This design comes from an exercise in tuning for small area, a short achievable clock period and few clock cycles per item on the open sky130 flow, not from production work. Only simulation tests tie the RTL to the original design; equivalence was not proved. Some runs may be left out. An edit can pass the tests and still lose a function that they never use. Power figures rest on the tool's default switching activity, not on a simulated workload.

File: flow/design.v
module mux 
#(parameter width =32)
(input [width-1:0] in_0,
input [width-1:0] in_1,
input sel,
output [width-1:0] out 
);
assign out = (sel==1'b1) ? in_1 : in_0 ;
endmodule
module mux_4_1 
#(parameter width =32,sel_width=2)
(input [width-1:0] in_0,in_1,in_2,in_3 ,  
input [sel_width-1:0] sel,
output reg [width-1:0] out 
);
always @ (*)begin
    case(sel) 
        2'b00: out=in_0; 
        2'b01: out=in_1;
        2'b10: out=in_2;
        2'b11: out=in_3;
        default: out=in_3;
    endcase 
end
endmodule 
module adder
#(parameter width =32)
(input [width-1:0] in_0,
input [width-1:0] in_1,
output [width-1:0] out 
);
assign out = in_0+in_1 ;
endmodule
module PC_Adder 
#(parameter ins_width =32)
(
input [ins_width-1:0]PC_in,
output[ins_width-1:0]PC_out 
);
assign PC_out=PC_in+32'd4;
endmodule 
module shift_left
#(parameter width=32)
(input [width-1:0] in,
output reg [width-1:0] out
);
always @(*)begin
out=(in<<2);  
end
endmodule
module sign_extention
#(parameter in_width=16,out_width=32)
(input [in_width-1:0] in,
output reg  [out_width-1:0] out 
);
always @ (*)begin
   out ={{in_width{in[in_width-1]}},in};
end
endmodule 
module ALU 
#(parameter width=32)
(input [width-1:0] op1 ,
input [width-1:0] op2,
input [2:0] ALU_control ,
output reg [width-1:0] result 
);
localparam [2:0] And=3'b000;
localparam [2:0] Or=3'b001;
localparam [2:0] add=3'b010;
localparam [2:0] sub=3'b100;
localparam [2:0] mul=3'b101;
localparam [2:0] slt=3'b110;
always @ (*)begin
    case(ALU_control)
    And:result=op1&op2;
    Or:result=op1|op2;
    add:result=op1+op2;
    sub:result=op1-op2;
    mul:result=op1*op2;
    slt:result= (op1<op2) ? {{(width-1){1'b0}}, 1'b1}:{(width){1'b0}};  
    default:result={width{1'b0}};
    endcase
end
endmodule 
module alu_decoder
#(parameter code_width=6,width_alu_op=2,width_alu_control=3 )
(input [code_width-1:0] func,
 input [width_alu_op-1:0] alu_op,
 output reg [width_alu_control-1:0] alu_control 
);
localparam [code_width-1:0] add=6'b10_0000;
localparam [code_width-1:0] sub=6'b10_0010;
localparam [code_width-1:0] slt=6'b10_1010;
localparam [code_width-1:0] mul=6'b01_1100;
localparam [code_width-1:0] And=6'b10_0100 ;
localparam [code_width-1:0] OR=6'b10_0101 ;
always @ (*)begin
    case(alu_op)
     2'b00:   alu_control=3'b010;
     2'b01:   alu_control=3'b100;
     2'b10:   case(func)
               add: alu_control=3'b010;
               sub: alu_control=3'b100;
               slt: alu_control=3'b110;
               mul: alu_control=3'b101;
               And: alu_control=3'b000;
               OR:  alu_control=3'b001;
               default:alu_control=3'b111;  
              endcase
    default :alu_control=3'b111;
    endcase
end
endmodule 
module main_decoder
#(parameter code_width=6,width_alu_op=2)
(input [code_width-1:0] op_code ,
output reg [width_alu_op-1:0] alu_control,
output reg mem2reg,
output reg mem_wr,
output reg branch,
output reg alu_src,
output reg reg_dst,
output reg reg_wr,
output reg jmp 
);
localparam [code_width-1:0] load=6'b10_0011;
localparam [code_width-1:0] store=6'b10_1011;
localparam [code_width-1:0] r_type=6'b00_0000;
localparam [code_width-1:0] add_imed=6'b00_1000;
localparam [code_width-1:0] branch_eq=6'b00_0100;
localparam [code_width-1:0] jmp_ins=6'b00_0010;
always @ (*)begin
    case(op_code)
    load:begin
        jmp=1'b0; 
        alu_control=2'b00;
        mem_wr=1'b0;
        reg_wr=1'b1;
        reg_dst=1'b0;
        alu_src=1'b1;
        mem2reg=1'b1;
        branch=1'b0;  
    end
    store:begin
        jmp=1'b0; 
        alu_control=2'b00;
        mem_wr=1'b1;
        reg_wr=1'b0;
        reg_dst=1'b0;
        alu_src=1'b1;
        mem2reg=1'b1;
        branch=1'b0; 
    end
    r_type:begin
        jmp=1'b0; 
        alu_control=2'b10;
        mem_wr=1'b0;
        reg_wr=1'b1;
        reg_dst=1'b1;
        alu_src=1'b0;
        mem2reg=1'b0;
        branch=1'b0; 
    end
    add_imed:begin
        jmp=1'b0; 
        alu_control=2'b00;
        mem_wr=1'b0;
        reg_wr=1'b1;
        reg_dst=1'b0;
        alu_src=1'b1;
        mem2reg=1'b0;
        branch=1'b0; 
    end
    branch_eq:begin
        jmp=1'b0; 
        alu_control=2'b01;
        mem_wr=1'b0;
        reg_wr=1'b0;
        reg_dst=1'b0;
        alu_src=1'b0;
        mem2reg=1'b0;
        branch=1'b1; 
    end
    jmp_ins:begin
        jmp=1'b1; 
        alu_control=2'b00;
        mem_wr=1'b0;
        reg_wr=1'b0;
        reg_dst=1'b0;
        alu_src=1'b0;
        mem2reg=1'b0;
        branch=1'b0; 
    end
    default :begin
        jmp=1'b0; 
        alu_control=2'b00;
        mem_wr=1'b0;
        reg_wr=1'b0;
        reg_dst=1'b0;
        alu_src=1'b0;
        mem2reg=1'b0;
        branch=1'b0; 
    end
    endcase 
end
endmodule 
module control_unit 
#(parameter width_code=6,width_alu_control=3)
(input [width_code-1:0] op_code,
input [width_code-1:0] func,
output [width_alu_control-1:0] alu_control,
output mem2reg,
output mem_wr,
output branch,
output alu_src,
output reg_dst,
output reg_wr,
output jmp 
);
localparam [1:0] width_alu_op=2;
wire [width_alu_op-1:0] alu_op;
main_decoder main_dec
(.op_code(op_code) ,
.alu_control(alu_op),
.mem2reg(mem2reg),
.mem_wr(mem_wr),
.branch(branch),
.alu_src(alu_src),
.reg_dst(reg_dst),
.reg_wr(reg_wr),
.jmp(jmp) 
);
alu_decoder alu_dec
(.func(func),
.alu_op(alu_op),
.alu_control(alu_control)
);
endmodule 
module hazard_unit 
#(parameter op_width=5,mux_sel=2)
(
    input branch_d,  
    input jmp_d,
 input [op_width-1:0] RsE,  
 input [op_width-1:0] RtE, 
 input [op_width-1:0] RsD,  
 input [op_width-1:0] RtD, 
 input [op_width-1:0] write_reg_m , 
 input [op_width-1:0] write_reg_w , 
  input [op_width-1:0] write_reg_e , 
 input reg_write_mem,  
 input reg_write_wr, 
 input reg_write_e,  
 input mem2reg_e,  
 input mem2reg_m, 
output reg [mux_sel-1:0] Forward_A_E,  
output reg [mux_sel-1:0] Forward_B_E,  
output  Forward_A_D,  
output  Forward_B_D,  
output stall_F ,  
output stall_D, 
output flush_E 
);
wire lw_stall;
wire branch;
assign lw_stall=((RsD==RtE) || (RtD==RtE)) && mem2reg_e ;
assign branch=((branch_d & reg_write_e & ((write_reg_e == RsD) | (write_reg_e == RtD))) | (branch_d & mem2reg_m & ((write_reg_m == RsD) | (write_reg_m == RtD))));;
assign stall_F=lw_stall||branch;
assign stall_D=lw_stall||branch;
assign flush_E=lw_stall||branch||jmp_d;
assign Forward_A_D = ((RsD!=0)&&(RsD==write_reg_m)&&reg_write_mem);
assign Forward_B_D = ((RtD!=0)&&(RtD==write_reg_m)&&reg_write_mem);
localparam [mux_sel-1:0] reg_file=2'b00; 
localparam [mux_sel-1:0] forward_wr=2'b01; 
localparam [mux_sel-1:0] forward_mem=2'b10; 
always @ (*)begin
    if((RsE!=0)&&((RsE==write_reg_m)&&reg_write_mem ))
    Forward_A_E=forward_mem;
    else if  ((RsE!=0)&&((RsE==write_reg_w)&&reg_write_wr ))
     Forward_A_E=forward_wr;
     else 
     Forward_A_E=reg_file;
end
always @ (*)begin
    if((RtE!=0)&&(RtE==write_reg_m)&&reg_write_mem )
    Forward_B_E=forward_mem;
    else if  ((RtE!=0)&&(RtE==write_reg_w)&&reg_write_wr )
     Forward_B_E=forward_wr;
     else 
     Forward_B_E=reg_file;
end
endmodule  
module Reg_file 
#(parameter width =32,depth=32,op_width=5)
(input clk,
input reset ,
input WE ,  
input [op_width-1:0] R_op1, 
input [op_width-1:0] R_op2,  
input [op_width-1:0] W_op,  
input  [width-1:0] W_data,  
output [width-1:0] RD1,  
output [width-1:0] RD2  
);
integer  i;
reg [width-1:0] reg_mem [0:depth-1];  
assign RD1=(R_op1=={op_width{1'b0}}) ? {width{1'b0}} : reg_mem[R_op1];
assign RD2=(R_op2=={op_width{1'b0}}) ? {width{1'b0}} : reg_mem[R_op2];
always @ (negedge clk ,negedge reset ) begin
    if(!reset) begin
        for (i=0;i<depth;i=i+1)begin
            reg_mem[i]<={width{1'b0}};
            end
        end
        else if(WE==1'b1) begin
         reg_mem[W_op]<=W_data;
            end 
    end
endmodule 
module Fetch_Pipe_Reg  
#(parameter width =32)
(input clk ,
input reset ,
input en,
input [width-1:0] pc_in,
output reg  [width-1:0] pc_out
);
always @ (posedge clk,negedge reset )begin
if(!reset)
pc_out<={width{1'b0}};
else if (!en)
pc_out<=pc_in;
end
endmodule 
module fetch_stage 
#(parameter inst_width=32)
( input [inst_width-1:0] pc ,
input [inst_width-1:0] imem_data ,  
output [inst_width-1:0] instruction ,
output [inst_width-1:0] pc_plus4
);
PC_Adder #(.ins_width(32)) pc_adder 
(
.PC_in(pc),
.PC_out(pc_plus4) 
);
assign instruction=imem_data;
endmodule 
module Decode_Pipe_Reg
#(parameter ins_width=32)
(input clk,
input en,
input reset ,
input clr,
input [ins_width-1:0] in_instruction ,
input [ins_width-1:0] pcplus4_in,
output  reg [ins_width-1:0] ins_out,
output  reg [ins_width-1:0] pcplus4_out 
);
always @ (posedge clk, negedge reset ) begin
    if (!reset)begin
    ins_out<={ins_width{1'b0}};
    pcplus4_out<={ins_width{1'b0}};
    end
else if ((clr==1'b1)&&!en)begin
 ins_out<={ins_width{1'b0}};
 pcplus4_out<={ins_width{1'b0}};
end
else if (!en)begin
ins_out<=in_instruction;
pcplus4_out<=pcplus4_in;
end
end
endmodule 
module decode_stage 
#(parameter instr_width=32 , data_width=32,pc_source_width=2 ,op_width=5)
(
    input clk ,
    input reset,
    input Forward_A_D,
    input Forward_B_D,
    input jmp,branch,
    input [data_width-1:0] alu_out_m,
    input [instr_width-1:0] instruction ,
    input [instr_width-1:0] pcplus4,
    input [data_width-1:0] result_w , 
    input [op_width-1:0] write_reg_w,
    input reg_write_w,  
    output [data_width-1:0] rd1,  
    output [data_width-1:0] rd2, 
    output [instr_width-1:0] pc_branch_d ,
    output [pc_source_width-1:0] pc_src_d,
    output [instr_width-1:0] sign_extended_d, 
    output [op_width-1:0] rsd,
    output [op_width-1:0] rtd,
    output [op_width-1:0] rde
);
wire [instr_width-1:0] sign_extended;  
wire [instr_width-1:0] sign_extended_shifted;  
wire [data_width-1:0] rd1_out;
wire [data_width-1:0] rd2_out;
wire branch_and_equal;
wire equal;
assign sign_extended_d=sign_extended;
assign rsd=instruction[25:21];
assign rtd=instruction[20:16];
assign rde=instruction[15:11];
assign pc_src_d={jmp,branch_and_equal};
assign equal = (rd1_out==rd2_out) ? 1'b1:1'b0 ;
assign branch_and_equal=equal&&branch;
 Reg_file #(.width (32),.depth(32),.op_width(5)) reg_file
(.clk(clk),
 .reset(reset) ,
 .WE(reg_write_w) ,  
.R_op1(instruction[25:21]), 
 .R_op2(instruction[20:16]),  
 .W_op(write_reg_w),  
 .W_data(result_w),  
.RD1(rd1),  
.RD2(rd2)  
);
mux  #(.width(32)) rd1_forward
(.in_0(rd1),
.in_1(alu_out_m),
 .sel(Forward_A_D),
 .out(rd1_out) 
);
mux  #(.width(32)) rd2_forward
(.in_0(rd2),
 .in_1(alu_out_m),
 .sel(Forward_B_D),
 .out(rd2_out) 
);
sign_extention #(.in_width(16),.out_width(32)) sign_exten
( .in(instruction[15:0]),
  .out(sign_extended) 
);
adder #(.width(32)) pc_bracnh_adder
( .in_0(sign_extended_shifted),
.in_1(pcplus4),
 .out(pc_branch_d) 
);
shift_left #(.width(32)) shft_lft
( .in(sign_extended),
  .out(sign_extended_shifted)
);
endmodule
module execute_pipe_reg
#(parameter data_width=32,alu_ctrl_width=3,op_width=5)
(input clk,
input reset ,
input clr,
input reg_write_d,
input mem2reg_d,
input mem_wr_d,
input [alu_ctrl_width-1:0] alu_control_d,
input alu_src_d,
input reg_dst_d,
input [data_width-1:0] rd1_d,
input [data_width-1:0] rd2_d,
input [op_width-1:0] rsd_d,
input [op_width-1:0] rtd_d,
input [op_width-1:0] rde_d,
input [data_width-1:0] sign_extend_d,
output reg reg_write,
output reg mem2reg,
output reg mem_wr,
output reg  [alu_ctrl_width-1:0] alu_control,
output reg  alu_src,
output reg  reg_dst,
output reg [data_width-1:0] rd1_e,
output reg [data_width-1:0] rd2_e,
output reg[op_width-1:0] rse,
output reg [op_width-1:0] rte,
output reg [op_width-1:0] rdE,
output reg [data_width-1:0] sign_extend
);
always @ (posedge clk,negedge reset)begin
    if(!reset)begin
 reg_write<=1'b0;
mem2reg<=1'b0;
mem_wr<=1'b0;
alu_control<={alu_ctrl_width{1'b0}};
alu_src<=1'b0;
reg_dst<=1'b0;
rd1_e<={data_width{1'b0}};
rd2_e<={data_width{1'b0}};
rse<={op_width{1'b0}};
rte<= {op_width{1'b0}};
rdE<={op_width{1'b0}};
sign_extend<={data_width{1'b0}};
    end
    else if(clr==1'b1) begin
reg_write<=1'b0;
mem2reg<=1'b0;
mem_wr<=1'b0;
alu_control<={alu_ctrl_width{1'b0}};
alu_src<=1'b0;
reg_dst<=1'b0;
rd1_e<={data_width{1'b0}};
rd2_e<={data_width{1'b0}};
rse<={op_width{1'b0}};
rte<= {op_width{1'b0}};
rdE<={op_width{1'b0}};
sign_extend<={data_width{1'b0}};
    end
    else begin
reg_write<=reg_write_d;   
mem2reg<=mem2reg_d;
mem_wr<=mem_wr_d;
alu_control<=alu_control_d;
alu_src<=alu_src_d;
reg_dst<=reg_dst_d;
rd1_e<=rd1_d;
rd2_e<=rd2_d;
rse<=rsd_d;
rte<=  rtd_d;
rdE<=rde_d;
sign_extend<=sign_extend_d;
    end
end
endmodule 
module execute_stage
#(parameter data_width=32,op_width=5,forward_sel_width=2,alu_ctrl_width=3)
( input [data_width-1:0] rd1,  
  input [data_width-1:0] rd2,  
  input [data_width-1:0] result_w ,  
  input [data_width-1:0] alu_out_m ,  
  input [op_width-1:0] rte,
  input [op_width-1:0] rde,
  input [data_width-1:0] sign_extend_e,
  input alu_src_e,regdst_e,
  input [forward_sel_width-1:0] forward_ae,
input [forward_sel_width-1:0] forward_be,
input [alu_ctrl_width-1:0] alu_ctrl_e,
  output [data_width-1:0] alu_result,
  output [data_width-1:0] write_data_e,
  output [op_width-1:0] write_reg
);
wire [data_width-1:0] src_a ; 
wire [data_width-1:0] src_b ; 
 mux_4_1  #(.width(32),.sel_width(2)) mux_forward_ae
(.in_0(rd1),
.in_1(result_w),
.in_2(alu_out_m),
.in_3({data_width{1'b0}}) ,  
.sel(forward_ae),
.out(src_a) 
);
 mux_4_1  #(.width(data_width),.sel_width(2)) mux_forward_be
(.in_0(rd2),
.in_1(result_w),
.in_2(alu_out_m),
.in_3({data_width{1'b0}}) ,  
.sel(forward_be),
.out(write_data_e)
);
mux #( .width (data_width)) mux_alu_src
(.in_0(write_data_e),
.in_1(sign_extend_e),
.sel(alu_src_e),
.out(src_b) 
);
ALU #(.width(32)) alu
(.op1(src_a) ,
.op2(src_b),
.ALU_control(alu_ctrl_e) ,
.result(alu_result) 
);
mux #( .width (op_width)) mux_reg_dest
(.in_0(rte),
.in_1(rde),
.sel(regdst_e),
.out(write_reg) 
);
endmodule
module memory_pipe_reg 
#(parameter data_width=32 ,op_width=5)
(input clk,
input reset ,
input [data_width-1:0] alu_result ,
input [data_width-1:0] write_data_e , 
input [op_width-1:0] write_reg_e,  
input reg_write_e,
input mem2reg_e,
input mem_write_e,
output reg reg_write_m,
output reg mem2reg_m,
output reg mem_write_m,
output reg [data_width-1:0] alu_result_m,
output reg [data_width-1:0] write_data_m,
output reg [op_width-1:0] write_reg_m
);
always @ (posedge clk ,negedge reset )begin
    if (!reset)begin
reg_write_m<=1'b0;
 mem2reg_m<=1'b0;
 mem_write_m<=1'b0;
alu_result_m<={data_width{1'b0}};
write_data_m<={data_width{1'b0}};
 write_reg_m<={op_width{1'b0}};
    end
    else begin
reg_write_m<=reg_write_e;
 mem2reg_m<=mem2reg_e;
 mem_write_m<=mem_write_e;
alu_result_m<=alu_result;
write_data_m<=write_data_e;
 write_reg_m<=write_reg_e;
    end
end
endmodule 
module memory_stage 
#(parameter data_width=32,op_width=5)
(input clk,
input reset,
    input [data_width-1:0] in_alu_out_m,
input  [data_width-1:0] write_data_mem,
input mem_write_m,
output [data_width-1:0] data_out, 
output [data_width-1:0] dmem_addr,
output [data_width-1:0] dmem_wdata,
output dmem_we,
input [data_width-1:0] dmem_rdata
);
assign dmem_addr=in_alu_out_m;
assign dmem_wdata=write_data_mem;
assign dmem_we=mem_write_m;
assign data_out=dmem_rdata;
endmodule
module wr_back_pipe_reg 
#(parameter data_width=32,op_width=5)
(input clk ,
input reset ,
input reg_wr_m,
input mem2reg_m,
input [data_width-1:0] data,  
input [op_width-1:0] write_reg_m,
input [data_width-1:0] alu_result_m ,
output reg reg_wr_w,
output reg mem2reg_w,
output reg [data_width-1:0] data_w,
output reg [op_width-1:0] write_reg_w,
output reg  [data_width-1:0] alu_result_w
);
always @ (posedge clk,negedge reset  )begin
    if (!reset )begin
 reg_wr_w<=1'b0;
mem2reg_w<=1'b0;
 data_w<={data_width{1'b0}};
write_reg_w<={op_width{1'b0}};
alu_result_w<={data_width{1'b0}};
    end
else begin
reg_wr_w<=reg_wr_m;
mem2reg_w<=mem2reg_m;
data_w<=data;
write_reg_w<=write_reg_m;
alu_result_w<=alu_result_m;
end
end
endmodule 
module data_path
#(parameter data_width=32 ,instr_width=32,width_alu_control=3,pc_source_width=2,op_width=5,code_width=6,forward_sel_width=2)
(
input clk ,
input reset ,
input stall_f,stall_d,flush_e,forward_ad,forward_bd,
input [forward_sel_width-1:0] forward_ae,forward_be,
input [width_alu_control-1:0] alu_control,
input  mem2reg,mem_wr, branch, alu_src, reg_dst, reg_wr, jmp ,
output [instr_width-1:0] imem_addr,
input [instr_width-1:0] imem_data,
output [data_width-1:0] dmem_addr,
output [data_width-1:0] dmem_wdata,
output dmem_we,
input [data_width-1:0] dmem_rdata,
output [op_width-1:0] h_rsd,h_rtd,h_rse,h_rte,
output [op_width-1:0] h_write_reg_m,h_write_reg_e,h_write_reg_w,
output reg_wr_e,reg_write_m,reg_wr_w,mem2reg_e,mem2reg_m,
output [code_width-1:0] op_code,func
);
wire [instr_width-1:0] pc;
wire [instr_width-1:0] pc_f;
wire [instr_width-1:0] pc_plus4;
wire [instr_width-1:0] instruction;
wire [instr_width-1:0] instr_d;  
wire [instr_width-1:0] pc_plus4_d;
wire [instr_width-1:0] pc_branch_d;
wire [pc_source_width-1:0] pc_src_d;
wire [data_width-1:0] rd1_d;
wire [data_width-1:0] rd2_d;
wire [data_width-1:0] sign_extended_d;
wire [op_width-1:0] rsd,rtd,rde;
wire clr_d ;   
wire [data_width-1:0] rd1_e;
wire [data_width-1:0] rd2_e;
wire [data_width-1:0] sign_extended_e;
wire [op_width-1:0] rse,rte,rde_e;
wire [width_alu_control-1:0] alu_control_e;
wire [data_width-1:0] alu_result_e;
wire [data_width-1:0] write_data_e;
wire [op_width-1:0]  write_reg_e;
wire mem_wr_e,alu_src_e, reg_dst_e; 
wire mem_write_m;
wire [data_width-1:0] alu_result_m;
wire [data_width-1:0] write_data_m;
wire [op_width-1:0] write_reg_m;
wire [data_width-1:0] mem_data_m; 
wire mem2reg_w;
wire [data_width-1:0] mem_data_w;
wire [op_width-1:0] write_reg_w;
wire  [data_width-1:0] alu_result_w;
wire [data_width-1:0] result_w;
assign imem_addr=pc_f;
assign op_code=instr_d[31:26];
assign func=instr_d[5:0];
 assign h_rsd=rsd;
 assign h_rtd=rtd;
 assign h_rse=rse;
 assign h_rte=rte;
assign  h_write_reg_m=write_reg_m;
assign h_write_reg_e=write_reg_e;
assign h_write_reg_w=write_reg_w;
 mux_4_1 #( .width(32),.sel_width(2)) mux_pc_src_d
(
.in_0(pc_plus4),
.in_1(pc_branch_d),
.in_2({pc_plus4_d[31:28],instr_d[25:0],2'b00}),
.in_3({32{1'b0}}) ,  
.sel(pc_src_d),
.out(pc)
);
 Fetch_Pipe_Reg #(.width(32))  fetch_pipe_register
(.clk(clk) ,
 .reset(reset) ,
 .en(stall_f),
 .pc_in(pc),
 .pc_out(pc_f)
);
fetch_stage  #(.inst_width(32)) fetch_stage_
( 
 .pc(pc_f) ,
 .imem_data(imem_data) ,
 .instruction(instruction) ,
 .pc_plus4(pc_plus4)
);
assign clr_d=pc_src_d[0] || pc_src_d[1];
 Decode_Pipe_Reg #(.ins_width(32)) decode_pipe_register
(.clk(clk),
 .en(stall_d),
 .reset(reset) ,
 .clr(clr_d),
 .in_instruction(instruction) ,
 .pcplus4_in(pc_plus4),
 .ins_out(instr_d),
 .pcplus4_out(pc_plus4_d) 
);
 decode_stage #(.instr_width(32) , .data_width(32),.pc_source_width(2) ,.op_width(5)) Decode_stage
( .clk(clk) ,
  .reset(reset),
  .Forward_A_D(forward_ad),
  .Forward_B_D(forward_bd),
  .jmp(jmp),
  .branch(branch),
  .alu_out_m(alu_result_m),
  .instruction(instr_d) ,
  .pcplus4(pc_plus4_d),
  .result_w(result_w) , 
  .write_reg_w(write_reg_w),
  .reg_write_w(reg_wr_w),  
  .rd1(rd1_d),  
  .rd2(rd2_d), 
  .pc_branch_d(pc_branch_d) ,
  .pc_src_d(pc_src_d),
  .sign_extended_d(sign_extended_d), 
  .rsd(rsd),
  .rtd(rtd),
  .rde(rde)
);
 execute_pipe_reg #(.data_width(32),.alu_ctrl_width(3),.op_width(5)) execute_register
(.clk(clk),
.reset(reset) ,
.clr(flush_e),
.reg_write_d(reg_wr),
.mem2reg_d(mem2reg),
.mem_wr_d(mem_wr),
.alu_control_d(alu_control),
.alu_src_d(alu_src),
.reg_dst_d(reg_dst),
.rd1_d(rd1_d),
.rd2_d(rd2_d),
.rsd_d(rsd),
.rtd_d(rtd),
.rde_d(rde),
.sign_extend_d(sign_extended_d),
.reg_write(reg_wr_e),
.mem2reg(mem2reg_e),
.mem_wr(mem_wr_e),
.alu_control(alu_control_e),
.alu_src(alu_src_e),
.reg_dst(reg_dst_e),
.rd1_e(rd1_e),
.rd2_e(rd2_e),
.rse(rse),
.rte(rte),
.rdE(rde_e),
.sign_extend(sign_extended_e)
);
execute_stage #( .data_width(32),.op_width(5),.forward_sel_width(2),.alu_ctrl_width(3)) Execute_Stage
( .rd1(rd1_e),  
  .rd2(rd2_e),  
  .result_w(result_w) ,  
  .alu_out_m(alu_result_m) ,  
  .rte(rte),
  .rde(rde_e),
  .sign_extend_e(sign_extended_e),
  .alu_src_e(alu_src_e),
  .regdst_e(reg_dst_e),
  .forward_ae(forward_ae),
  .forward_be(forward_be),
  .alu_ctrl_e(alu_control_e),
  .alu_result(alu_result_e),
  .write_data_e(write_data_e),
  .write_reg(write_reg_e)
);
memory_pipe_reg #(.data_width(32) ,.op_width(5)) memory_register
(.clk(clk),
 .reset(reset) ,
 .alu_result(alu_result_e) ,
 .write_data_e(write_data_e) , 
 .write_reg_e(write_reg_e),  
 .reg_write_e(reg_wr_e),
 .mem2reg_e(mem2reg_e),
 .mem_write_e(mem_wr_e),
 .reg_write_m(reg_write_m),
 .mem2reg_m(mem2reg_m),
 .mem_write_m(mem_write_m),
 .alu_result_m(alu_result_m),
 .write_data_m(write_data_m),
 .write_reg_m(write_reg_m)
);
 memory_stage #(.data_width(32),.op_width(5)) mem_stage
(.clk(clk),
 .reset(reset),
 .in_alu_out_m(alu_result_m),
 .write_data_mem(write_data_m),
 .mem_write_m(mem_write_m),
 .data_out(mem_data_m), 
 .dmem_addr(dmem_addr),
 .dmem_wdata(dmem_wdata),
 .dmem_we(dmem_we),
 .dmem_rdata(dmem_rdata)
);
wr_back_pipe_reg #(.data_width(32),.op_width(5)) write_back_register
(.clk(clk) ,
 .reset(reset) ,
 .reg_wr_m(reg_write_m),
 .mem2reg_m(mem2reg_m),
 .data(mem_data_m),  
 .write_reg_m(write_reg_m),
 .alu_result_m(alu_result_m) ,
 .reg_wr_w(reg_wr_w),
 .mem2reg_w(mem2reg_w),
 .data_w(mem_data_w),
 .write_reg_w(write_reg_w),
.alu_result_w(alu_result_w)
);
mux #( .width (32)) mux_mem2reg_w
(.in_0(alu_result_w),
 .in_1(mem_data_w),
 .sel(mem2reg_w),
 .out(result_w) 
);
endmodule 
module P_MIPS 
#(parameter data_width=32 ,instr_width=32,width_alu_control=3,pc_source_width=2,op_width=5,code_width=6,forward_sel_width=2)
(
input clk,
input reset ,
output [instr_width-1:0] imem_addr,
input [instr_width-1:0] imem_data,
output [data_width-1:0] dmem_addr,
output [data_width-1:0] dmem_wdata,
output dmem_we,
input [data_width-1:0] dmem_rdata
);
wire [code_width-1:0] op_code,func ;
wire [width_alu_control-1:0] alu_control;
wire  mem2reg,mem_wr, branch, alu_src,reg_dst,reg_wr, jmp  ;
wire  [forward_sel_width-1:0] Forward_A_E;  
wire  [forward_sel_width-1:0] Forward_B_E;  
wire  Forward_A_D;  
wire  Forward_B_D;  
wire [op_width-1:0] h_rsd,h_rtd,h_rse,h_rte;
wire [op_width-1:0] h_write_reg_m,h_write_reg_e,h_write_reg_w;
wire reg_wr_e,reg_write_m,reg_wr_w,mem2reg_e,mem2reg_m;
wire stall_F ;  
wire stall_D; 
wire flush_E; 
control_unit #(.width_code(6),.width_alu_control(3)) ctrl_unit
(.op_code(op_code),
 .func(func),
 .alu_control(alu_control),
 .mem2reg(mem2reg),
 .mem_wr(mem_wr),
 .branch(branch),
 .alu_src(alu_src),
 .reg_dst(reg_dst),
 .reg_wr(reg_wr),
 .jmp(jmp) 
);
 hazard_unit #(.op_width(5),.mux_sel(2)) hazard_unt
(
 .branch_d(branch),  
 .jmp_d(jmp),
 .RsE(h_rse),  
 .RtE(h_rte), 
 .RsD(h_rsd),  
 .RtD(h_rtd), 
 .write_reg_m(h_write_reg_m) , 
 .write_reg_w(h_write_reg_w) , 
 .write_reg_e(h_write_reg_e) , 
 .reg_write_mem(reg_write_m),  
 .reg_write_wr(reg_wr_w), 
 .reg_write_e(reg_wr_e),  
 .mem2reg_e(mem2reg_e),  
 .mem2reg_m(mem2reg_m), 
.Forward_A_E(Forward_A_E),  
.Forward_B_E(Forward_B_E),  
.Forward_A_D(Forward_A_D),  
.Forward_B_D(Forward_B_D),  
.stall_F(stall_F) ,  
.stall_D(stall_D), 
.flush_E(flush_E) 
);
 data_path #(.data_width(32) ,.instr_width(32),.width_alu_control(3),.pc_source_width(2),.op_width(5),.code_width(6),.forward_sel_width(2)) data_path_
(
.clk(clk) ,
.reset(reset) ,
 .stall_f(stall_F),
 .stall_d(stall_D),
 .flush_e(flush_E),
 .forward_ad(Forward_A_D),
 .forward_bd(Forward_B_D),
 .forward_ae(Forward_A_E),
 .forward_be(Forward_B_E),
.alu_control(alu_control),
.mem2reg(mem2reg),
.mem_wr(mem_wr),
.branch(branch), 
.alu_src(alu_src), 
.reg_dst(reg_dst), 
.reg_wr(reg_wr), 
.jmp(jmp) ,
.imem_addr(imem_addr),
.imem_data(imem_data),
.dmem_addr(dmem_addr),
.dmem_wdata(dmem_wdata),
.dmem_we(dmem_we),
.dmem_rdata(dmem_rdata),
.h_rsd(h_rsd),
.h_rtd(h_rtd),
.h_rse(h_rse),
.h_rte(h_rte),
.h_write_reg_m(h_write_reg_m),
.h_write_reg_e(h_write_reg_e),
.h_write_reg_w(h_write_reg_w),
.reg_wr_e(reg_wr_e),
.reg_write_m(reg_write_m),
.reg_wr_w(reg_wr_w),
.mem2reg_e(mem2reg_e),
.mem2reg_m(mem2reg_m),
.op_code(op_code),
.func(func)
);
endmodule 
File: flow/run.sh
#!/bin/bash
# synth_recipe.tcl (not shown) runs the flow's synth.tcl, then flattens the netlist and writes it again
# the make line also repeats each setting of config.mk as NAME=value (left out here)
make -C /OpenROAD-flow-scripts/flow DESIGN_CONFIG=/design/flow/config.mk WORK_HOME=/design/flow/orfs CLKGATE_MAP_FILE= SYNTH_SCRIPT=/design/flow/synth_recipe.tcl finish
File: flow/config.mk
export PLATFORM = sky130hd
export DESIGN_NAME = P_MIPS
export DESIGN_NICKNAME = P_MIPS
export VERILOG_FILES = /design/flow/design.v
export SDC_FILE = /design/flow/constraint.sdc
export NUM_CORES = 4
export LEC_CHECK = 0
export CAP_MARGIN = 20
export CORE_MARGIN = 2
export CORE_UTILIZATION = 30
export SETUP_SLACK_MARGIN = 3
export SLEW_MARGIN = 20
File: flow/constraint.sdc
create_clock -name core_clock -period 12.0 [get_ports {clk}]
set_input_delay 2.4000 -clock core_clock [delete_from_list [all_inputs] [get_ports {clk}]]
set_output_delay 2.4000 -clock core_clock [all_outputs]
set_load 0.01 [all_outputs]
Fig. 1: run 1, metal layers overlaid
The bar under the picture is 200 um long.
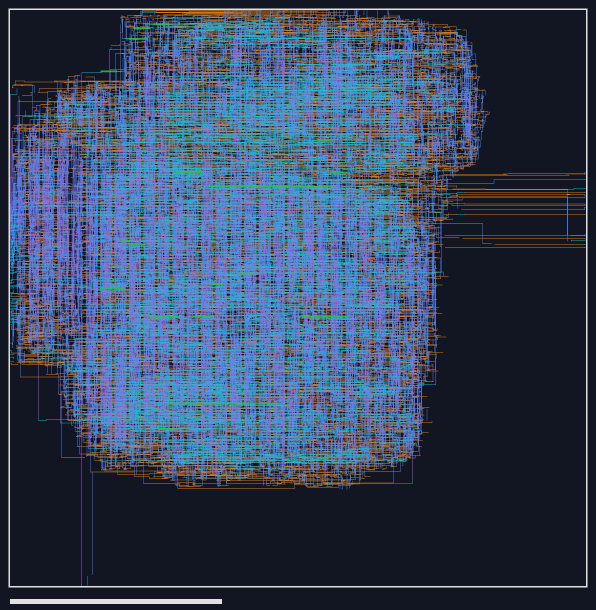
[blue] metal 2 | wire length: 177 mm
[cyan] metal 3 | wire length: 75.8 mm
[green] metal 5 | wire length: 508 um
[orange] metal 1 | wire length: 166 mm
[purple] metal 4 | wire length: 42.6 mm

Fig. 2: run 1, where the registers sit
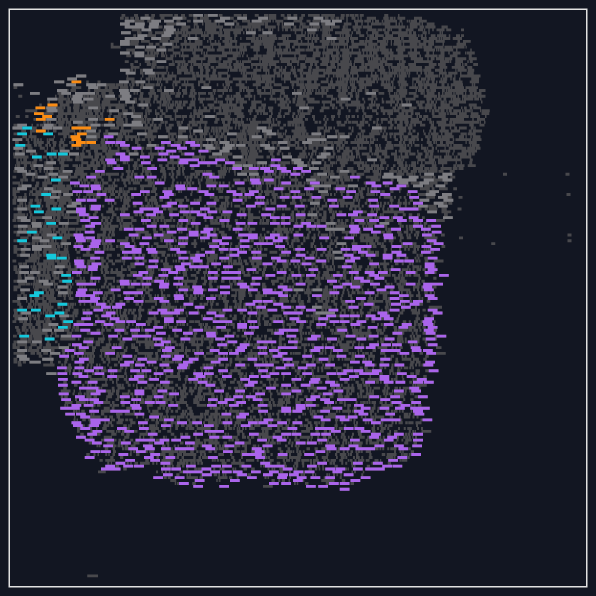
[orange] data_path_.execute_register.sign_extend | placed flops: 16 | where: upper left
[purple] data_path_.Decode_stage.reg_file.reg_mem | placed flops: 992
[cyan] data_path_.decode_pipe_register.pcplus4_out | placed flops: 32

Fig. 3: run 1, nets reached from selected ports
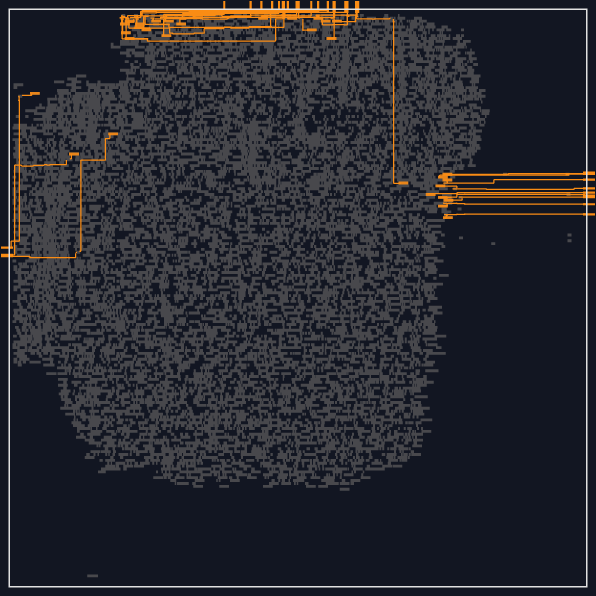
[orange] dmem_rdata | bits: 32 | direction: input | end cells: 32 | wire: 4200 um

## run 1: repair_timing
action,CTS,global route
resized for setup,321,263
endpoints found under the setup margin,467,264
endpoints found under the hold margin,0,0
pin swaps,93,156
hold buffers,0,0
gates cloned,18,9
buffers inserted,147,45
## run 1: per-layer routing
layer	wire length [um]	part of all wire	GRT usage	vias to the layer above
met5	507	0.0011	0.00707	-
met4	42600	0.092	0.231	38
met3	75800	0.16	0.142	2291
met2	177000	0.38	0.402	8118
met1	166000	0.36	0.380	43000
li1	-	-	-	35200
## run 1: worst reg2reg max path, stage by stage (launching register included)
cell	delay, ns
dfrtn_1	0.44
nand3b_1	0.14
a2111oi_4	0.42
a2111oi_2	0.08
nand4_1	0.20
a2bb2oi_4	0.34
a221oi_1	0.19
o21ai_2	0.34
and4_1	0.30
nand4_1	0.59
nor4_4	0.45
buf_6	0.22
buf_16	0.17
buf_6	0.11
mux2i_1	0.17
nand2_1	0.09
o311ai_2	0.13
==> qor.csv, run 1 <==
metric;value;unit
outcome;timing/DRC/antenna clean;
Routed WL per cell;32.8;um
Inverters, non-clock;563;
Post-DP Area;93600;um^2
EDFF count, synth;0;
Seq area share;0.321;
clock sinks;1329;
largest net degree at the start of global routing;149;
clk latency of the worst-skew pair;0.86;ns
combinational fraction of design power;0.263;
YS warnings;14;
largest stage delay on the critical path;0.59;ns
clkbuf count;221;
class of the tightest hold or removal check;reg2reg;
max reg flops;992;
Synth top cells by count;nor2_1, dfrtn_1, nand2_1;
largest family of logic cells by synthesized area;simple AND/OR/NAND/NOR gates;
crit path from;data_path_.Decode_stage.reg_file.reg_mem[24][13];
ANT cells;66;
tapcell count;3781;
H-tree depth;4;
share of cells above drive strength 1;0.135;
most frequent cells in the layout;nor2_1, dfrtn_1, nand2_1;
mux cell area share after synthesis;0.0111;
fin nets;10800;
drt total wl;461000;um
final setup fails;0;
Setup TNS;0;ns
grt ovf;0;
Post-Synth Adder-Cell Area;0.131;
Top Ports;163;
clk root buf;clkbuf_16;
vias in the first global route;83300;
critical path depth;16;
most common cell in the synthesized netlist;nor2_1;
area of the multi-input gates;50800;um^2
P&R area growth vs syn;19.4;%
synthesized area;86900;um^2
Pleak;46.0;nW
Synth Area in Compound Gates;0.172;
Iteration-0 DRC Markers;14900;
Cell variety after synth;106;
cell count of the worst reg-to-reg path;16;
fin. max-slew vios;0;
multi-input combinational area share;0.489;
Synth Instances;10100;
top cell type's share of synthesized area;0.286;
DIE WIDTH;542;um
WP buf/inv;3;
simple-gate share of the synthesized area;0.216;
clk cell area share;0.0495;
Pwr Total;13.9;mW
Testbench counts for the RTL of run 1, summed over its fixed seeds: cycles 140,913, instrs 112,529.
Fig. 4: run 1, track usage over the die
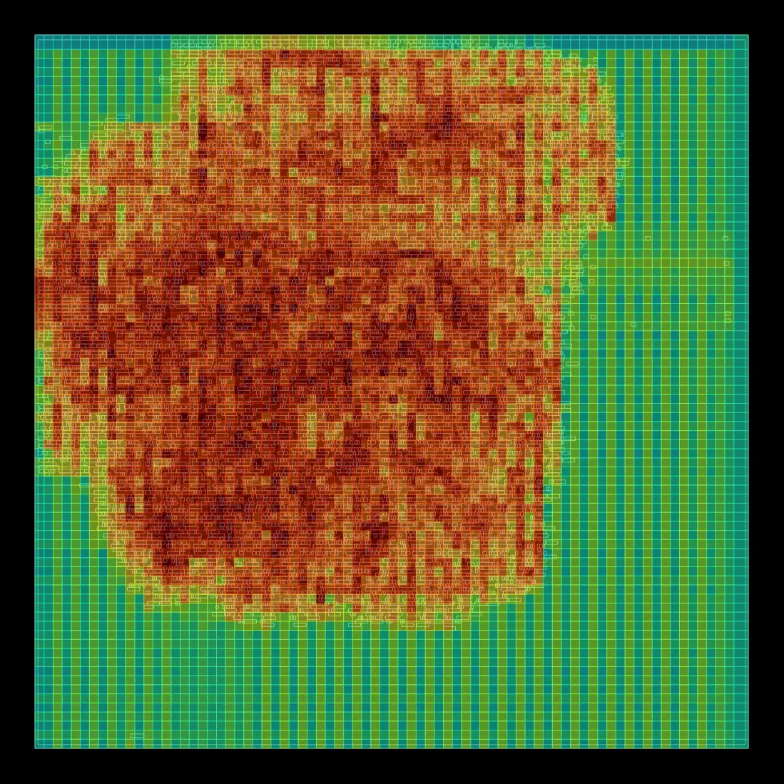

## Run 2: large edit since run 1, in outline
flow/design.v: 977 -> 970 lines; modules unchanged: 0
  mul_s1: new, 690 lines
  mul_s2: new, 119 lines
  P_MIPS: edited, 102 -> 161 lines
  removed: mux, mux_4_1, adder, PC_Adder, shift_left, sign_extention, ALU, alu_decoder, main_decoder, control_unit, hazard_unit, Reg_file, Fetch_Pipe_Reg, fetch_stage, Decode_Pipe_Reg, decode_stage, execute_pipe_reg, execute_stage, memory_pipe_reg, memory_stage, wr_back_pipe_reg, data_path
==> module P_MIPS as of run 2 <==
module P_MIPS (
    input         clk,
    input         reset,
    output [31:0] imem_addr,
    input  [31:0] imem_data,
    output [31:0] dmem_addr,
    output [31:0] dmem_wdata,
    output        dmem_we,
    input  [31:0] dmem_rdata
);
localparam NMR = 119;    
reg  [31:0] pc;
reg         d_valid;
reg  [31:0] d_ir;
reg  [31:0] d_pc4;
reg         d_pred;      
reg         e_we, e_late, e_load, e_mul, e_store, e_beq, e_pred;
reg  [4:0]  e_dest;
reg  [31:0] e_rsv, e_rtv, e_alt;
reg  [15:0] e_imm;
reg         e_bimm, e_add, e_sub, e_and, e_or, e_slt;
reg         m_we, m_load, m_mul, m_store;
reg  [4:0]  m_dest;
reg  [31:0] m_alu, m_sdata;
reg  [NMR-1:0] m_mr;
reg         w_we;
reg  [4:0]  w_dest;
reg  [31:0] w_val;
reg         rst_q;
reg  [31:0] rf [1:31];
wire [31:0] rf_wd = w_val & {32{rst_q}};
genvar gi;
generate
    for (gi = 1; gi < 32; gi = gi + 1) begin : g_rf
        always @(posedge clk)
            if (!rst_q || (w_we && w_dest == gi))
                rf[gi] <= rf_wd;
    end
endgenerate
always @(posedge clk or negedge reset)
    if (!reset) rst_q <= 1'b0;
    else        rst_q <= 1'b1;
wire [31:0] pc4 = pc + 32'd4;
wire [5:0]  f_op  = imem_data[31:26];
wire [15:0] f_imm = imem_data[15:0];
wire f_is_j   = f_op == 6'h02;
wire f_is_beq = f_op == 6'h04;
wire f_small  = (&f_imm[15:7]) || !(|f_imm[15:7]);
wire [8:0] f_blo = {1'b0, pc4[9:2]} + {1'b0, f_imm[7:0]};
wire f_near   = f_small && (f_blo[8] == f_imm[15]);
wire f_btaken = f_is_beq && f_near && (f_imm[15] || imem_data[25:21] == imem_data[20:16]);
wire f_taken  = f_is_j || f_btaken;
wire [31:0] f_tgt  = f_is_j ? {pc4[31:28], imem_data[25:0], 2'b00} :
                              {pc4[31:10], f_blo[7:0], 2'b00};
wire [5:0]  op   = d_ir[31:26];
wire [4:0]  rs   = d_ir[25:21];
wire [4:0]  rt   = d_ir[20:16];
wire [4:0]  rd   = d_ir[15:11];
wire [5:0]  fn   = d_ir[5:0];
wire [15:0] imm  = d_ir[15:0];
wire is_r    = op == 6'h00;
wire is_beq  = op == 6'h04;
wire is_addi = op == 6'h08;
wire is_lw   = op == 6'h23;
wire is_sw   = op == 6'h2B;
wire is_mul  = is_r && fn == 6'h1C;
wire [31:0] br_tgt = d_pc4 + {{14{imm[15]}}, imm, 2'b00};
wire [4:0] dest  = is_r ? rd : rt;
wire d_wr    = (is_r || is_addi || is_lw) && dest != 5'd0;
wire use_rs  = is_r || is_addi || is_lw || is_sw || is_beq;
wire use_rt  = is_r || is_sw || is_beq;
wire stall = d_valid && e_late &&
             ((use_rs && rs == e_dest) || (use_rt && rt == e_dest));
wire [31:0] opb  = e_bimm ? {{16{e_imm[15]}}, e_imm} : e_rtv;
wire [31:0] opbx = opb ^ {32{e_sub | e_slt}};
wire [32:0] sum  = {1'b0, e_rsv} + {1'b0, opbx} + {32'd0, e_sub | e_slt};
wire [31:0] alu  = ({32{e_add | e_sub}} & sum[31:0]) |
                   ({32{e_and}} & (e_rsv & opb)) |
                   ({32{e_or}}  & (e_rsv | opb)) |
                   {31'd0, e_slt & !sum[32]};
wire e_mispredict = e_beq && ((e_rsv == e_rtv) != e_pred);
wire [NMR-1:0] mul_r;
mul_s1 u_mul1 (.a(e_rsv), .b(e_rtv), .r(mul_r));
wire [31:0] m_prod;
mul_s2 u_mul2 (.r(m_mr), .p(m_prod));
wire [31:0] m_val = m_load ? dmem_rdata : m_mul ? m_prod : m_alu;
assign dmem_addr  = m_alu;
assign dmem_wdata = m_sdata;
assign dmem_we    = m_store;
assign imem_addr  = pc;
wire [31:0] rs_rf = (rs == 5'd0) ? 32'd0 : rf[rs];
wire [31:0] rt_rf = (rt == 5'd0) ? 32'd0 : rf[rt];
wire sa_e = e_we && !e_late && e_dest == rs;
wire sa_m = m_we && m_dest == rs;
wire sa_w = w_we && w_dest == rs;
wire sb_e = e_we && !e_late && e_dest == rt;
wire sb_m = m_we && m_dest == rt;
wire sb_w = w_we && w_dest == rt;
wire [31:0] rs_o = sa_m ? m_val : sa_w ? w_val : rs_rf;
wire [31:0] rt_o = sb_m ? m_val : sb_w ? w_val : rt_rf;
wire [31:0] rs_v = sa_e ? alu : rs_o;
wire [31:0] rt_v = sb_e ? alu : rt_o;
always @(posedge clk or negedge reset) begin
    if (!reset) begin
        pc      <= 32'd0;
        d_valid <= 1'b0;
        e_we <= 1'b0; e_late <= 1'b0; e_load <= 1'b0; e_mul <= 1'b0;
        e_store <= 1'b0; e_beq <= 1'b0;
        m_we <= 1'b0; m_load <= 1'b0; m_mul <= 1'b0; m_store <= 1'b0;
        w_we <= 1'b0;
    end else begin
        if (e_mispredict)  pc <= e_alt;
        else if (stall)    pc <= pc;
        else if (f_taken)  pc <= f_tgt;
        else               pc <= pc4;
        if (e_mispredict)  d_valid <= 1'b0;
        else if (!stall)   d_valid <= 1'b1;
        if (e_mispredict || stall || !d_valid) begin
            e_we <= 1'b0; e_late <= 1'b0; e_load <= 1'b0; e_mul <= 1'b0;
            e_store <= 1'b0; e_beq <= 1'b0;
        end else begin
            e_we    <= d_wr;
            e_late  <= is_lw || is_mul;
            e_load  <= is_lw;
            e_mul   <= is_mul;
            e_store <= is_sw;
            e_beq   <= is_beq;
        end
        m_we    <= e_we;
        m_load  <= e_load;
        m_mul   <= e_mul;
        m_store <= e_store;
        w_we    <= m_we;
    end
end
always @(posedge clk) begin
    if (!stall) begin
        d_ir   <= imem_data;
        d_pc4  <= pc4;
        d_pred <= f_taken;
    end
    e_dest <= dest;
    e_rsv  <= rs_v;
    e_rtv  <= rt_v;
    e_imm  <= imm;
    e_pred <= d_pred;
    e_alt  <= d_pred ? d_pc4 : br_tgt;
    e_bimm <= is_addi || is_lw || is_sw;
    e_add  <= is_addi || is_lw || is_sw || (is_r && fn == 6'h20);
    e_sub  <= is_r && fn == 6'h22;
    e_and  <= is_r && fn == 6'h24;
    e_or   <= is_r && fn == 6'h25;
    e_slt  <= is_r && fn == 6'h2A;
    m_dest  <= e_dest;
    m_alu   <= alu;
    m_sdata <= e_rtv;
    m_mr    <= mul_r;
    w_dest  <= m_dest;
    w_val   <= m_val;
end
endmodule
==> module mul_s2 as of run 2 <==
module mul_s2(input [118:0] r, output [31:0] p);
wire s365 = r[8] ^ r[9];
wire c366 = r[8] & r[9];
wire s367 = r[12] ^ r[13];
wire c368 = r[12] & r[13];
wire s369 = r[15] ^ r[16] ^ r[17];
wire c370 = (r[15] & r[16]) | (r[15] & r[17]) | (r[16] & r[17]);
wire s371 = r[19] ^ r[20] ^ r[21];
wire c372 = (r[19] & r[20]) | (r[19] & r[21]) | (r[20] & r[21]);
wire s373 = r[23] ^ r[24] ^ r[25];
wire c374 = (r[23] & r[24]) | (r[23] & r[25]) | (r[24] & r[25]);
wire s375 = r[27] ^ r[28] ^ r[29];
wire c376 = (r[27] & r[28]) | (r[27] & r[29]) | (r[28] & r[29]);
wire s377 = r[31] ^ r[32] ^ r[33];
wire c378 = (r[31] & r[32]) | (r[31] & r[33]) | (r[32] & r[33]);
wire s379 = r[35] ^ r[36] ^ r[37];
wire c380 = (r[35] & r[36]) | (r[35] & r[37]) | (r[36] & r[37]);
wire s381 = r[39] ^ r[40] ^ r[41];
wire c382 = (r[39] & r[40]) | (r[39] & r[41]) | (r[40] & r[41]);
wire s383 = r[43] ^ r[44] ^ r[45];
wire c384 = (r[43] & r[44]) | (r[43] & r[45]) | (r[44] & r[45]);
wire s385 = r[47] ^ r[48] ^ r[49];
wire c386 = (r[47] & r[48]) | (r[47] & r[49]) | (r[48] & r[49]);
wire s387 = r[51] ^ r[52] ^ r[53];
wire c388 = (r[51] & r[52]) | (r[51] & r[53]) | (r[52] & r[53]);
wire s389 = r[55] ^ r[56] ^ r[57];
wire c390 = (r[55] & r[56]) | (r[55] & r[57]) | (r[56] & r[57]);
wire s391 = r[59] ^ r[60] ^ r[61];
wire c392 = (r[59] & r[60]) | (r[59] & r[61]) | (r[60] & r[61]);
wire s393 = r[63] ^ r[64] ^ r[65];
wire c394 = (r[63] & r[64]) | (r[63] & r[65]) | (r[64] & r[65]);
wire s395 = r[67] ^ r[68] ^ r[69];
wire c396 = (r[67] & r[68]) | (r[67] & r[69]) | (r[68] & r[69]);
wire s397 = r[71] ^ r[72] ^ r[73];
wire c398 = (r[71] & r[72]) | (r[71] & r[73]) | (r[72] & r[73]);
wire s399 = r[75] ^ r[76] ^ r[77];
wire c400 = (r[75] & r[76]) | (r[75] & r[77]) | (r[76] & r[77]);
wire s401 = r[79] ^ r[80] ^ r[81];
wire c402 = (r[79] & r[80]) | (r[79] & r[81]) | (r[80] & r[81]);
wire s403 = r[83] ^ r[84] ^ r[85];
wire c404 = (r[83] & r[84]) | (r[83] & r[85]) | (r[84] & r[85]);
wire s405 = r[87] ^ r[88] ^ r[89];
wire c406 = (r[87] & r[88]) | (r[87] & r[89]) | (r[88] & r[89]);
wire s407 = r[91] ^ r[92] ^ r[93];
wire c408 = (r[91] & r[92]) | (r[91] & r[93]) | (r[92] & r[93]);
wire s409 = r[95] ^ r[96] ^ r[97];
wire c410 = (r[95] & r[96]) | (r[95] & r[97]) | (r[96] & r[97]);
wire s411 = r[99] ^ r[100] ^ r[101];
wire c412 = (r[99] & r[100]) | (r[99] & r[101]) | (r[100] & r[101]);
wire s413 = r[103] ^ r[104] ^ r[105];
wire c414 = (r[103] & r[104]) | (r[103] & r[105]) | (r[104] & r[105]);
wire s415 = r[107] ^ r[108] ^ r[109];
wire c416 = (r[107] & r[108]) | (r[107] & r[109]) | (r[108] & r[109]);
wire s417 = r[111] ^ r[112] ^ r[113];
wire c418 = (r[111] & r[112]) | (r[111] & r[113]) | (r[112] & r[113]);
wire s419 = r[115] ^ r[116] ^ r[117];
wire s421 = r[3] ^ r[4];
wire c422 = r[3] & r[4];
wire s423 = r[6] ^ r[7];
wire c424 = r[6] & r[7];
wire s425 = r[10] ^ r[11] ^ s365;
wire c426 = (r[10] & r[11]) | (r[10] & s365) | (r[11] & s365);
wire s427 = r[14] ^ s367 ^ c366;
wire c428 = (r[14] & s367) | (r[14] & c366) | (s367 & c366);
wire s429 = r[18] ^ s369 ^ c368;
wire c430 = (r[18] & s369) | (r[18] & c368) | (s369 & c368);
wire s431 = r[22] ^ s371 ^ c370;
wire c432 = (r[22] & s371) | (r[22] & c370) | (s371 & c370);
wire s433 = r[26] ^ s373 ^ c372;
wire c434 = (r[26] & s373) | (r[26] & c372) | (s373 & c372);
wire s435 = r[30] ^ s375 ^ c374;
wire c436 = (r[30] & s375) | (r[30] & c374) | (s375 & c374);
wire s437 = r[34] ^ s377 ^ c376;
wire c438 = (r[34] & s377) | (r[34] & c376) | (s377 & c376);
wire s439 = r[38] ^ s379 ^ c378;
wire c440 = (r[38] & s379) | (r[38] & c378) | (s379 & c378);
wire s441 = r[42] ^ s381 ^ c380;
wire c442 = (r[42] & s381) | (r[42] & c380) | (s381 & c380);
wire s443 = r[46] ^ s383 ^ c382;
wire c444 = (r[46] & s383) | (r[46] & c382) | (s383 & c382);
wire s445 = r[50] ^ s385 ^ c384;
wire c446 = (r[50] & s385) | (r[50] & c384) | (s385 & c384);
wire s447 = r[54] ^ s387 ^ c386;
wire c448 = (r[54] & s387) | (r[54] & c386) | (s387 & c386);
wire s449 = r[58] ^ s389 ^ c388;
wire c450 = (r[58] & s389) | (r[58] & c388) | (s389 & c388);
wire s451 = r[62] ^ s391 ^ c390;
wire c452 = (r[62] & s391) | (r[62] & c390) | (s391 & c390);
wire s453 = r[66] ^ s393 ^ c392;
wire c454 = (r[66] & s393) | (r[66] & c392) | (s393 & c392);
wire s455 = r[70] ^ s395 ^ c394;
wire c456 = (r[70] & s395) | (r[70] & c394) | (s395 & c394);
wire s457 = r[74] ^ s397 ^ c396;
wire c458 = (r[74] & s397) | (r[74] & c396) | (s397 & c396);
wire s459 = r[78] ^ s399 ^ c398;
wire c460 = (r[78] & s399) | (r[78] & c398) | (s399 & c398);
wire s461 = r[82] ^ s401 ^ c400;
wire c462 = (r[82] & s401) | (r[82] & c400) | (s401 & c400);
wire s463 = r[86] ^ s403 ^ c402;
wire c464 = (r[86] & s403) | (r[86] & c402) | (s403 & c402);
wire s465 = r[90] ^ s405 ^ c404;
wire c466 = (r[90] & s405) | (r[90] & c404) | (s405 & c404);
wire s467 = r[94] ^ s407 ^ c406;
wire c468 = (r[94] & s407) | (r[94] & c406) | (s407 & c406);
wire s469 = r[98] ^ s409 ^ c408;
wire c470 = (r[98] & s409) | (r[98] & c408) | (s409 & c408);
wire s471 = r[102] ^ s411 ^ c410;
wire c472 = (r[102] & s411) | (r[102] & c410) | (s411 & c410);
wire s473 = r[106] ^ s413 ^ c412;
wire c474 = (r[106] & s413) | (r[106] & c412) | (s413 & c412);
wire s475 = r[110] ^ s415 ^ c414;
wire c476 = (r[110] & s415) | (r[110] & c414) | (s415 & c414);
wire s477 = r[114] ^ s417 ^ c416;
wire c478 = (r[114] & s417) | (r[114] & c416) | (s417 & c416);
wire s479 = r[118] ^ s419 ^ c418;
wire [31:0] x = {s479, s477, s475, s473, s471, s469, s467, s465, s463, s461, s459, s457, s455, s453, s451, s449, s447, s445, s443, s441, s439, s437, s435, s433, s431, s429, s427, s425, s423, r[5], r[2], r[0]};
wire [31:0] y = {c478, c476, c474, c472, c470, c468, c466, c464, c462, c460, c458, c456, c454, c452, c450, c448, c446, c444, c442, c440, c438, c436, c434, c432, c430, c428, c426, c424, c422, s421, 1'b0, r[1]};
assign p = x + y;
endmodule
==> flow/flow/run.sh (new file) <==
#!/bin/bash
set -euo pipefail
MARGIN=$(cat flow/margin.txt)
bash standard.sh SETUP_SLACK_MARGIN=$MARGIN finish > flow_make.log 2>&1
==> flow/flow/margin.txt (new file) <==
8.3
==> flow/standard.sh (new file) <==
#!/bin/bash
# synth_recipe.tcl (not shown) runs the flow's synth.tcl, then flattens the netlist and writes it again
# the make line also repeats each setting of config.mk as NAME=value (left out here)
make -C /OpenROAD-flow-scripts/flow DESIGN_CONFIG=/design/flow/config.mk WORK_HOME=/design/flow/orfs CLKGATE_MAP_FILE= SYNTH_SCRIPT=/design/flow/synth_recipe.tcl "${@:-finish}"
--- a/flow/config.mk
+++ b/flow/config.mk
@@ -6,7 +6,7 @@
 export NUM_CORES = 4
 export LEC_CHECK = 0
+export ABC_CLOCK_PERIOD_IN_PS = 3500
 export CAP_MARGIN = 20
 export CORE_MARGIN = 2
-export CORE_UTILIZATION = 30
-export SETUP_SLACK_MARGIN = 3
+export CORE_UTILIZATION = 45
 export SLEW_MARGIN = 20
removed: flow/run.sh
Fig. 5: run 2, track usage over the die
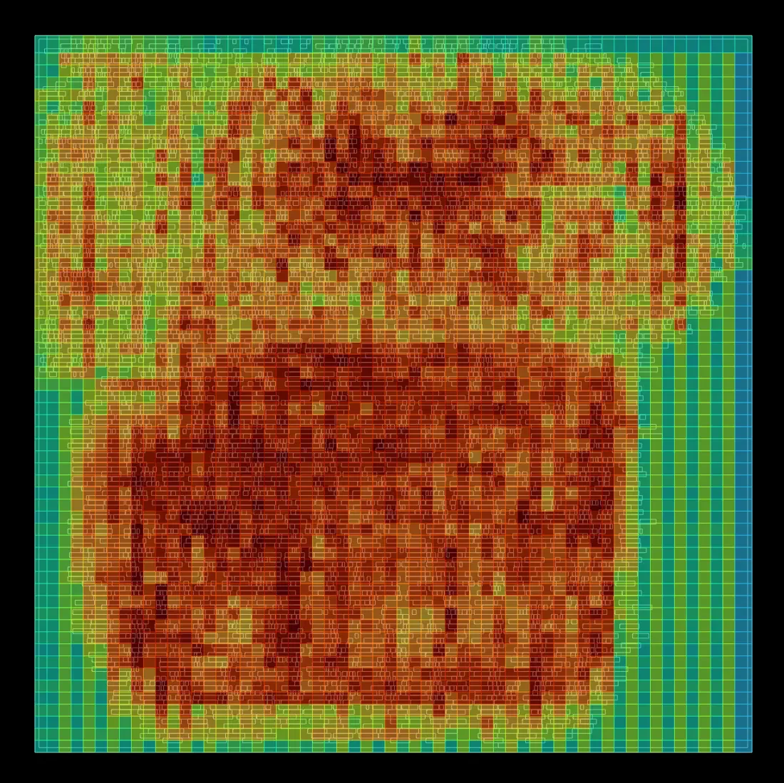
met1 Use GR: 0.513
Routed WL per cell: 38.2 um
met3 usage: 0.173

Fig. 6: run 2, nets reached from selected ports
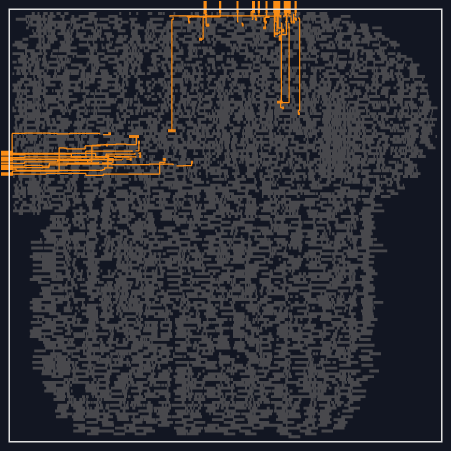
[orange] dmem_rdata | bits: 32 | direction: input | end cells: 32 | wire: 2340 um
Top Ports: 163
PortBufs: 162

Fig. 7: run 2, metal layers overlaid
The bar under the picture is 100 um long.
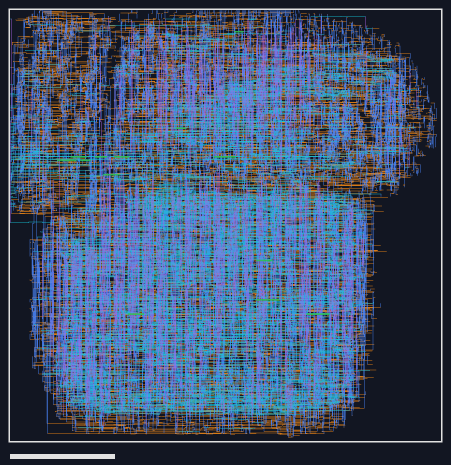
via count: 65400
Total GRT Usage: 0.399
drt total wl: 347000 um

Fig. 8: run 2, where the registers sit
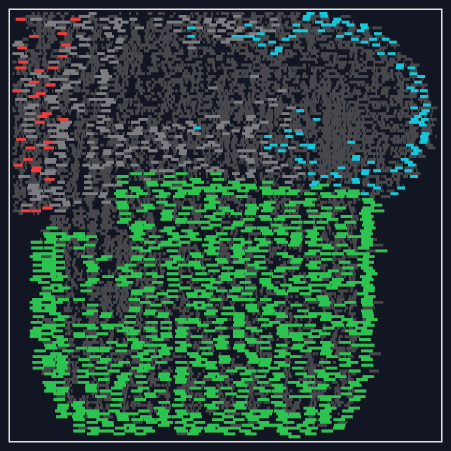
Seq. pwr: 6.45 mW
Final Util: 0.542
Seq area share: 0.450

==> run 2 against run 1 <==
Against the previous run: combinational power increased to 3.4 times the previous value; register-to-register slack improved by 6.2 ns; sequential power increased by 21%; worst setup slack improved by 6.2 ns; clock power increased by 2%; non-clock buffer count decreased by 128; via count decreased by 26%; global-route usage increased by 9.4 points; area after synthesis decreased by 15%; routed wire length decreased by 25%; largest cell class is now flip-flops and latches.
==> qor.csv, run 2 <==
metric;value;unit
post_cts resized;888;
Synth Instances;6475;
Cell variety after synth;89;
Pwr Total;23.8;mW
clk cell area share;0.0591;
outcome;timing/DRC/antenna clean;
WP buf/inv;1;
Inverters, non-clock;308;
combinational fraction of design power;0.518;
grt ovf;0;
CTS Hold Bufs;0;
area of the multi-input gates;34300;um^2
Setup TNS;0;ns
fin. max-slew vios;0;
fin nets;7162;
DIE WIDTH;410;um
clock sinks;1450;
crit path from;imem_data[0];
clkbuf count;196;
setup bufs post-CTS;167;
ANT cells;14;
synthesized area;74200;um^2
Iteration-0 DRC Markers;13600;
most common cell in the synthesized netlist;a22oi_1;
max reg flops;992;
largest stage delay on the critical path;0.36;ns
tapcell count;2189;
Post-DP Area;79300;um^2
most frequent cells in the layout;a22oi_1, edfxtp_1, nand2_1;
Pleak;33.6;nW
Synth top cells by count;a22oi_1, edfxtp_1, nand2_1;
largest net degree at the start of global routing;72;
P&R area growth vs syn;20.0;%
top cell type's share of synthesized area;0.428;
EDFF count, synth;1057;
clk root buf;clkbuf_16;
share of cells above drive strength 1;0.192;
H-tree depth;4;
YS warnings;34;
final setup fails;0;
Longest Clk Path Bufs;3;
Testbench counts for the RTL of run 2, summed over its fixed seeds: cycles 124,666, instrs 112,529.
==> run 2: cell types whose count changed after synthesis, sizes merged, moves of 220 or more <==
cell,before,now
nand2,989,406
a22oi,178,1078
and3,420,27
nor2,1195,263
dfrtn,992,0
inv,550,308
nand3,737,104
o21ai,614,293
dfrtp,337,45
dfxtp,0,348
edfxtp,0,1057
fa,411,191
a21oi,855,315
==> run 2: metal layers <==
layer / share of wire / GRT usage / wire, um
met1: 0.35 / 0.513 / 121000
met2: 0.39 / 0.540 / 137000
met3: 0.17 / 0.173 / 58700
met4: 0.089 / 0.266 / 30800
met5: 0.00051 / 0.00316 / 178
==> run 2: path summary, 6_finish.rpt <==
kind / endpoint / cells past startpoint
max in group asynchronous: rst_q / 2
worst max register to register: e_rtv[26] / 14
worst max-delay path: pc[5] / 13
worst min register to register: e_alt[1] / 0
min in group asynchronous: pc[31] / 2
worst min-delay path: e_alt[1] / 0
==> run 2: cell families after synthesis <==
group           count (synthesis)  share of synthesized area
flops                        1450                      0.537
xor+xnor                      470                     0.0555
fa+ha+maj                     336                     0.0760
compound gates               2071                      0.194
simple gates                 1249                     0.0809
other cells                     1                  0.0000506
mux                           120                     0.0169
buf+inv                       778                     0.0398
==> run 3: changes to the inputs <==
--- a/flow/design.v
+++ b/flow/design.v
@@ -1,8 +1,8 @@
 module mul_s1(input [31:0] a, input [31:0] b, output [118:0] r);
 wire bm0 = 1'b0, b00 = b[0], b10 = b[1];
 wire one0 = b00 ^ bm0;
-wire two0 = (b10 & ~b00 & ~bm0) | (~b10 & b00 & bm0);
-wire neg0 = b10 & ~(b00 & bm0);
+wire two0 = ~one0 & (b10 ^ b00);
+wire neg0 = b10;
 wire p0_0 = ((one0 & a[0]) | (two0 & 1'b0)) ^ neg0;
 wire p0_1 = ((one0 & a[1]) | (two0 & a[0])) ^ neg0;
 wire p0_2 = ((one0 & a[2]) | (two0 & a[1])) ^ neg0;
@@ -37,8 +37,8 @@
 wire p0_31 = ((one0 & a[31]) | (two0 & a[30])) ^ neg0;
 wire bm1 = b[1], b01 = b[2], b11 = b[3];
 wire one1 = b01 ^ bm1;
-wire two1 = (b11 & ~b01 & ~bm1) | (~b11 & b01 & bm1);
-wire neg1 = b11 & ~(b01 & bm1);
+wire two1 = ~one1 & (b11 ^ b01);
+wire neg1 = b11;
 wire p1_0 = ((one1 & a[0]) | (two1 & 1'b0)) ^ neg1;
 wire p1_1 = ((one1 & a[1]) | (two1 & a[0])) ^ neg1;
 wire p1_2 = ((one1 & a[2]) | (two1 & a[1])) ^ neg1;
@@ -71,8 +71,8 @@
 wire p1_29 = ((one1 & a[29]) | (two1 & a[28])) ^ neg1;
 wire bm2 = b[3], b02 = b[4], b12 = b[5];
 wire one2 = b02 ^ bm2;
-wire two2 = (b12 & ~b02 & ~bm2) | (~b12 & b02 & bm2);
-wire neg2 = b12 & ~(b02 & bm2);
+wire two2 = ~one2 & (b12 ^ b02);
+wire neg2 = b12;
 wire p2_0 = ((one2 & a[0]) | (two2 & 1'b0)) ^ neg2;
 wire p2_1 = ((one2 & a[1]) | (two2 & a[0])) ^ neg2;
 wire p2_2 = ((one2 & a[2]) | (two2 & a[1])) ^ neg2;
@@ -103,8 +103,8 @@
 wire p2_27 = ((one2 & a[27]) | (two2 & a[26])) ^ neg2;
 wire bm3 = b[5], b03 = b[6], b13 = b[7];
 wire one3 = b03 ^ bm3;
-wire two3 = (b13 & ~b03 & ~bm3) | (~b13 & b03 & bm3);
-wire neg3 = b13 & ~(b03 & bm3);
+wire two3 = ~one3 & (b13 ^ b03);
+wire neg3 = b13;
 wire p3_0 = ((one3 & a[0]) | (two3 & 1'b0)) ^ neg3;
 wire p3_1 = ((one3 & a[1]) | (two3 & a[0])) ^ neg3;
 wire p3_2 = ((one3 & a[2]) | (two3 & a[1])) ^ neg3;
@@ -133,8 +133,8 @@
 wire p3_25 = ((one3 & a[25]) | (two3 & a[24])) ^ neg3;
 wire bm4 = b[7], b04 = b[8], b14 = b[9];
 wire one4 = b04 ^ bm4;
-wire two4 = (b14 & ~b04 & ~bm4) | (~b14 & b04 & bm4);
-wire neg4 = b14 & ~(b04 & bm4);
+wire two4 = ~one4 & (b14 ^ b04);
+wire neg4 = b14;
 wire p4_0 = ((one4 & a[0]) | (two4 & 1'b0)) ^ neg4;
 wire p4_1 = ((one4 & a[1]) | (two4 & a[0])) ^ neg4;
 wire p4_2 = ((one4 & a[2]) | (two4 & a[1])) ^ neg4;
@@ -161,8 +161,8 @@
 wire p4_23 = ((one4 & a[23]) | (two4 & a[22])) ^ neg4;
 wire bm5 = b[9], b05 = b[10], b15 = b[11];
 wire one5 = b05 ^ bm5;
-wire two5 = (b15 & ~b05 & ~bm5) | (~b15 & b05 & bm5);
-wire neg5 = b15 & ~(b05 & bm5);
+wire two5 = ~one5 & (b15 ^ b05);
+wire neg5 = b15;
 wire p5_0 = ((one5 & a[0]) | (two5 & 1'b0)) ^ neg5;
 wire p5_1 = ((one5 & a[1]) | (two5 & a[0])) ^ neg5;
 wire p5_2 = ((one5 & a[2]) | (two5 & a[1])) ^ neg5;
@@ -187,8 +187,8 @@
 wire p5_21 = ((one5 & a[21]) | (two5 & a[20])) ^ neg5;
 wire bm6 = b[11], b06 = b[12], b16 = b[13];
 wire one6 = b06 ^ bm6;
-wire two6 = (b16 & ~b06 & ~bm6) | (~b16 & b06 & bm6);
-wire neg6 = b16 & ~(b06 & bm6);
+wire two6 = ~one6 & (b16 ^ b06);
+wire neg6 = b16;
 wire p6_0 = ((one6 & a[0]) | (two6 & 1'b0)) ^ neg6;
 wire p6_1 = ((one6 & a[1]) | (two6 & a[0])) ^ neg6;
 wire p6_2 = ((one6 & a[2]) | (two6 & a[1])) ^ neg6;
@@ -211,8 +211,8 @@
 wire p6_19 = ((one6 & a[19]) | (two6 & a[18])) ^ neg6;
 wire bm7 = b[13], b07 = b[14], b17 = b[15];
 wire one7 = b07 ^ bm7;
-wire two7 = (b17 & ~b07 & ~bm7) | (~b17 & b07 & bm7);
-wire neg7 = b17 & ~(b07 & bm7);
+wire two7 = ~one7 & (b17 ^ b07);
+wire neg7 = b17;
 wire p7_0 = ((one7 & a[0]) | (two7 & 1'b0)) ^ neg7;
 wire p7_1 = ((one7 & a[1]) | (two7 & a[0])) ^ neg7;
 wire p7_2 = ((one7 & a[2]) | (two7 & a[1])) ^ neg7;
@@ -233,8 +233,8 @@
 wire p7_17 = ((one7 & a[17]) | (two7 & a[16])) ^ neg7;
 wire bm8 = b[15], b08 = b[16], b18 = b[17];
 wire one8 = b08 ^ bm8;
-wire two8 = (b18 & ~b08 & ~bm8) | (~b18 & b08 & bm8);
-wire neg8 = b18 & ~(b08 & bm8);
+wire two8 = ~one8 & (b18 ^ b08);
+wire neg8 = b18;
 wire p8_0 = ((one8 & a[0]) | (two8 & 1'b0)) ^ neg8;
 wire p8_1 = ((one8 & a[1]) | (two8 & a[0])) ^ neg8;
 wire p8_2 = ((one8 & a[2]) | (two8 & a[1])) ^ neg8;
@@ -253,8 +253,8 @@
 wire p8_15 = ((one8 & a[15]) | (two8 & a[14])) ^ neg8;
 wire bm9 = b[17], b09 = b[18], b19 = b[19];
 wire one9 = b09 ^ bm9;
-wire two9 = (b19 & ~b09 & ~bm9) | (~b19 & b09 & bm9);
-wire neg9 = b19 & ~(b09 & bm9);
+wire two9 = ~one9 & (b19 ^ b09);
+wire neg9 = b19;
 wire p9_0 = ((one9 & a[0]) | (two9 & 1'b0)) ^ neg9;
 wire p9_1 = ((one9 & a[1]) | (two9 & a[0])) ^ neg9;
 wire p9_2 = ((one9 & a[2]) | (two9 & a[1])) ^ neg9;
@@ -271,8 +271,8 @@
 wire p9_13 = ((one9 & a[13]) | (two9 & a[12])) ^ neg9;
 wire bm10 = b[19], b010 = b[20], b110 = b[21];
 wire one10 = b010 ^ bm10;
-wire two10 = (b110 & ~b010 & ~bm10) | (~b110 & b010 & bm10);
-wire neg10 = b110 & ~(b010 & bm10);
+wire two10 = ~one10 & (b110 ^ b010);
+wire neg10 = b110;
 wire p10_0 = ((one10 & a[0]) | (two10 & 1'b0)) ^ neg10;
 wire p10_1 = ((one10 & a[1]) | (two10 & a[0])) ^ neg10;
 wire p10_2 = ((one10 & a[2]) | (two10 & a[1])) ^ neg10;
@@ -287,8 +287,8 @@
 wire p10_11 = ((one10 & a[11]) | (two10 & a[10])) ^ neg10;
 wire bm11 = b[21], b011 = b[22], b111 = b[23];
 wire one11 = b011 ^ bm11;
-wire two11 = (b111 & ~b011 & ~bm11) | (~b111 & b011 & bm11);
-wire neg11 = b111 & ~(b011 & bm11);
+wire two11 = ~one11 & (b111 ^ b011);
+wire neg11 = b111;
 wire p11_0 = ((one11 & a[0]) | (two11 & 1'b0)) ^ neg11;
 wire p11_1 = ((one11 & a[1]) | (two11 & a[0])) ^ neg11;
 wire p11_2 = ((one11 & a[2]) | (two11 & a[1])) ^ neg11;
@@ -301,8 +301,8 @@
 wire p11_9 = ((one11 & a[9]) | (two11 & a[8])) ^ neg11;
 wire bm12 = b[23], b012 = b[24], b112 = b[25];
 wire one12 = b012 ^ bm12;
-wire two12 = (b112 & ~b012 & ~bm12) | (~b112 & b012 & bm12);
-wire neg12 = b112 & ~(b012 & bm12);
+wire two12 = ~one12 & (b112 ^ b012);
+wire neg12 = b112;
 wire p12_0 = ((one12 & a[0]) | (two12 & 1'b0)) ^ neg12;
 wire p12_1 = ((one12 & a[1]) | (two12 & a[0])) ^ neg12;
 wire p12_2 = ((one12 & a[2]) | (two12 & a[1])) ^ neg12;
@@ -313,8 +313,8 @@
 wire p12_7 = ((one12 & a[7]) | (two12 & a[6])) ^ neg12;
 wire bm13 = b[25], b013 = b[26], b113 = b[27];
 wire one13 = b013 ^ bm13;
-wire two13 = (b113 & ~b013 & ~bm13) | (~b113 & b013 & bm13);
-wire neg13 = b113 & ~(b013 & bm13);
+wire two13 = ~one13 & (b113 ^ b013);
+wire neg13 = b113;
 wire p13_0 = ((one13 & a[0]) | (two13 & 1'b0)) ^ neg13;
 wire p13_1 = ((one13 & a[1]) | (two13 & a[0])) ^ neg13;
 wire p13_2 = ((one13 & a[2]) | (two13 & a[1])) ^ neg13;
@@ -323,16 +323,16 @@
 wire p13_5 = ((one13 & a[5]) | (two13 & a[4])) ^ neg13;
 wire bm14 = b[27], b014 = b[28], b114 = b[29];
 wire one14 = b014 ^ bm14;
-wire two14 = (b114 & ~b014 & ~bm14) | (~b114 & b014 & bm14);
-wire neg14 = b114 & ~(b014 & bm14);
+wire two14 = ~one14 & (b114 ^ b014);
+wire neg14 = b114;
 wire p14_0 = ((one14 & a[0]) | (two14 & 1'b0)) ^ neg14;
 wire p14_1 = ((one14 & a[1]) | (two14 & a[0])) ^ neg14;
 wire p14_2 = ((one14 & a[2]) | (two14 & a[1])) ^ neg14;
 wire p14_3 = ((one14 & a[3]) | (two14 & a[2])) ^ neg14;
 wire bm15 = b[29], b015 = b[30], b115 = b[31];
 wire one15 = b015 ^ bm15;
-wire two15 = (b115 & ~b015 & ~bm15) | (~b115 & b015 & bm15);
-wire neg15 = b115 & ~(b015 & bm15);
+wire two15 = ~one15 & (b115 ^ b015);
+wire neg15 = b115;
 wire p15_0 = ((one15 & a[0]) | (two15 & 1'b0)) ^ neg15;
 wire p15_1 = ((one15 & a[1]) | (two15 & a[0])) ^ neg15;
 wire s1 = p0_24 ^ p1_22;
@@ -825,9 +825,8 @@
 reg         d_pred;      
 reg         e_we, e_late, e_load, e_mul, e_store, e_beq, e_pred;
 reg  [4:0]  e_dest;
-reg  [31:0] e_rsv, e_rtv, e_alt;
-reg  [15:0] e_imm;
-reg         e_bimm, e_add, e_sub, e_and, e_or, e_slt;
+reg  [31:0] e_rsv, e_rtv, e_opb, e_alt;    
+reg         e_add, e_sub, e_and, e_or, e_slt;
 reg         m_we, m_load, m_mul, m_store;
 reg  [4:0]  m_dest;
 reg  [31:0] m_alu, m_sdata;
@@ -854,13 +853,12 @@
 wire [15:0] f_imm = imem_data[15:0];
 wire f_is_j   = f_op == 6'h02;
 wire f_is_beq = f_op == 6'h04;
-wire f_small  = (&f_imm[15:7]) || !(|f_imm[15:7]);
-wire [8:0] f_blo = {1'b0, pc4[9:2]} + {1'b0, f_imm[7:0]};
-wire f_near   = f_small && (f_blo[8] == f_imm[15]);
-wire f_btaken = f_is_beq && f_near && (f_imm[15] || imem_data[25:21] == imem_data[20:16]);
-wire f_taken  = f_is_j || f_btaken;
-wire [31:0] f_tgt  = f_is_j ? {pc4[31:28], imem_data[25:0], 2'b00} :
-                              {pc4[31:10], f_blo[7:0], 2'b00};
+wire f_small  = (&f_imm[15:5]) || !(|f_imm[15:5]);
+wire f_bt     = f_is_beq && f_small && (f_imm[15] || imem_data[25:21] == imem_data[20:16]);
+wire f_taken  = f_is_j || f_bt;
+wire [5:0]  f_low  = pc4[7:2] + f_imm[5:0];
+wire [31:0] f_btgt = {pc4[31:8], f_low, 2'b00};
+wire [31:0] f_jtgt = {pc4[31:28], imem_data[25:0], 2'b00};
 wire [5:0]  op   = d_ir[31:26];
 wire [4:0]  rs   = d_ir[25:21];
 wire [4:0]  rt   = d_ir[20:16];
@@ -880,19 +878,22 @@
 wire use_rt  = is_r || is_sw || is_beq;
 wire stall = d_valid && e_late &&
              ((use_rs && rs == e_dest) || (use_rt && rt == e_dest));
-wire [31:0] opb  = e_bimm ? {{16{e_imm[15]}}, e_imm} : e_rtv;
-wire [31:0] opbx = opb ^ {32{e_sub | e_slt}};
-wire [32:0] sum  = {1'b0, e_rsv} + {1'b0, opbx} + {32'd0, e_sub | e_slt};
+wire [32:0] sum  = {1'b0, e_rsv} + {1'b0, e_opb} + {32'd0, e_sub | e_slt};
 wire [31:0] alu  = ({32{e_add | e_sub}} & sum[31:0]) |
-                   ({32{e_and}} & (e_rsv & opb)) |
-                   ({32{e_or}}  & (e_rsv | opb)) |
+                   ({32{e_and}} & (e_rsv & e_opb)) |
+                   ({32{e_or}}  & (e_rsv | e_opb)) |
                    {31'd0, e_slt & !sum[32]};
 wire e_mispredict = e_beq && ((e_rsv == e_rtv) != e_pred);
+wire d_fix = d_valid && is_beq && d_pred && br_tgt[31:8] != d_pc4[31:8] && !stall;
+wire [31:0] pc_other = e_mispredict ? e_alt : d_fix ? br_tgt : stall ? pc : pc4;
+wire f_ok   = !stall && !e_mispredict && !d_fix;
+wire f_go_b = f_ok && f_bt;
+wire f_go_j = f_ok && f_is_j;
 wire [NMR-1:0] mul_r;
 mul_s1 u_mul1 (.a(e_rsv), .b(e_rtv), .r(mul_r));
 wire [31:0] m_prod;
 mul_s2 u_mul2 (.r(m_mr), .p(m_prod));
-wire [31:0] m_val = m_load ? dmem_rdata : m_mul ? m_prod : m_alu;
+wire [31:0] m_val = m_mul ? m_prod : m_load ? dmem_rdata : m_alu;
 assign dmem_addr  = m_alu;
 assign dmem_wdata = m_sdata;
 assign dmem_we    = m_store;
@@ -909,6 +910,9 @@
 wire [31:0] rt_o = sb_m ? m_val : sb_w ? w_val : rt_rf;
 wire [31:0] rs_v = sa_e ? alu : rs_o;
 wire [31:0] rt_v = sb_e ? alu : rt_o;
+wire d_bimm = is_addi || is_lw || is_sw;
+wire d_inv  = is_r && (fn == 6'h22 || fn == 6'h2A);
+wire [31:0] opb_v = d_bimm ? {{16{imm[15]}}, imm} : (rt_v ^ {32{d_inv}});
 always @(posedge clk or negedge reset) begin
     if (!reset) begin
         pc      <= 32'd0;
@@ -918,12 +922,10 @@
         m_we <= 1'b0; m_load <= 1'b0; m_mul <= 1'b0; m_store <= 1'b0;
         w_we <= 1'b0;
     end else begin
-        if (e_mispredict)  pc <= e_alt;
-        else if (stall)    pc <= pc;
-        else if (f_taken)  pc <= f_tgt;
-        else               pc <= pc4;
+        pc <= ({32{f_go_b}} & f_btgt) | ({32{f_go_j}} & f_jtgt) |
+              ({32{!f_go_b && !f_go_j}} & pc_other);
         if (e_mispredict)  d_valid <= 1'b0;
-        else if (!stall)   d_valid <= 1'b1;
+        else if (!stall)   d_valid <= !d_fix;
         if (e_mispredict || stall || !d_valid) begin
             e_we <= 1'b0; e_late <= 1'b0; e_load <= 1'b0; e_mul <= 1'b0;
             e_store <= 1'b0; e_beq <= 1'b0;
@@ -951,10 +953,9 @@
     e_dest <= dest;
     e_rsv  <= rs_v;
     e_rtv  <= rt_v;
-    e_imm  <= imm;
     e_pred <= d_pred;
     e_alt  <= d_pred ? d_pc4 : br_tgt;
-    e_bimm <= is_addi || is_lw || is_sw;
+    e_opb  <= opb_v;
     e_add  <= is_addi || is_lw || is_sw || (is_r && fn == 6'h20);
     e_sub  <= is_r && fn == 6'h22;
     e_and  <= is_r && fn == 6'h24;
Fig. 9: run 3, nets reached from selected ports
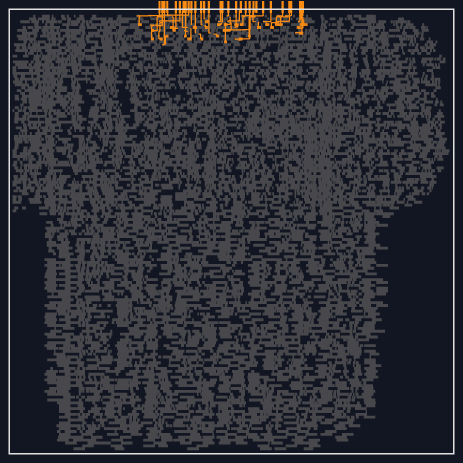
[orange] dmem_rdata | bits: 32 | direction: input | end cells: 32 | wire: 906 um

Fig. 10: run 3, where the registers sit
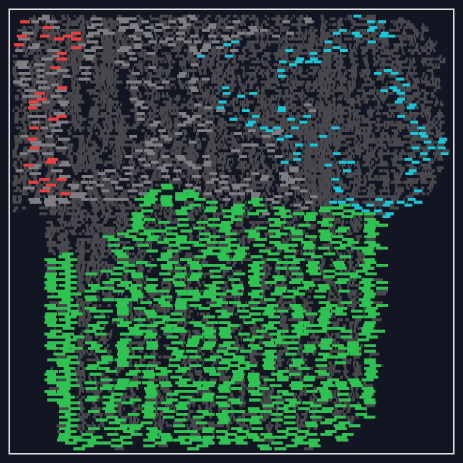
[green] rf | placed flops: 992
[cyan] m_mr | placed flops: 119
[red] pc | placed flops: 32 | where: upper left
register area: 40300 um^2
Seq area share: 0.424
Final Util: 0.552

==> run 3 against run 2 <==
Against the previous run: clock power is 0.8% lower; first-iteration DRC count increased by 13%; area after synthesis grew 5.3%; maximum frequency is 4.3% lower; critical path type is now reg2reg; critical endpoint is now e_opb[23]; largest cell class unchanged; highest routed layer unchanged.
==> qor.csv, run 3 <==
metric;value;unit
P&R area growth vs syn;21.5;%
EDFF count, synth;1057;
Synth top cells by count;edfxtp_1, a22oi_1, clkbuf_1;
area of the multi-input gates;38300;um^2
crit path from;m_mr[33];
fin. max-slew vios;0;
CP Class;reg2reg;
vias in the first global route;66900;
cell count of the worst reg-to-reg path;17;
clk latency of the worst-skew pair;0.84;ns
first-pass GRT wire length;517000;um
Top Ports;163;
share of cells above drive strength 1;0.202;
final setup fails;0;
Pleak;35.3;nW
outcome;timing/DRC/antenna clean;
WP buf/inv;2;
Psw;9.78;mW
hold endpoint;m_mul;
Post-DP Area;82800;um^2
most common cell in the synthesized netlist;edfxtp_1;
Synth Instances;7184;
Iteration-0 DRC Markers;15400;
most frequent cells in the layout;edfxtp_1, a22oi_1, nand2_1;
Core ar.;172000;um^2
hpwl dp;207000;um
class of the tightest hold or removal check;reg2reg;
DIE WIDTH;421;um
Setup TNS;0;ns
Cell variety after synth;93;
reg2reg end;e_opb[23];
Max power group;combinational logic;
combinational fraction of design power;0.514;
largest stage delay on the critical path;0.54;ns
Seq. pwr;6.45;mW
YS warnings;34;
Pwr Total;23.6;mW
clk root buf;clkbuf_16;
max reg flops;992;
H-tree depth;4;
crit path to;e_opb[23];
WHS Path Cells;0;
largest net degree at the start of global routing;67;
fin nets;7825;
PortBufs;162;
Die Footprint;177000;um^2
synthesized area;78100;um^2
Testbench counts for the RTL of run 3, summed over its fixed seeds: cycles 124,887, instrs 112,529.
Fig. 11: run 3, metal layers overlaid
The bar under the picture is 100 um long.
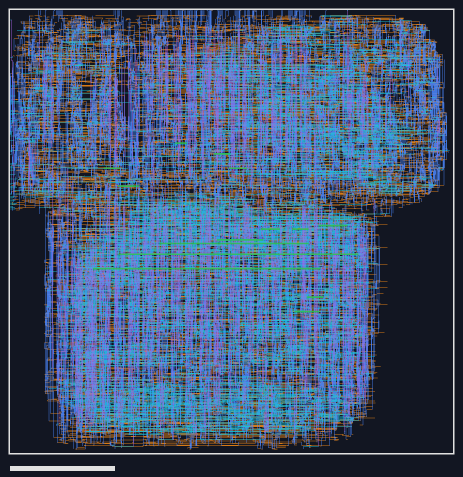
[cyan] metal 3 | wire length: 63.7 mm
[orange] metal 1 | wire length: 131 mm
[green] metal 5 | wire length: 786 um
[purple] metal 4 | wire length: 33.5 mm
[blue] metal 2 | wire length: 152 mm
via count: 72100
Routed WL per cell: 38.7 um
drt total wl: 381000 um

Fig. 12: run 3, track usage over the die
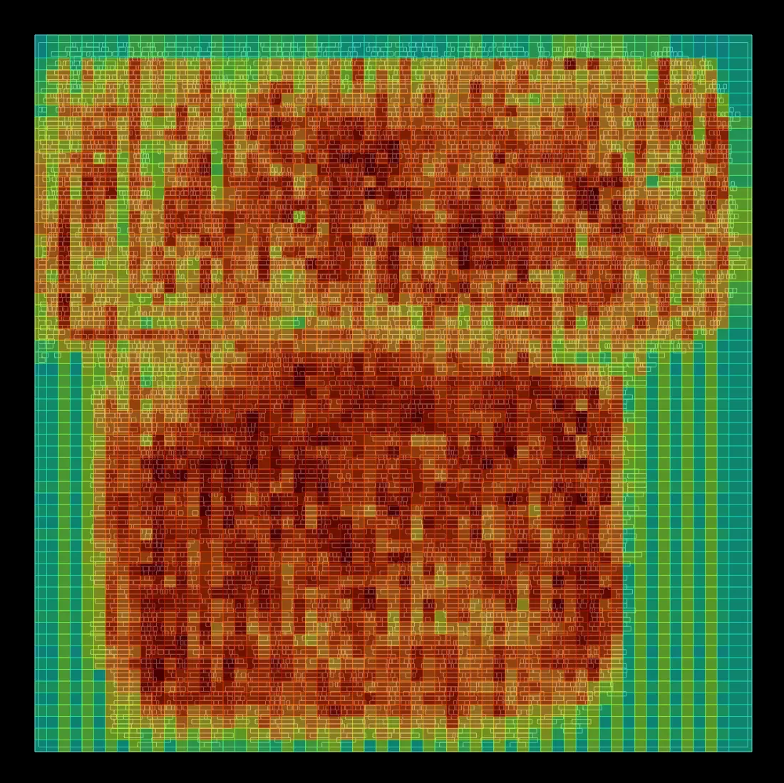
met3 usage: 0.177
Total GRT Usage: 0.416
GR peak layer: met2
met1 Use GR: 0.523
met2 usage: 0.580

==> run 3: per-layer routing <==
metal | part of all wire | up-vias | wire (um) | global-route usage
li1 | - | 28100 | - | -
met4 | 0.088 | 29 | 33500 | 0.269
met5 | 0.0021 | - | 785 | 0.0164
met3 | 0.17 | 1943 | 63700 | 0.177
met1 | 0.34 | 34800 | 131000 | 0.523
met2 | 0.40 | 7265 | 152000 | 0.580
==> run 3: kinds of logic after synthesis <==
family          count (synthesis)  synth area share
compound gates               2458             0.224
simple gates                 1598            0.0937
flops                        1461             0.513
buf+inv                       894            0.0441
fa+ha+maj                     352            0.0749
xor+xnor                      312            0.0359
mux                           108            0.0142
other cells                     1         0.0000480
==> run 3: timing repair <==
item,4_1_cts,5_1_grt
hold buffers,0,0
gates resized for setup,1194,209
cloned,24,8
setup buffers,217,70
pin swaps,160,81
setup endpoints to repair,306,215
==> run 3: cell type report <==
class	instances	share of cell area
Clock inverter	92	0.00900
Inverter	260	0.0107
Antenna cell	12	0.000317
Timing Repair Buffer	690	0.0759
Clock buffer	201	0.0458
Tap cell	2310	0.0305
Multi-Input combinational cell	4832	0.403
Sequential cell	1461	0.424
==> run 4: changes to the inputs <==
--- a/flow/design.v
+++ b/flow/design.v
@@ -807,6 +807,20 @@
 wire [31:0] y = {c478, c476, c474, c472, c470, c468, c466, c464, c462, c460, c458, c456, c454, c452, c450, c448, c446, c444, c442, c440, c438, c436, c434, c432, c430, c428, c426, c424, c422, s421, 1'b0, r[1]};
 assign p = x + y;
 endmodule
+module rf_read (
+    input  [991:0] regs,     
+    input  [4:0]   sel,
+    output [31:0]  q
+);
+integer i;
+reg [31:0] acc;
+always @(*) begin
+    acc = 32'd0;
+    for (i = 1; i < 32; i = i + 1)
+        acc = acc | ({32{sel == i}} & regs[(i-1)*32 +: 32]);
+end
+assign q = acc;
+endmodule
 module P_MIPS (
     input         clk,
     input         reset,
@@ -823,10 +837,12 @@
 reg  [31:0] d_ir;
 reg  [31:0] d_pc4;
 reg         d_pred;      
+reg         d_cross;     
 reg         e_we, e_late, e_load, e_mul, e_store, e_beq, e_pred;
 reg  [4:0]  e_dest;
-reg  [31:0] e_rsv, e_rtv, e_opb, e_alt;    
-reg         e_add, e_sub, e_and, e_or, e_slt;
+reg  [31:0] e_rsv, e_rtv, e_alt;
+reg  [15:0] e_imm;
+reg         e_bimm, e_add, e_sub, e_and, e_or, e_slt;
 reg         m_we, m_load, m_mul, m_store;
 reg  [4:0]  m_dest;
 reg  [31:0] m_alu, m_sdata;
@@ -856,8 +872,9 @@
 wire f_small  = (&f_imm[15:5]) || !(|f_imm[15:5]);
 wire f_bt     = f_is_beq && f_small && (f_imm[15] || imem_data[25:21] == imem_data[20:16]);
 wire f_taken  = f_is_j || f_bt;
-wire [5:0]  f_low  = pc4[7:2] + f_imm[5:0];
-wire [31:0] f_btgt = {pc4[31:8], f_low, 2'b00};
+wire [6:0]  f_low  = {1'b0, pc4[7:2]} + {1'b0, f_imm[5:0]};
+wire [31:0] f_btgt = {pc4[31:8], f_low[5:0], 2'b00};
+wire f_cross = f_low[6] != f_imm[15];
 wire [31:0] f_jtgt = {pc4[31:28], imem_data[25:0], 2'b00};
 wire [5:0]  op   = d_ir[31:26];
 wire [4:0]  rs   = d_ir[25:21];
@@ -878,13 +895,15 @@
 wire use_rt  = is_r || is_sw || is_beq;
 wire stall = d_valid && e_late &&
              ((use_rs && rs == e_dest) || (use_rt && rt == e_dest));
-wire [32:0] sum  = {1'b0, e_rsv} + {1'b0, e_opb} + {32'd0, e_sub | e_slt};
+wire [31:0] opb  = e_bimm ? {{16{e_imm[15]}}, e_imm} : e_rtv;
+wire [31:0] opbx = opb ^ {32{e_sub | e_slt}};
+wire [32:0] sum  = {1'b0, e_rsv} + {1'b0, opbx} + {32'd0, e_sub | e_slt};
 wire [31:0] alu  = ({32{e_add | e_sub}} & sum[31:0]) |
-                   ({32{e_and}} & (e_rsv & e_opb)) |
-                   ({32{e_or}}  & (e_rsv | e_opb)) |
+                   ({32{e_and}} & (e_rsv & opb)) |
+                   ({32{e_or}}  & (e_rsv | opb)) |
                    {31'd0, e_slt & !sum[32]};
 wire e_mispredict = e_beq && ((e_rsv == e_rtv) != e_pred);
-wire d_fix = d_valid && is_beq && d_pred && br_tgt[31:8] != d_pc4[31:8] && !stall;
+wire d_fix = d_valid && is_beq && d_pred && d_cross && !stall;
 wire [31:0] pc_other = e_mispredict ? e_alt : d_fix ? br_tgt : stall ? pc : pc4;
 wire f_ok   = !stall && !e_mispredict && !d_fix;
 wire f_go_b = f_ok && f_bt;
@@ -893,26 +912,32 @@
 mul_s1 u_mul1 (.a(e_rsv), .b(e_rtv), .r(mul_r));
 wire [31:0] m_prod;
 mul_s2 u_mul2 (.r(m_mr), .p(m_prod));
-wire [31:0] m_val = m_mul ? m_prod : m_load ? dmem_rdata : m_alu;
+wire [31:0] m_vnm = m_load ? dmem_rdata : m_alu;    
 assign dmem_addr  = m_alu;
 assign dmem_wdata = m_sdata;
 assign dmem_we    = m_store;
 assign imem_addr  = pc;
-wire [31:0] rs_rf = (rs == 5'd0) ? 32'd0 : rf[rs];
-wire [31:0] rt_rf = (rt == 5'd0) ? 32'd0 : rf[rt];
+wire [991:0] rf_flat;
+generate
+    for (gi = 1; gi < 32; gi = gi + 1) begin : g_rff
+        assign rf_flat[(gi-1)*32 +: 32] = rf[gi];
+    end
+endgenerate
+wire [31:0] rs_rf, rt_rf;
+rf_read u_rs (.regs(rf_flat), .sel(rs), .q(rs_rf));
+rf_read u_rt (.regs(rf_flat), .sel(rt), .q(rt_rf));
 wire sa_e = e_we && !e_late && e_dest == rs;
 wire sa_m = m_we && m_dest == rs;
 wire sa_w = w_we && w_dest == rs;
 wire sb_e = e_we && !e_late && e_dest == rt;
 wire sb_m = m_we && m_dest == rt;
 wire sb_w = w_we && w_dest == rt;
-wire [31:0] rs_o = sa_m ? m_val : sa_w ? w_val : rs_rf;
-wire [31:0] rt_o = sb_m ? m_val : sb_w ? w_val : rt_rf;
-wire [31:0] rs_v = sa_e ? alu : rs_o;
-wire [31:0] rt_v = sb_e ? alu : rt_o;
-wire d_bimm = is_addi || is_lw || is_sw;
-wire d_inv  = is_r && (fn == 6'h22 || fn == 6'h2A);
-wire [31:0] opb_v = d_bimm ? {{16{imm[15]}}, imm} : (rt_v ^ {32{d_inv}});
+wire sa_p = !sa_e && sa_m && m_mul;
+wire sb_p = !sb_e && sb_m && m_mul;
+wire [31:0] rs_o = sa_m ? m_vnm : sa_w ? w_val : rs_rf;
+wire [31:0] rt_o = sb_m ? m_vnm : sb_w ? w_val : rt_rf;
+wire [31:0] rs_v = sa_p ? m_prod : sa_e ? alu : rs_o;
+wire [31:0] rt_v = sb_p ? m_prod : sb_e ? alu : rt_o;
 always @(posedge clk or negedge reset) begin
     if (!reset) begin
         pc      <= 32'd0;
@@ -949,13 +974,15 @@
         d_ir   <= imem_data;
         d_pc4  <= pc4;
         d_pred <= f_taken;
+        d_cross <= f_cross;
     end
     e_dest <= dest;
     e_rsv  <= rs_v;
     e_rtv  <= rt_v;
     e_pred <= d_pred;
     e_alt  <= d_pred ? d_pc4 : br_tgt;
-    e_opb  <= opb_v;
+    e_imm  <= imm;
+    e_bimm <= is_addi || is_lw || is_sw;
     e_add  <= is_addi || is_lw || is_sw || (is_r && fn == 6'h20);
     e_sub  <= is_r && fn == 6'h22;
     e_and  <= is_r && fn == 6'h24;
@@ -966,6 +993,6 @@
     m_sdata <= e_rtv;
     m_mr    <= mul_r;
     w_dest  <= m_dest;
-    w_val   <= m_val;
+    w_val   <= m_mul ? m_prod : m_vnm;
 end
 endmodule
--- a/flow/config.mk
+++ b/flow/config.mk
@@ -9,4 +9,6 @@
 export CAP_MARGIN = 20
 export CORE_MARGIN = 2
 export CORE_UTILIZATION = 45
+export CTS_CLUSTER_DIAMETER = 70
+export CTS_CLUSTER_SIZE = 30
 export SLEW_MARGIN = 20
Fig. 13: run 4, track usage over the die
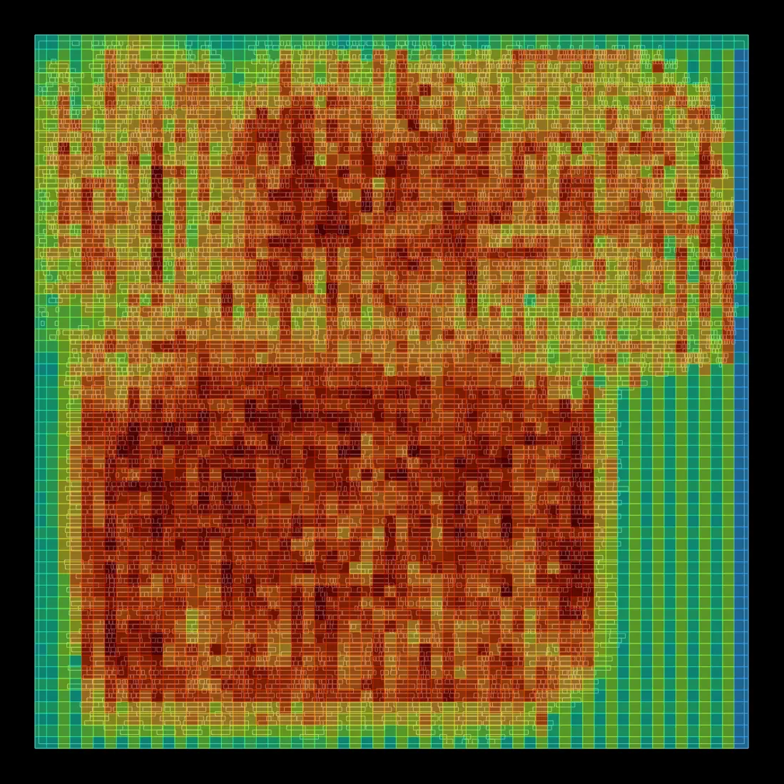
Final Util: 0.524
Total GRT Usage: 0.396
met3 usage: 0.135

Fig. 14: run 4, where the registers sit
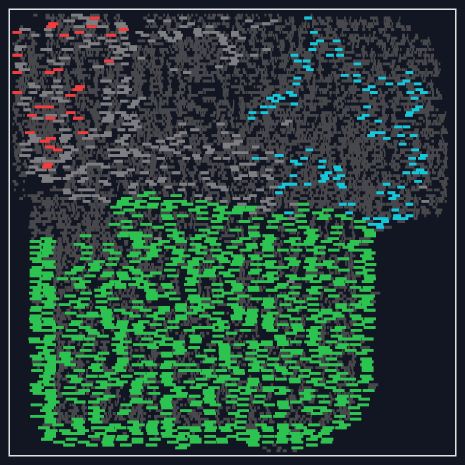
[green] rf | placed flops: 992
[cyan] m_mr | placed flops: 119
[red] pc | placed flops: 32 | where: upper left
not colored: 304
Seq. pwr: 6.43 mW
Seq area share: 0.439
register area: 40000 um^2

Fig. 15: run 4, metal layers overlaid
The bar under the picture is 100 um long.
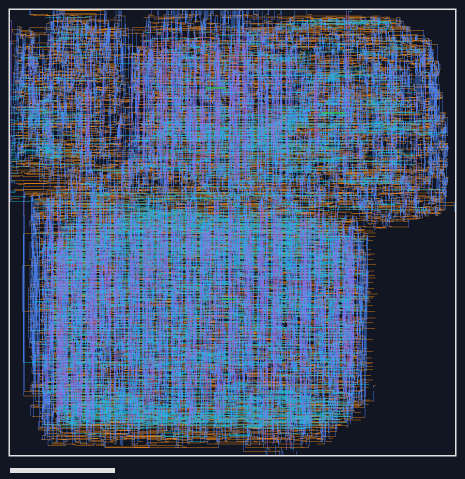
via count: 71700
Routed WL per cell: 36.1 um
drt total wl: 367000 um

Fig. 16: run 4, nets reached from selected ports
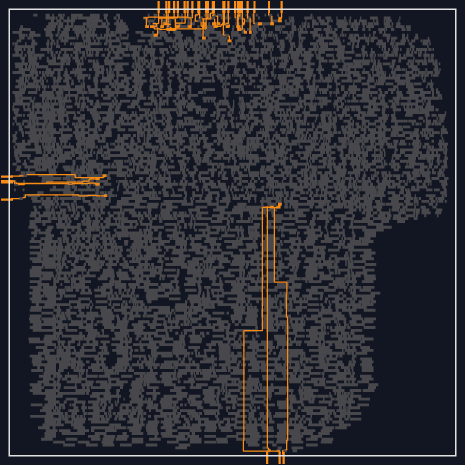
[orange] dmem_rdata | bits: 32 | direction: input | end cells: 32 | wire: 1770 um

==> run 4 against run 3 <==
Against the previous run: still clean; area after synthesis rose by 0.88%; register-to-register slack better by 0.45 ns; clock power fell by 22%; first-iteration DRC count shrank 7.5%; non-clock buffer count fell by 104; core utilization shrank 2.7 points; critical path depth increased by 2; highest routed layer unchanged.
==> qor.csv, run 4 <==
metric;value;unit
area of the multi-input gates;38300;um^2
fin. max-slew vios;0;
CP Class;reg2reg;
YS warnings;3;
outcome;timing/DRC/antenna clean;
largest net degree at the start of global routing;85;
GR peak layer;met2;
most frequent cells in the layout;edfxtp_1, a22oi_1, nand2_1;
Iteration-0 DRC Markers;14200;
largest stage delay on the critical path;0.55;ns
Synth top cells by count;edfxtp_1, a22oi_1, nand2_1;
share of cells above drive strength 1;0.154;
final setup fails;0;
max reg flops;992;
clk cell area share;0.0404;
class of the tightest hold or removal check;reg2reg;
Post-Synth Adder-Cell Area;0.0765;
Die Footprint;178000;um^2
Cell variety after synth;84;
hpwl dp;207000;um
clock sinks;1447;
met1 Use GR;0.515;
simple-gate share of the synthesized area;0.120;
Pleak;34.1;nW
Buffers excl. clock;586;
H-tree depth;3;
Testbench counts for the RTL of run 4, summed over its fixed seeds: cycles 124,887, instrs 112,529.
-- run 4: worst paths after layout --
check,startpoint,endpoint,slack (ns)
worst max-delay path,m_mr[16],e_rtv[29],8.05
worst min-delay path,e_load,m_load,0.35
worst max register to register,m_mr[16],e_rtv[29],8.05
worst min register to register,e_load,m_load,0.35
max in group asynchronous,reset,rst_q,9.69
min in group asynchronous,reset,pc[14],1.76
-- run 4: worst reg2reg max path: stages, from the launching register on --
cell      delay [ns]
dfxtp_2         0.33
fa_1            0.55
inv_2           0.05
fa_1            0.49
inv_2           0.05
ha_4            0.22
o21ai_4         0.09
o311a_1         0.25
o31ai_4         0.12
a21oi_4         0.19
o211ai_1        0.10
buf_4           0.17
buf_4           0.13
buf_4           0.13
a211oi_2        0.25
xor2_1          0.17
buf_4           0.16
a21oi_4         0.07
a21oi_2         0.24
a21oi_1         0.07
-- run 4: power breakdown --
group,switching (mW),internal (mW)
sequential,0.443,5.98
clock,2.11,1.81
combinational,6.99,4.75
total,9.54,12.5
-- run 4: repair_timing --
action                                  4_1_cts  5_1_grt
endpoints found under the setup margin      292      164
resized for setup                           909      204
buffers inserted                            151       71
cloned                                        6        2
pin swaps                                    90       90
## Run 5: large edit since run 4, in outline
flow/design.v: 998 -> 1001 lines; modules unchanged: 1
  mul_s1: edited, 690 -> 688 lines
  mul_s2: edited, 119 -> 123 lines
  P_MIPS: edited, 175 -> 176 lines
==> module mul_s2 as of run 5 <==
module mul_s2(input [124:0] r, output [31:0] p);
wire s355 = r[8] ^ r[9];
wire c356 = r[8] & r[9];
wire s357 = r[12] ^ r[13];
wire c358 = r[12] & r[13];
wire s359 = r[15] ^ r[16] ^ r[17];
wire c360 = (r[15] & r[16]) | (r[15] & r[17]) | (r[16] & r[17]);
wire s361 = r[19] ^ r[20] ^ r[21];
wire c362 = (r[19] & r[20]) | (r[19] & r[21]) | (r[20] & r[21]);
wire s363 = r[23] ^ r[24] ^ r[25];
wire c364 = (r[23] & r[24]) | (r[23] & r[25]) | (r[24] & r[25]);
wire s365 = r[27] ^ r[28] ^ r[29];
wire c366 = (r[27] & r[28]) | (r[27] & r[29]) | (r[28] & r[29]);
wire s367 = r[31] ^ r[32] ^ r[33];
wire c368 = (r[31] & r[32]) | (r[31] & r[33]) | (r[32] & r[33]);
wire s369 = r[35] ^ r[36] ^ r[37];
wire c370 = (r[35] & r[36]) | (r[35] & r[37]) | (r[36] & r[37]);
wire s371 = r[39] ^ r[40] ^ r[41];
wire c372 = (r[39] & r[40]) | (r[39] & r[41]) | (r[40] & r[41]);
wire s373 = r[43] ^ r[44] ^ r[45];
wire c374 = (r[43] & r[44]) | (r[43] & r[45]) | (r[44] & r[45]);
wire s375 = r[47] ^ r[48] ^ r[49];
wire c376 = (r[47] & r[48]) | (r[47] & r[49]) | (r[48] & r[49]);
wire s377 = r[51] ^ r[52] ^ r[53];
wire c378 = (r[51] & r[52]) | (r[51] & r[53]) | (r[52] & r[53]);
wire s379 = r[55] ^ r[56] ^ r[57];
wire c380 = (r[55] & r[56]) | (r[55] & r[57]) | (r[56] & r[57]);
wire s381 = r[59] ^ r[60] ^ r[61];
wire c382 = (r[59] & r[60]) | (r[59] & r[61]) | (r[60] & r[61]);
wire s383 = r[63] ^ r[64] ^ r[65];
wire c384 = (r[63] & r[64]) | (r[63] & r[65]) | (r[64] & r[65]);
wire s385 = r[67] ^ r[68] ^ r[69];
wire c386 = (r[67] & r[68]) | (r[67] & r[69]) | (r[68] & r[69]);
wire s387 = r[71] ^ r[72] ^ r[73];
wire c388 = (r[71] & r[72]) | (r[71] & r[73]) | (r[72] & r[73]);
wire s389 = r[75] ^ r[76] ^ r[77];
wire c390 = (r[75] & r[76]) | (r[75] & r[77]) | (r[76] & r[77]);
wire s391 = r[79] ^ r[80] ^ r[81];
wire c392 = (r[79] & r[80]) | (r[79] & r[81]) | (r[80] & r[81]);
wire s393 = r[83] ^ r[84] ^ r[85];
wire c394 = (r[83] & r[84]) | (r[83] & r[85]) | (r[84] & r[85]);
wire s395 = r[87] ^ r[88] ^ r[89];
wire c396 = (r[87] & r[88]) | (r[87] & r[89]) | (r[88] & r[89]);
wire s397 = r[91] ^ r[92] ^ r[93];
wire c398 = (r[91] & r[92]) | (r[91] & r[93]) | (r[92] & r[93]);
wire s399 = r[95] ^ r[96] ^ r[97];
wire c400 = (r[95] & r[96]) | (r[95] & r[97]) | (r[96] & r[97]);
wire s401 = r[99] ^ r[100] ^ r[101];
wire c402 = (r[99] & r[100]) | (r[99] & r[101]) | (r[100] & r[101]);
wire s403 = r[103] ^ r[104] ^ r[105];
wire c404 = (r[103] & r[104]) | (r[103] & r[105]) | (r[104] & r[105]);
wire s405 = r[107] ^ r[108] ^ r[109];
wire c406 = (r[107] & r[108]) | (r[107] & r[109]) | (r[108] & r[109]);
wire s407 = r[111] ^ r[112] ^ r[113];
wire c408 = (r[111] & r[112]) | (r[111] & r[113]) | (r[112] & r[113]);
wire s409 = r[115] ^ r[116] ^ r[117];
wire s411 = r[118] ^ r[119] ^ r[120];
wire s413 = r[121] ^ r[122] ^ r[123];
wire s415 = r[3] ^ r[4];
wire c416 = r[3] & r[4];
wire s417 = r[6] ^ r[7];
wire c418 = r[6] & r[7];
wire s419 = r[10] ^ r[11] ^ s355;
wire c420 = (r[10] & r[11]) | (r[10] & s355) | (r[11] & s355);
wire s421 = r[14] ^ s357 ^ c356;
wire c422 = (r[14] & s357) | (r[14] & c356) | (s357 & c356);
wire s423 = r[18] ^ s359 ^ c358;
wire c424 = (r[18] & s359) | (r[18] & c358) | (s359 & c358);
wire s425 = r[22] ^ s361 ^ c360;
wire c426 = (r[22] & s361) | (r[22] & c360) | (s361 & c360);
wire s427 = r[26] ^ s363 ^ c362;
wire c428 = (r[26] & s363) | (r[26] & c362) | (s363 & c362);
wire s429 = r[30] ^ s365 ^ c364;
wire c430 = (r[30] & s365) | (r[30] & c364) | (s365 & c364);
wire s431 = r[34] ^ s367 ^ c366;
wire c432 = (r[34] & s367) | (r[34] & c366) | (s367 & c366);
wire s433 = r[38] ^ s369 ^ c368;
wire c434 = (r[38] & s369) | (r[38] & c368) | (s369 & c368);
wire s435 = r[42] ^ s371 ^ c370;
wire c436 = (r[42] & s371) | (r[42] & c370) | (s371 & c370);
wire s437 = r[46] ^ s373 ^ c372;
wire c438 = (r[46] & s373) | (r[46] & c372) | (s373 & c372);
wire s439 = r[50] ^ s375 ^ c374;
wire c440 = (r[50] & s375) | (r[50] & c374) | (s375 & c374);
wire s441 = r[54] ^ s377 ^ c376;
wire c442 = (r[54] & s377) | (r[54] & c376) | (s377 & c376);
wire s443 = r[58] ^ s379 ^ c378;
wire c444 = (r[58] & s379) | (r[58] & c378) | (s379 & c378);
wire s445 = r[62] ^ s381 ^ c380;
wire c446 = (r[62] & s381) | (r[62] & c380) | (s381 & c380);
wire s447 = r[66] ^ s383 ^ c382;
wire c448 = (r[66] & s383) | (r[66] & c382) | (s383 & c382);
wire s449 = r[70] ^ s385 ^ c384;
wire c450 = (r[70] & s385) | (r[70] & c384) | (s385 & c384);
wire s451 = r[74] ^ s387 ^ c386;
wire c452 = (r[74] & s387) | (r[74] & c386) | (s387 & c386);
wire s453 = r[78] ^ s389 ^ c388;
wire c454 = (r[78] & s389) | (r[78] & c388) | (s389 & c388);
wire s455 = r[82] ^ s391 ^ c390;
wire c456 = (r[82] & s391) | (r[82] & c390) | (s391 & c390);
wire s457 = r[86] ^ s393 ^ c392;
wire c458 = (r[86] & s393) | (r[86] & c392) | (s393 & c392);
wire s459 = r[90] ^ s395 ^ c394;
wire c460 = (r[90] & s395) | (r[90] & c394) | (s395 & c394);
wire s461 = r[94] ^ s397 ^ c396;
wire c462 = (r[94] & s397) | (r[94] & c396) | (s397 & c396);
wire s463 = r[98] ^ s399 ^ c398;
wire c464 = (r[98] & s399) | (r[98] & c398) | (s399 & c398);
wire s465 = r[102] ^ s401 ^ c400;
wire c466 = (r[102] & s401) | (r[102] & c400) | (s401 & c400);
wire s467 = r[106] ^ s403 ^ c402;
wire c468 = (r[106] & s403) | (r[106] & c402) | (s403 & c402);
wire s469 = r[110] ^ s405 ^ c404;
wire c470 = (r[110] & s405) | (r[110] & c404) | (s405 & c404);
wire s471 = r[114] ^ s407 ^ c406;
wire c472 = (r[114] & s407) | (r[114] & c406) | (s407 & c406);
wire s473 = r[124] ^ s409 ^ s411;
wire s475 = s413 ^ c408;
wire s477 = s473 ^ s475;
wire [31:0] x = {c472, s471, s469, s467, s465, s463, s461, s459, s457, s455, s453, s451, s449, s447, s445, s443, s441, s439, s437, s435, s433, s431, s429, s427, s425, s423, s421, s419, s417, r[5], r[2], r[0]};
wire [31:0] y = {s477, c470, c468, c466, c464, c462, c460, c458, c456, c454, c452, c450, c448, c446, c444, c442, c440, c438, c436, c434, c432, c430, c428, c426, c424, c422, c420, c418, c416, s415, 1'b0, r[1]};
assign p = x + y;
endmodule
Fig. 17: run 5, metal layers overlaid
The bar under the picture is 100 um long.
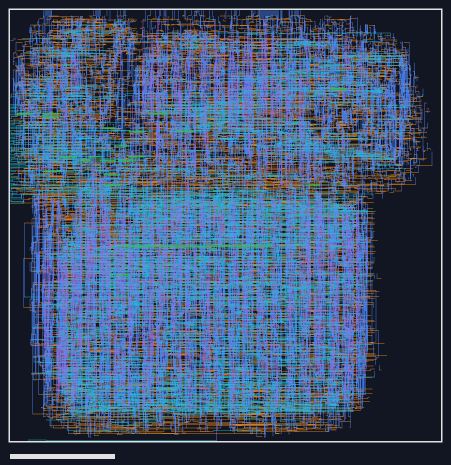
Total GRT Usage: 0.399
drt total wl: 347000 um
via count: 65000

Fig. 18: run 5, nets reached from selected ports
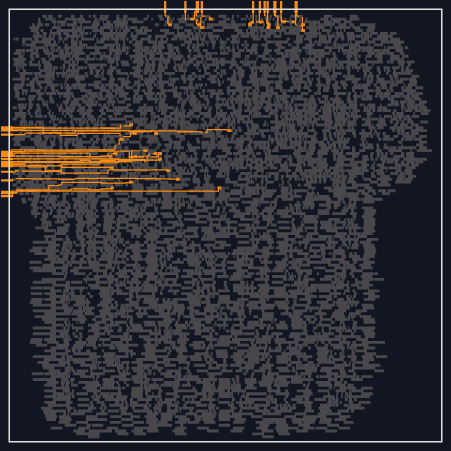

==> run 5 against run 4 <==
Against the previous run: core utilization grew 0.75 points; worst setup slack got worse by 0.049 ns; sequential share of layout area up 1.3 points; area after synthesis decreased by 5.9%; via count shrank 9.3%; synthesized cell count is 15% lower; critical endpoint is now e_rtv[27].
==> qor.csv, run 5 <==
metric;value;unit
outcome;timing/DRC/antenna clean;
largest net degree at the start of global routing;71;
crit path from;d_ir[20];
grt ovf;0;
clk latency of the worst-skew pair;0.81;ns
Iteration-0 DRC Markers;13400;
PortBufs;162;
clkbuf count;111;
share of cells above drive strength 1;0.179;
crit path to;e_rtv[27];
Core ar.;163000;um^2
clk cell area share;0.0442;
mux cell area share after synthesis;0.0123;
Synth Instances;6533;
Pleak;32.6;nW
area of the multi-input gates;35100;um^2
WHS Path Cells;0;
Seq area share;0.452;
Cell variety after synth;89;
max reg flops;992;
YS warnings;3;
setup bufs post-CTS;142;
simple-gate share of the synthesized area;0.0926;
clock sinks;1425;
family with the most delay on the worst path;simple AND/OR/NAND/NOR gates;
vias in the first global route;60900;
Pwr Total;21.9;mW
Top Ports;163;
DIE WIDTH;410;um
class of the tightest hold or removal check;reg2reg;
CP Class;reg2reg;
Post-DP Area;78900;um^2
clk root buf;clkbuf_16;
WP buf/inv;1;
CTS Hold Bufs;0;
final setup fails;0;
hold endpoint;m_mul;
hpwl dp;196000;um
worst r2r src;d_ir[20];
top cell type's share of synthesized area;0.416;
most common cell in the synthesized netlist;a22oi_1;
Buffers excl. clock;578;
Data buffer area share;0.0596;
synthesized area;74100;um^2
post-synthesis xor/xnor area fraction;0.0587;
EDFF count, synth;1026;
FF+latch count;1425;
multi-input combinational area share;0.404;
largest stage delay on the critical path;0.74;ns
Longest Clk Path Bufs;3;
Setup TNS;0;ns
fin. max-slew vios;0;
fin nets;7155;
Synth top cells by count;a22oi_1, edfxtp_1, nand2_1;
H-tree depth;3;
post_cts resized;799;
first-pass GRT wire length;472000;um
Testbench counts for the RTL of run 5, summed over its fixed seeds: cycles 124,887, instrs 112,529.
Fig. 19: run 5, track usage over the die
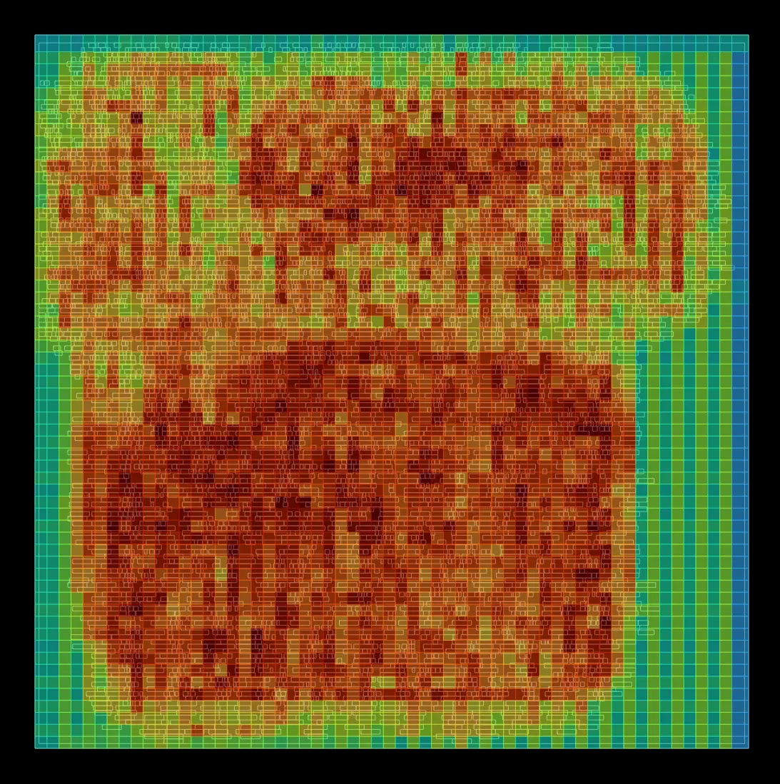
Routed WL per cell: 38.4 um
met3 usage: 0.154

Fig. 20: run 5, where the registers sit
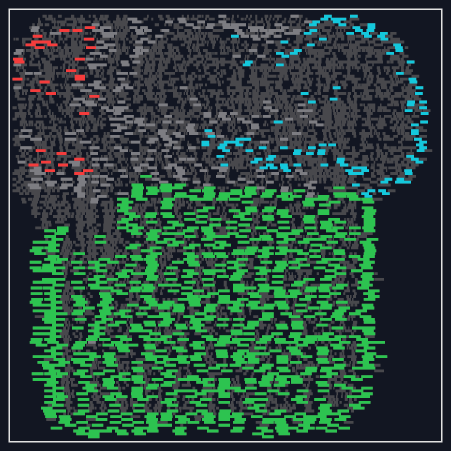
[green] rf | placed flops: 992
[red] pc | placed flops: 32 | where: upper left
[cyan] m_mr | placed flops: 125
not colored: 276
Final Util: 0.532
register area: 39200 um^2
Seq. pwr: 6.35 mW

## run 5: changes by cell type in the layout (fill, tap and decap cells not counted), sizes merged, moves of 43 or more
cell,delta
nand3,-59
nor2,-288
o21ai,-251
a21oi,-222
maj3,-60
xnor2,+122
a221oi,-48
o22ai,-43
nand2,-335
xor2,+91
o211ai,-45
a22oi,+186
## run 5: cells by family (layout without fill, tap and decap cells)
logic type | count (synthesis) | count (layout)
AO/OA/AOI/OAI | 2032 | 2032
AND/OR/NAND/NOR | 1467 | 1471
other | 1 | 11
multiplexers | 87 | 87
flip-flops | 1425 | 1425
buffers and inverters | 675 | 970
XOR/XNOR | 497 | 497
adder cells (fa/ha/maj) | 349 | 349
## run 5: report_power, final
| group | internal [mW] | switching, mW | total (mW) |
|---|---|---|---|
| Combinational | 4.80 | 6.78 | 11.6 |
| Clock | 1.85 | 2.14 | 3.99 |
| Sequential | 5.89 | 0.459 | 6.35 |
| Total | 12.5 | 9.38 | 21.9 |
## run 5: routing by layer
metal  track usage  part of all wire  vias to the layer above
met5       0.00718            0.0012                        -
met4         0.248             0.083                       42
met3         0.154              0.17                     1488
met2         0.555              0.40                     6597
met1         0.519              0.35                    31600
li1              -                 -                    25300
==> run 6: changes to the inputs <==
==> flow/flow/margin.txt (replaced) <==
8.1
Fig. 21: run 6, nets reached from selected ports
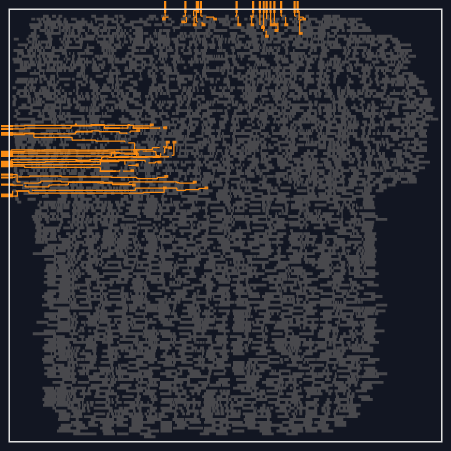
[orange] dmem_rdata | bits: 32 | direction: input | end cells: 32 | wire: 2750 um

Fig. 22: run 6, metal layers overlaid
The bar under the picture is 100 um long.
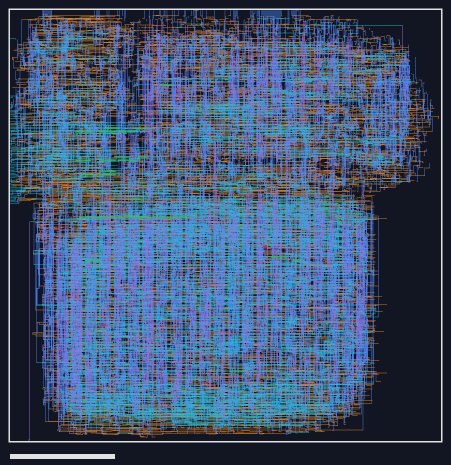
Routed WL per cell: 38.4 um
Total GRT Usage: 0.394
via count: 64300

Fig. 23: run 6, where the registers sit
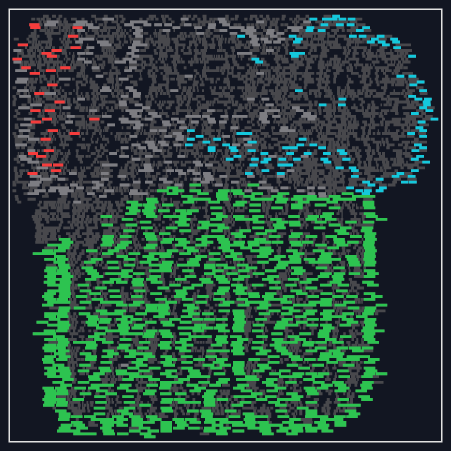
Final Util: 0.521
register area: 39100 um^2

Fig. 24: run 6, track usage over the die
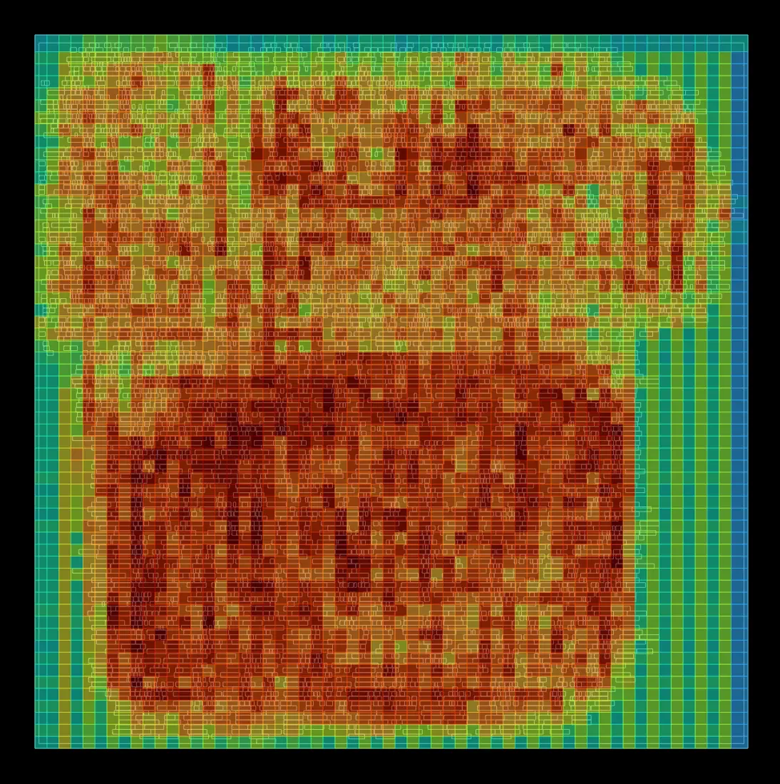
met3 usage: 0.165
met1 Use GR: 0.510
met2 usage: 0.541

==> run 6 against run 5 <==
Against the previous run: still clean; via count down 1.1%; combinational power down 8%; clock skew down 0.019 ns; largest cell class unchanged.
==> qor.csv, run 6 <==
metric;value;unit
vias in the first global route;60300;
Seq. pwr;6.32;mW
EDFF count, synth;1026;
synthesized area;74100;um^2
comb pwr;10.7;mW
largest stage delay on the critical path;0.68;ns
fin worst setup slack;7.94;ns
drt total wl;342000;um
clock group power;4.08;mW
max reg flops;992;
sequential share of power;0.300;
Synth Instances;6533;
share of cells above drive strength 1;0.135;
slowest CP cell;edfxtp_1;
Iteration-0 DRC Markers;14300;
Cell variety after synth;89;
met3 wire length;59200;um
worst slew pin tran;1.31;ns
worst r2r src;d_ir[18];
fin. max-slew vios;0;
met2 wire length;136000;um
class of the tightest hold or removal check;reg2reg;
GR peak layer;met2;
Setup TNS;0;ns
top cell type's share of synthesized area;0.416;
Hold Crit Start;e_store;
Die Footprint;168000;um^2
grt ovf;0;
first-pass GRT wire length;467000;um
family with the most delay on the worst path;compound AO/OA/AOI/OAI gates;
outcome;timing/DRC/antenna clean;
switching share of power;0.432;
Pwr Total;21.1;mW
DR top layer;met5;
combinational fraction of design power;0.507;
P&R area growth vs syn;14.8;%
Post-DP Area;78900;um^2
Psw;9.10;mW
most frequent cells in the layout;a22oi_1, edfxtp_1, nand2_1;
Core ar.;163000;um^2
largest net degree at the start of global routing;71;
final setup fails;0;
Top Ports;163;
CP Class;reg2reg;
YS warnings;3;
Synth top cells by count;a22oi_1, edfxtp_1, nand2_1;
met1 WL;119000;um
fin nets;7058;
clk root buf;clkbuf_16;
DIE WIDTH;410;um
PortBufs;162;
Regs by FF count;rf x992, m_mr x125;
-- run 6: path summary, 6_finish.rpt --
kind                       cells past startpoint        end  slack (ns)
max                                           11  e_rtv[19]        7.94
min                                            0    m_store        0.35
max reg2reg                                   11  e_rtv[19]        7.94
min reg2reg                                    0    m_store        0.35
max in group asynchronous                      2      rst_q        9.63
min in group asynchronous                      2      pc[9]        1.78
-- run 6: cells by family after synthesis --
family                     Yosys count  share of synthesized area
other                                1                  0.0000506
buffers and inverters              675                     0.0359
adders and majority gates          349                     0.0785
and+or+nand+nor                   1467                     0.0926
DFF                               1425                      0.527
AOI/OAI and AO/OA                 2032                      0.195
muxes                               87                     0.0123
xor gates and xnor gates           497                     0.0587
-- run 6: area by class of cell --
class	count	area [um^2]
Clock buffer	106	2630
Antenna cell	6	15.0
Timing Repair Buffer	484	4160
Tap cell	2175	2720
Sequential cell	1425	39100
Clock inverter	92	1360
Fill cell	14100	78100
Inverter	194	731
Multi-Input combinational cell	4434	34300
-- run 6: repair_timing --
action | CTS | global route
pin swaps | 52 | 77
resized for setup | 321 | 152
gates cloned | 0 | 3
buffers inserted | 80 | 60
setup endpoints to repair | 221 | 106
--- run 7: outline of the changes from run 6 ---
flow/design.v: 1001 -> 1001 lines; modules unchanged: 1
  mul_s1: edited, 688 -> 726 lines
  mul_s2: edited, 123 -> 85 lines
  P_MIPS: edited, 176 -> 176 lines
Fig. 25: run 7, nets reached from selected ports
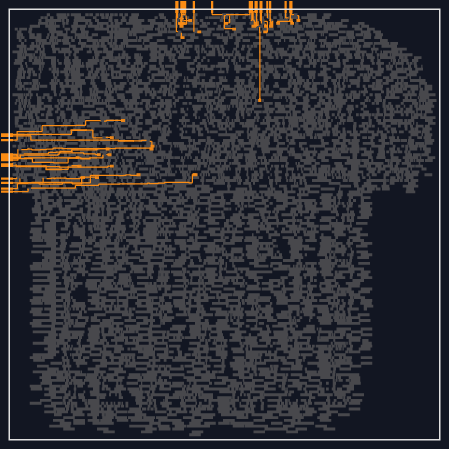

Fig. 26: run 7, metal layers overlaid
The bar under the picture is 100 um long.
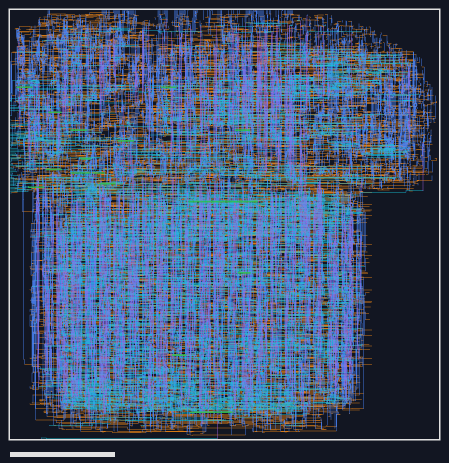
[orange] metal 1 | wire length: 119 mm
[blue] metal 2 | wire length: 137 mm
[green] metal 5 | wire length: 281 um
[purple] metal 4 | wire length: 29.8 mm
[cyan] metal 3 | wire length: 56.6 mm

Fig. 27: run 7, track usage over the die
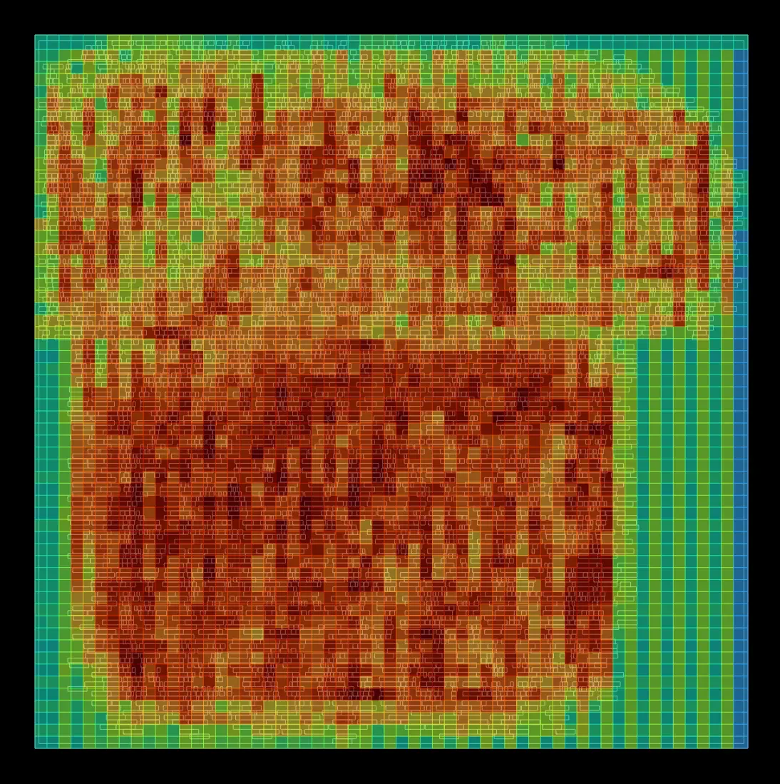
Total GRT Usage: 0.396
met1 Use GR: 0.504
Routed WL per cell: 38.5 um
Final Util: 0.517
met2 usage: 0.553

Fig. 28: run 7, where the registers sit
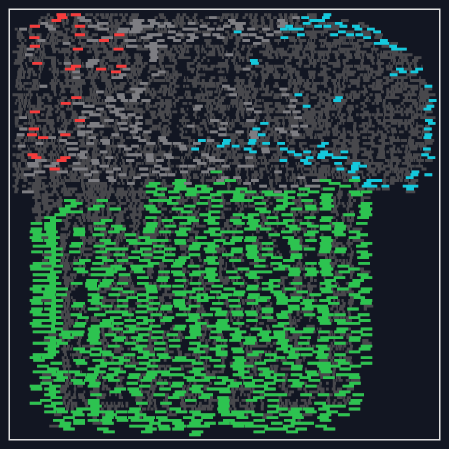
register area: 38800 um^2
Seq area share: 0.461
Seq. pwr: 6.21 mW

==> run 7 against run 6 <==
Against the previous run: still clean on timing, DRC and antenna; largest power group unchanged; design area shrank 1.1%; count of clock-buffer cells in the layout grew 9; die area shrank 0.66%; critical path depth is the same; sequential cell count shrank 17; core utilization shrank 0.38 points; largest cell class unchanged; global-route usage grew 0.20 points; routed wire length grew 0.20%; total power shrank 9.6%.
==> qor.csv, run 7 <==
metric;value;unit
CP Class;reg2reg;
first-pass GRT wire length;467000;um
clk root buf;clkbuf_16;
WP buf/inv;1;
Longest Clk Path Bufs;3;
mux cell area share after synthesis;0.0125;
most common cell in the synthesized netlist;a22oi_1;
hpwl dp;191000;um
combinational fraction of design power;0.463;
Pwr Total;19.0;mW
Pleak;31.6;nW
Internal Power;10.9;mW
hold endpoint;m_mul;
synthesized area;73600;um^2
Top Ports;163;
Die Footprint;167000;um^2
reg2reg end;e_rsv[16];
largest family of logic cells by synthesized area;compound AO/OA/AOI/OAI gates;
met2 wire length;137000;um
GR peak layer;met2;
top cell type's share of synthesized area;0.418;
critical path depth;11;
drt total wl;343000;um
class of the tightest hold or removal check;reg2reg;
fin. max-slew vios;0;
met1 WL;119000;um
largest stage delay on the critical path;0.73;ns
most frequent cells in the layout;a22oi_1, edfxtp_1, nand2_1;
met3 wire length;56600;um
clk latency of the worst-skew pair;0.81;ns
Synth top cells by count;a22oi_1, edfxtp_1, nand2_1;
largest net degree at the start of global routing;70;
H-tree depth;3;
Post-DP Area;78500;um^2
Synth Area in Compound Gates;0.196;
max reg flops;992;
DIE WIDTH;408;um
CTS Hold Bufs;0;
outcome;timing/DRC/antenna clean;
met3 usage;0.153;
DR top layer;met5;
P&R area growth vs syn;14.3;%
crit path to;e_rsv[16];
fin nets;7033;
Psw;8.13;mW
Hold Crit Start;e_mul;
sequential share of power;0.326;
Iteration-0 DRC Markers;13600;
post-synthesis xor/xnor area fraction;0.0585;
Testbench counts for the RTL of run 7, summed over its fixed seeds: cycles 124,887, instrs 112,529.
[run 7: cell types whose count changed in the layout (fill, tap and decap cells not counted), sizes merged, moves of 16 or more]
cell,change
clkbuf,+16
dfxtp,-17
nand2,-32
nor2,+37
o211ai,-16
xnor2,-25
xor2,+20
[run 7: power groups by stage]
stage / sequential [mW] / combinational, mW / clock (mW)
finish: 6.21 / 8.82 / 4.02
detailed placement: 6.35 / 7.78 / 0
global route: 6.24 / 9.53 / 4.19
CTS: 6.19 / 8.26 / 4.01
floorplan: 6.17 / 4.86 / 0
global placement: 6.35 / 7.71 / 0
[run 7: what timing repair did]
item	CTS	global route
setup buffers	72	35
pin swaps	33	21
gates resized for setup	324	114
endpoints found under the hold margin	0	0
gates cloned	0	6
endpoints found under the setup margin	239	120
[run 7: area by class of cell]
type	count	area [um^2]
antenna	13	32.5
clock buffer	115	2770
clock inverter	83	1110
fill	14300	78500
inverter	211	796
multi-input combinational	4423	33800
sequential	1408	38800
tap	2175	2720
timing repair buffer	469	4120

-- port drivers added, routing unchanged --
No port has a modelled driver above. Below, the same layouts with a new extraction and two added sets of constraints. Step 1 assumes that a clkbuf_16 drives the clock port and a buf_2 every other input. Step 2 times the ports against the registers' clock, not the clock port: input delays grow and output delays shrink by t, the midpoint of the rising clock arrivals with the driver on. a / b / c = no drivers / after step 1 / after step 2; a / b = the first two.
run	t, ns	setup WS [ns]	slew at the worst register clock pin (ns)	worst slew at a driven data input, ns	cell pins on the clock port's net
run 2	0.924	7.794 / 7.803 / 6.919	0.07 / 0.07	0.17	1
run 3	0.922	7.606 / 7.606 / 6.990	0.07 / 0.07	0.06	1
run 4	0.861	8.054 / 8.054 / 7.412	0.11 / 0.11	0.08	1
run 5	0.849	8.005 / 8.005 / 7.510	0.12 / 0.12	0.20	1
run 6	0.857	7.938 / 7.938 / 7.352	0.11 / 0.11	0.16	1
run 7	0.863	7.910 / 7.910 / 7.214	0.11 / 0.11	0.15	1
After both steps every run listed still meets setup and hold. The setup slack of run 2, which loses most, moves by +0.009 ns with the drivers and by -0.875 ns with both steps.
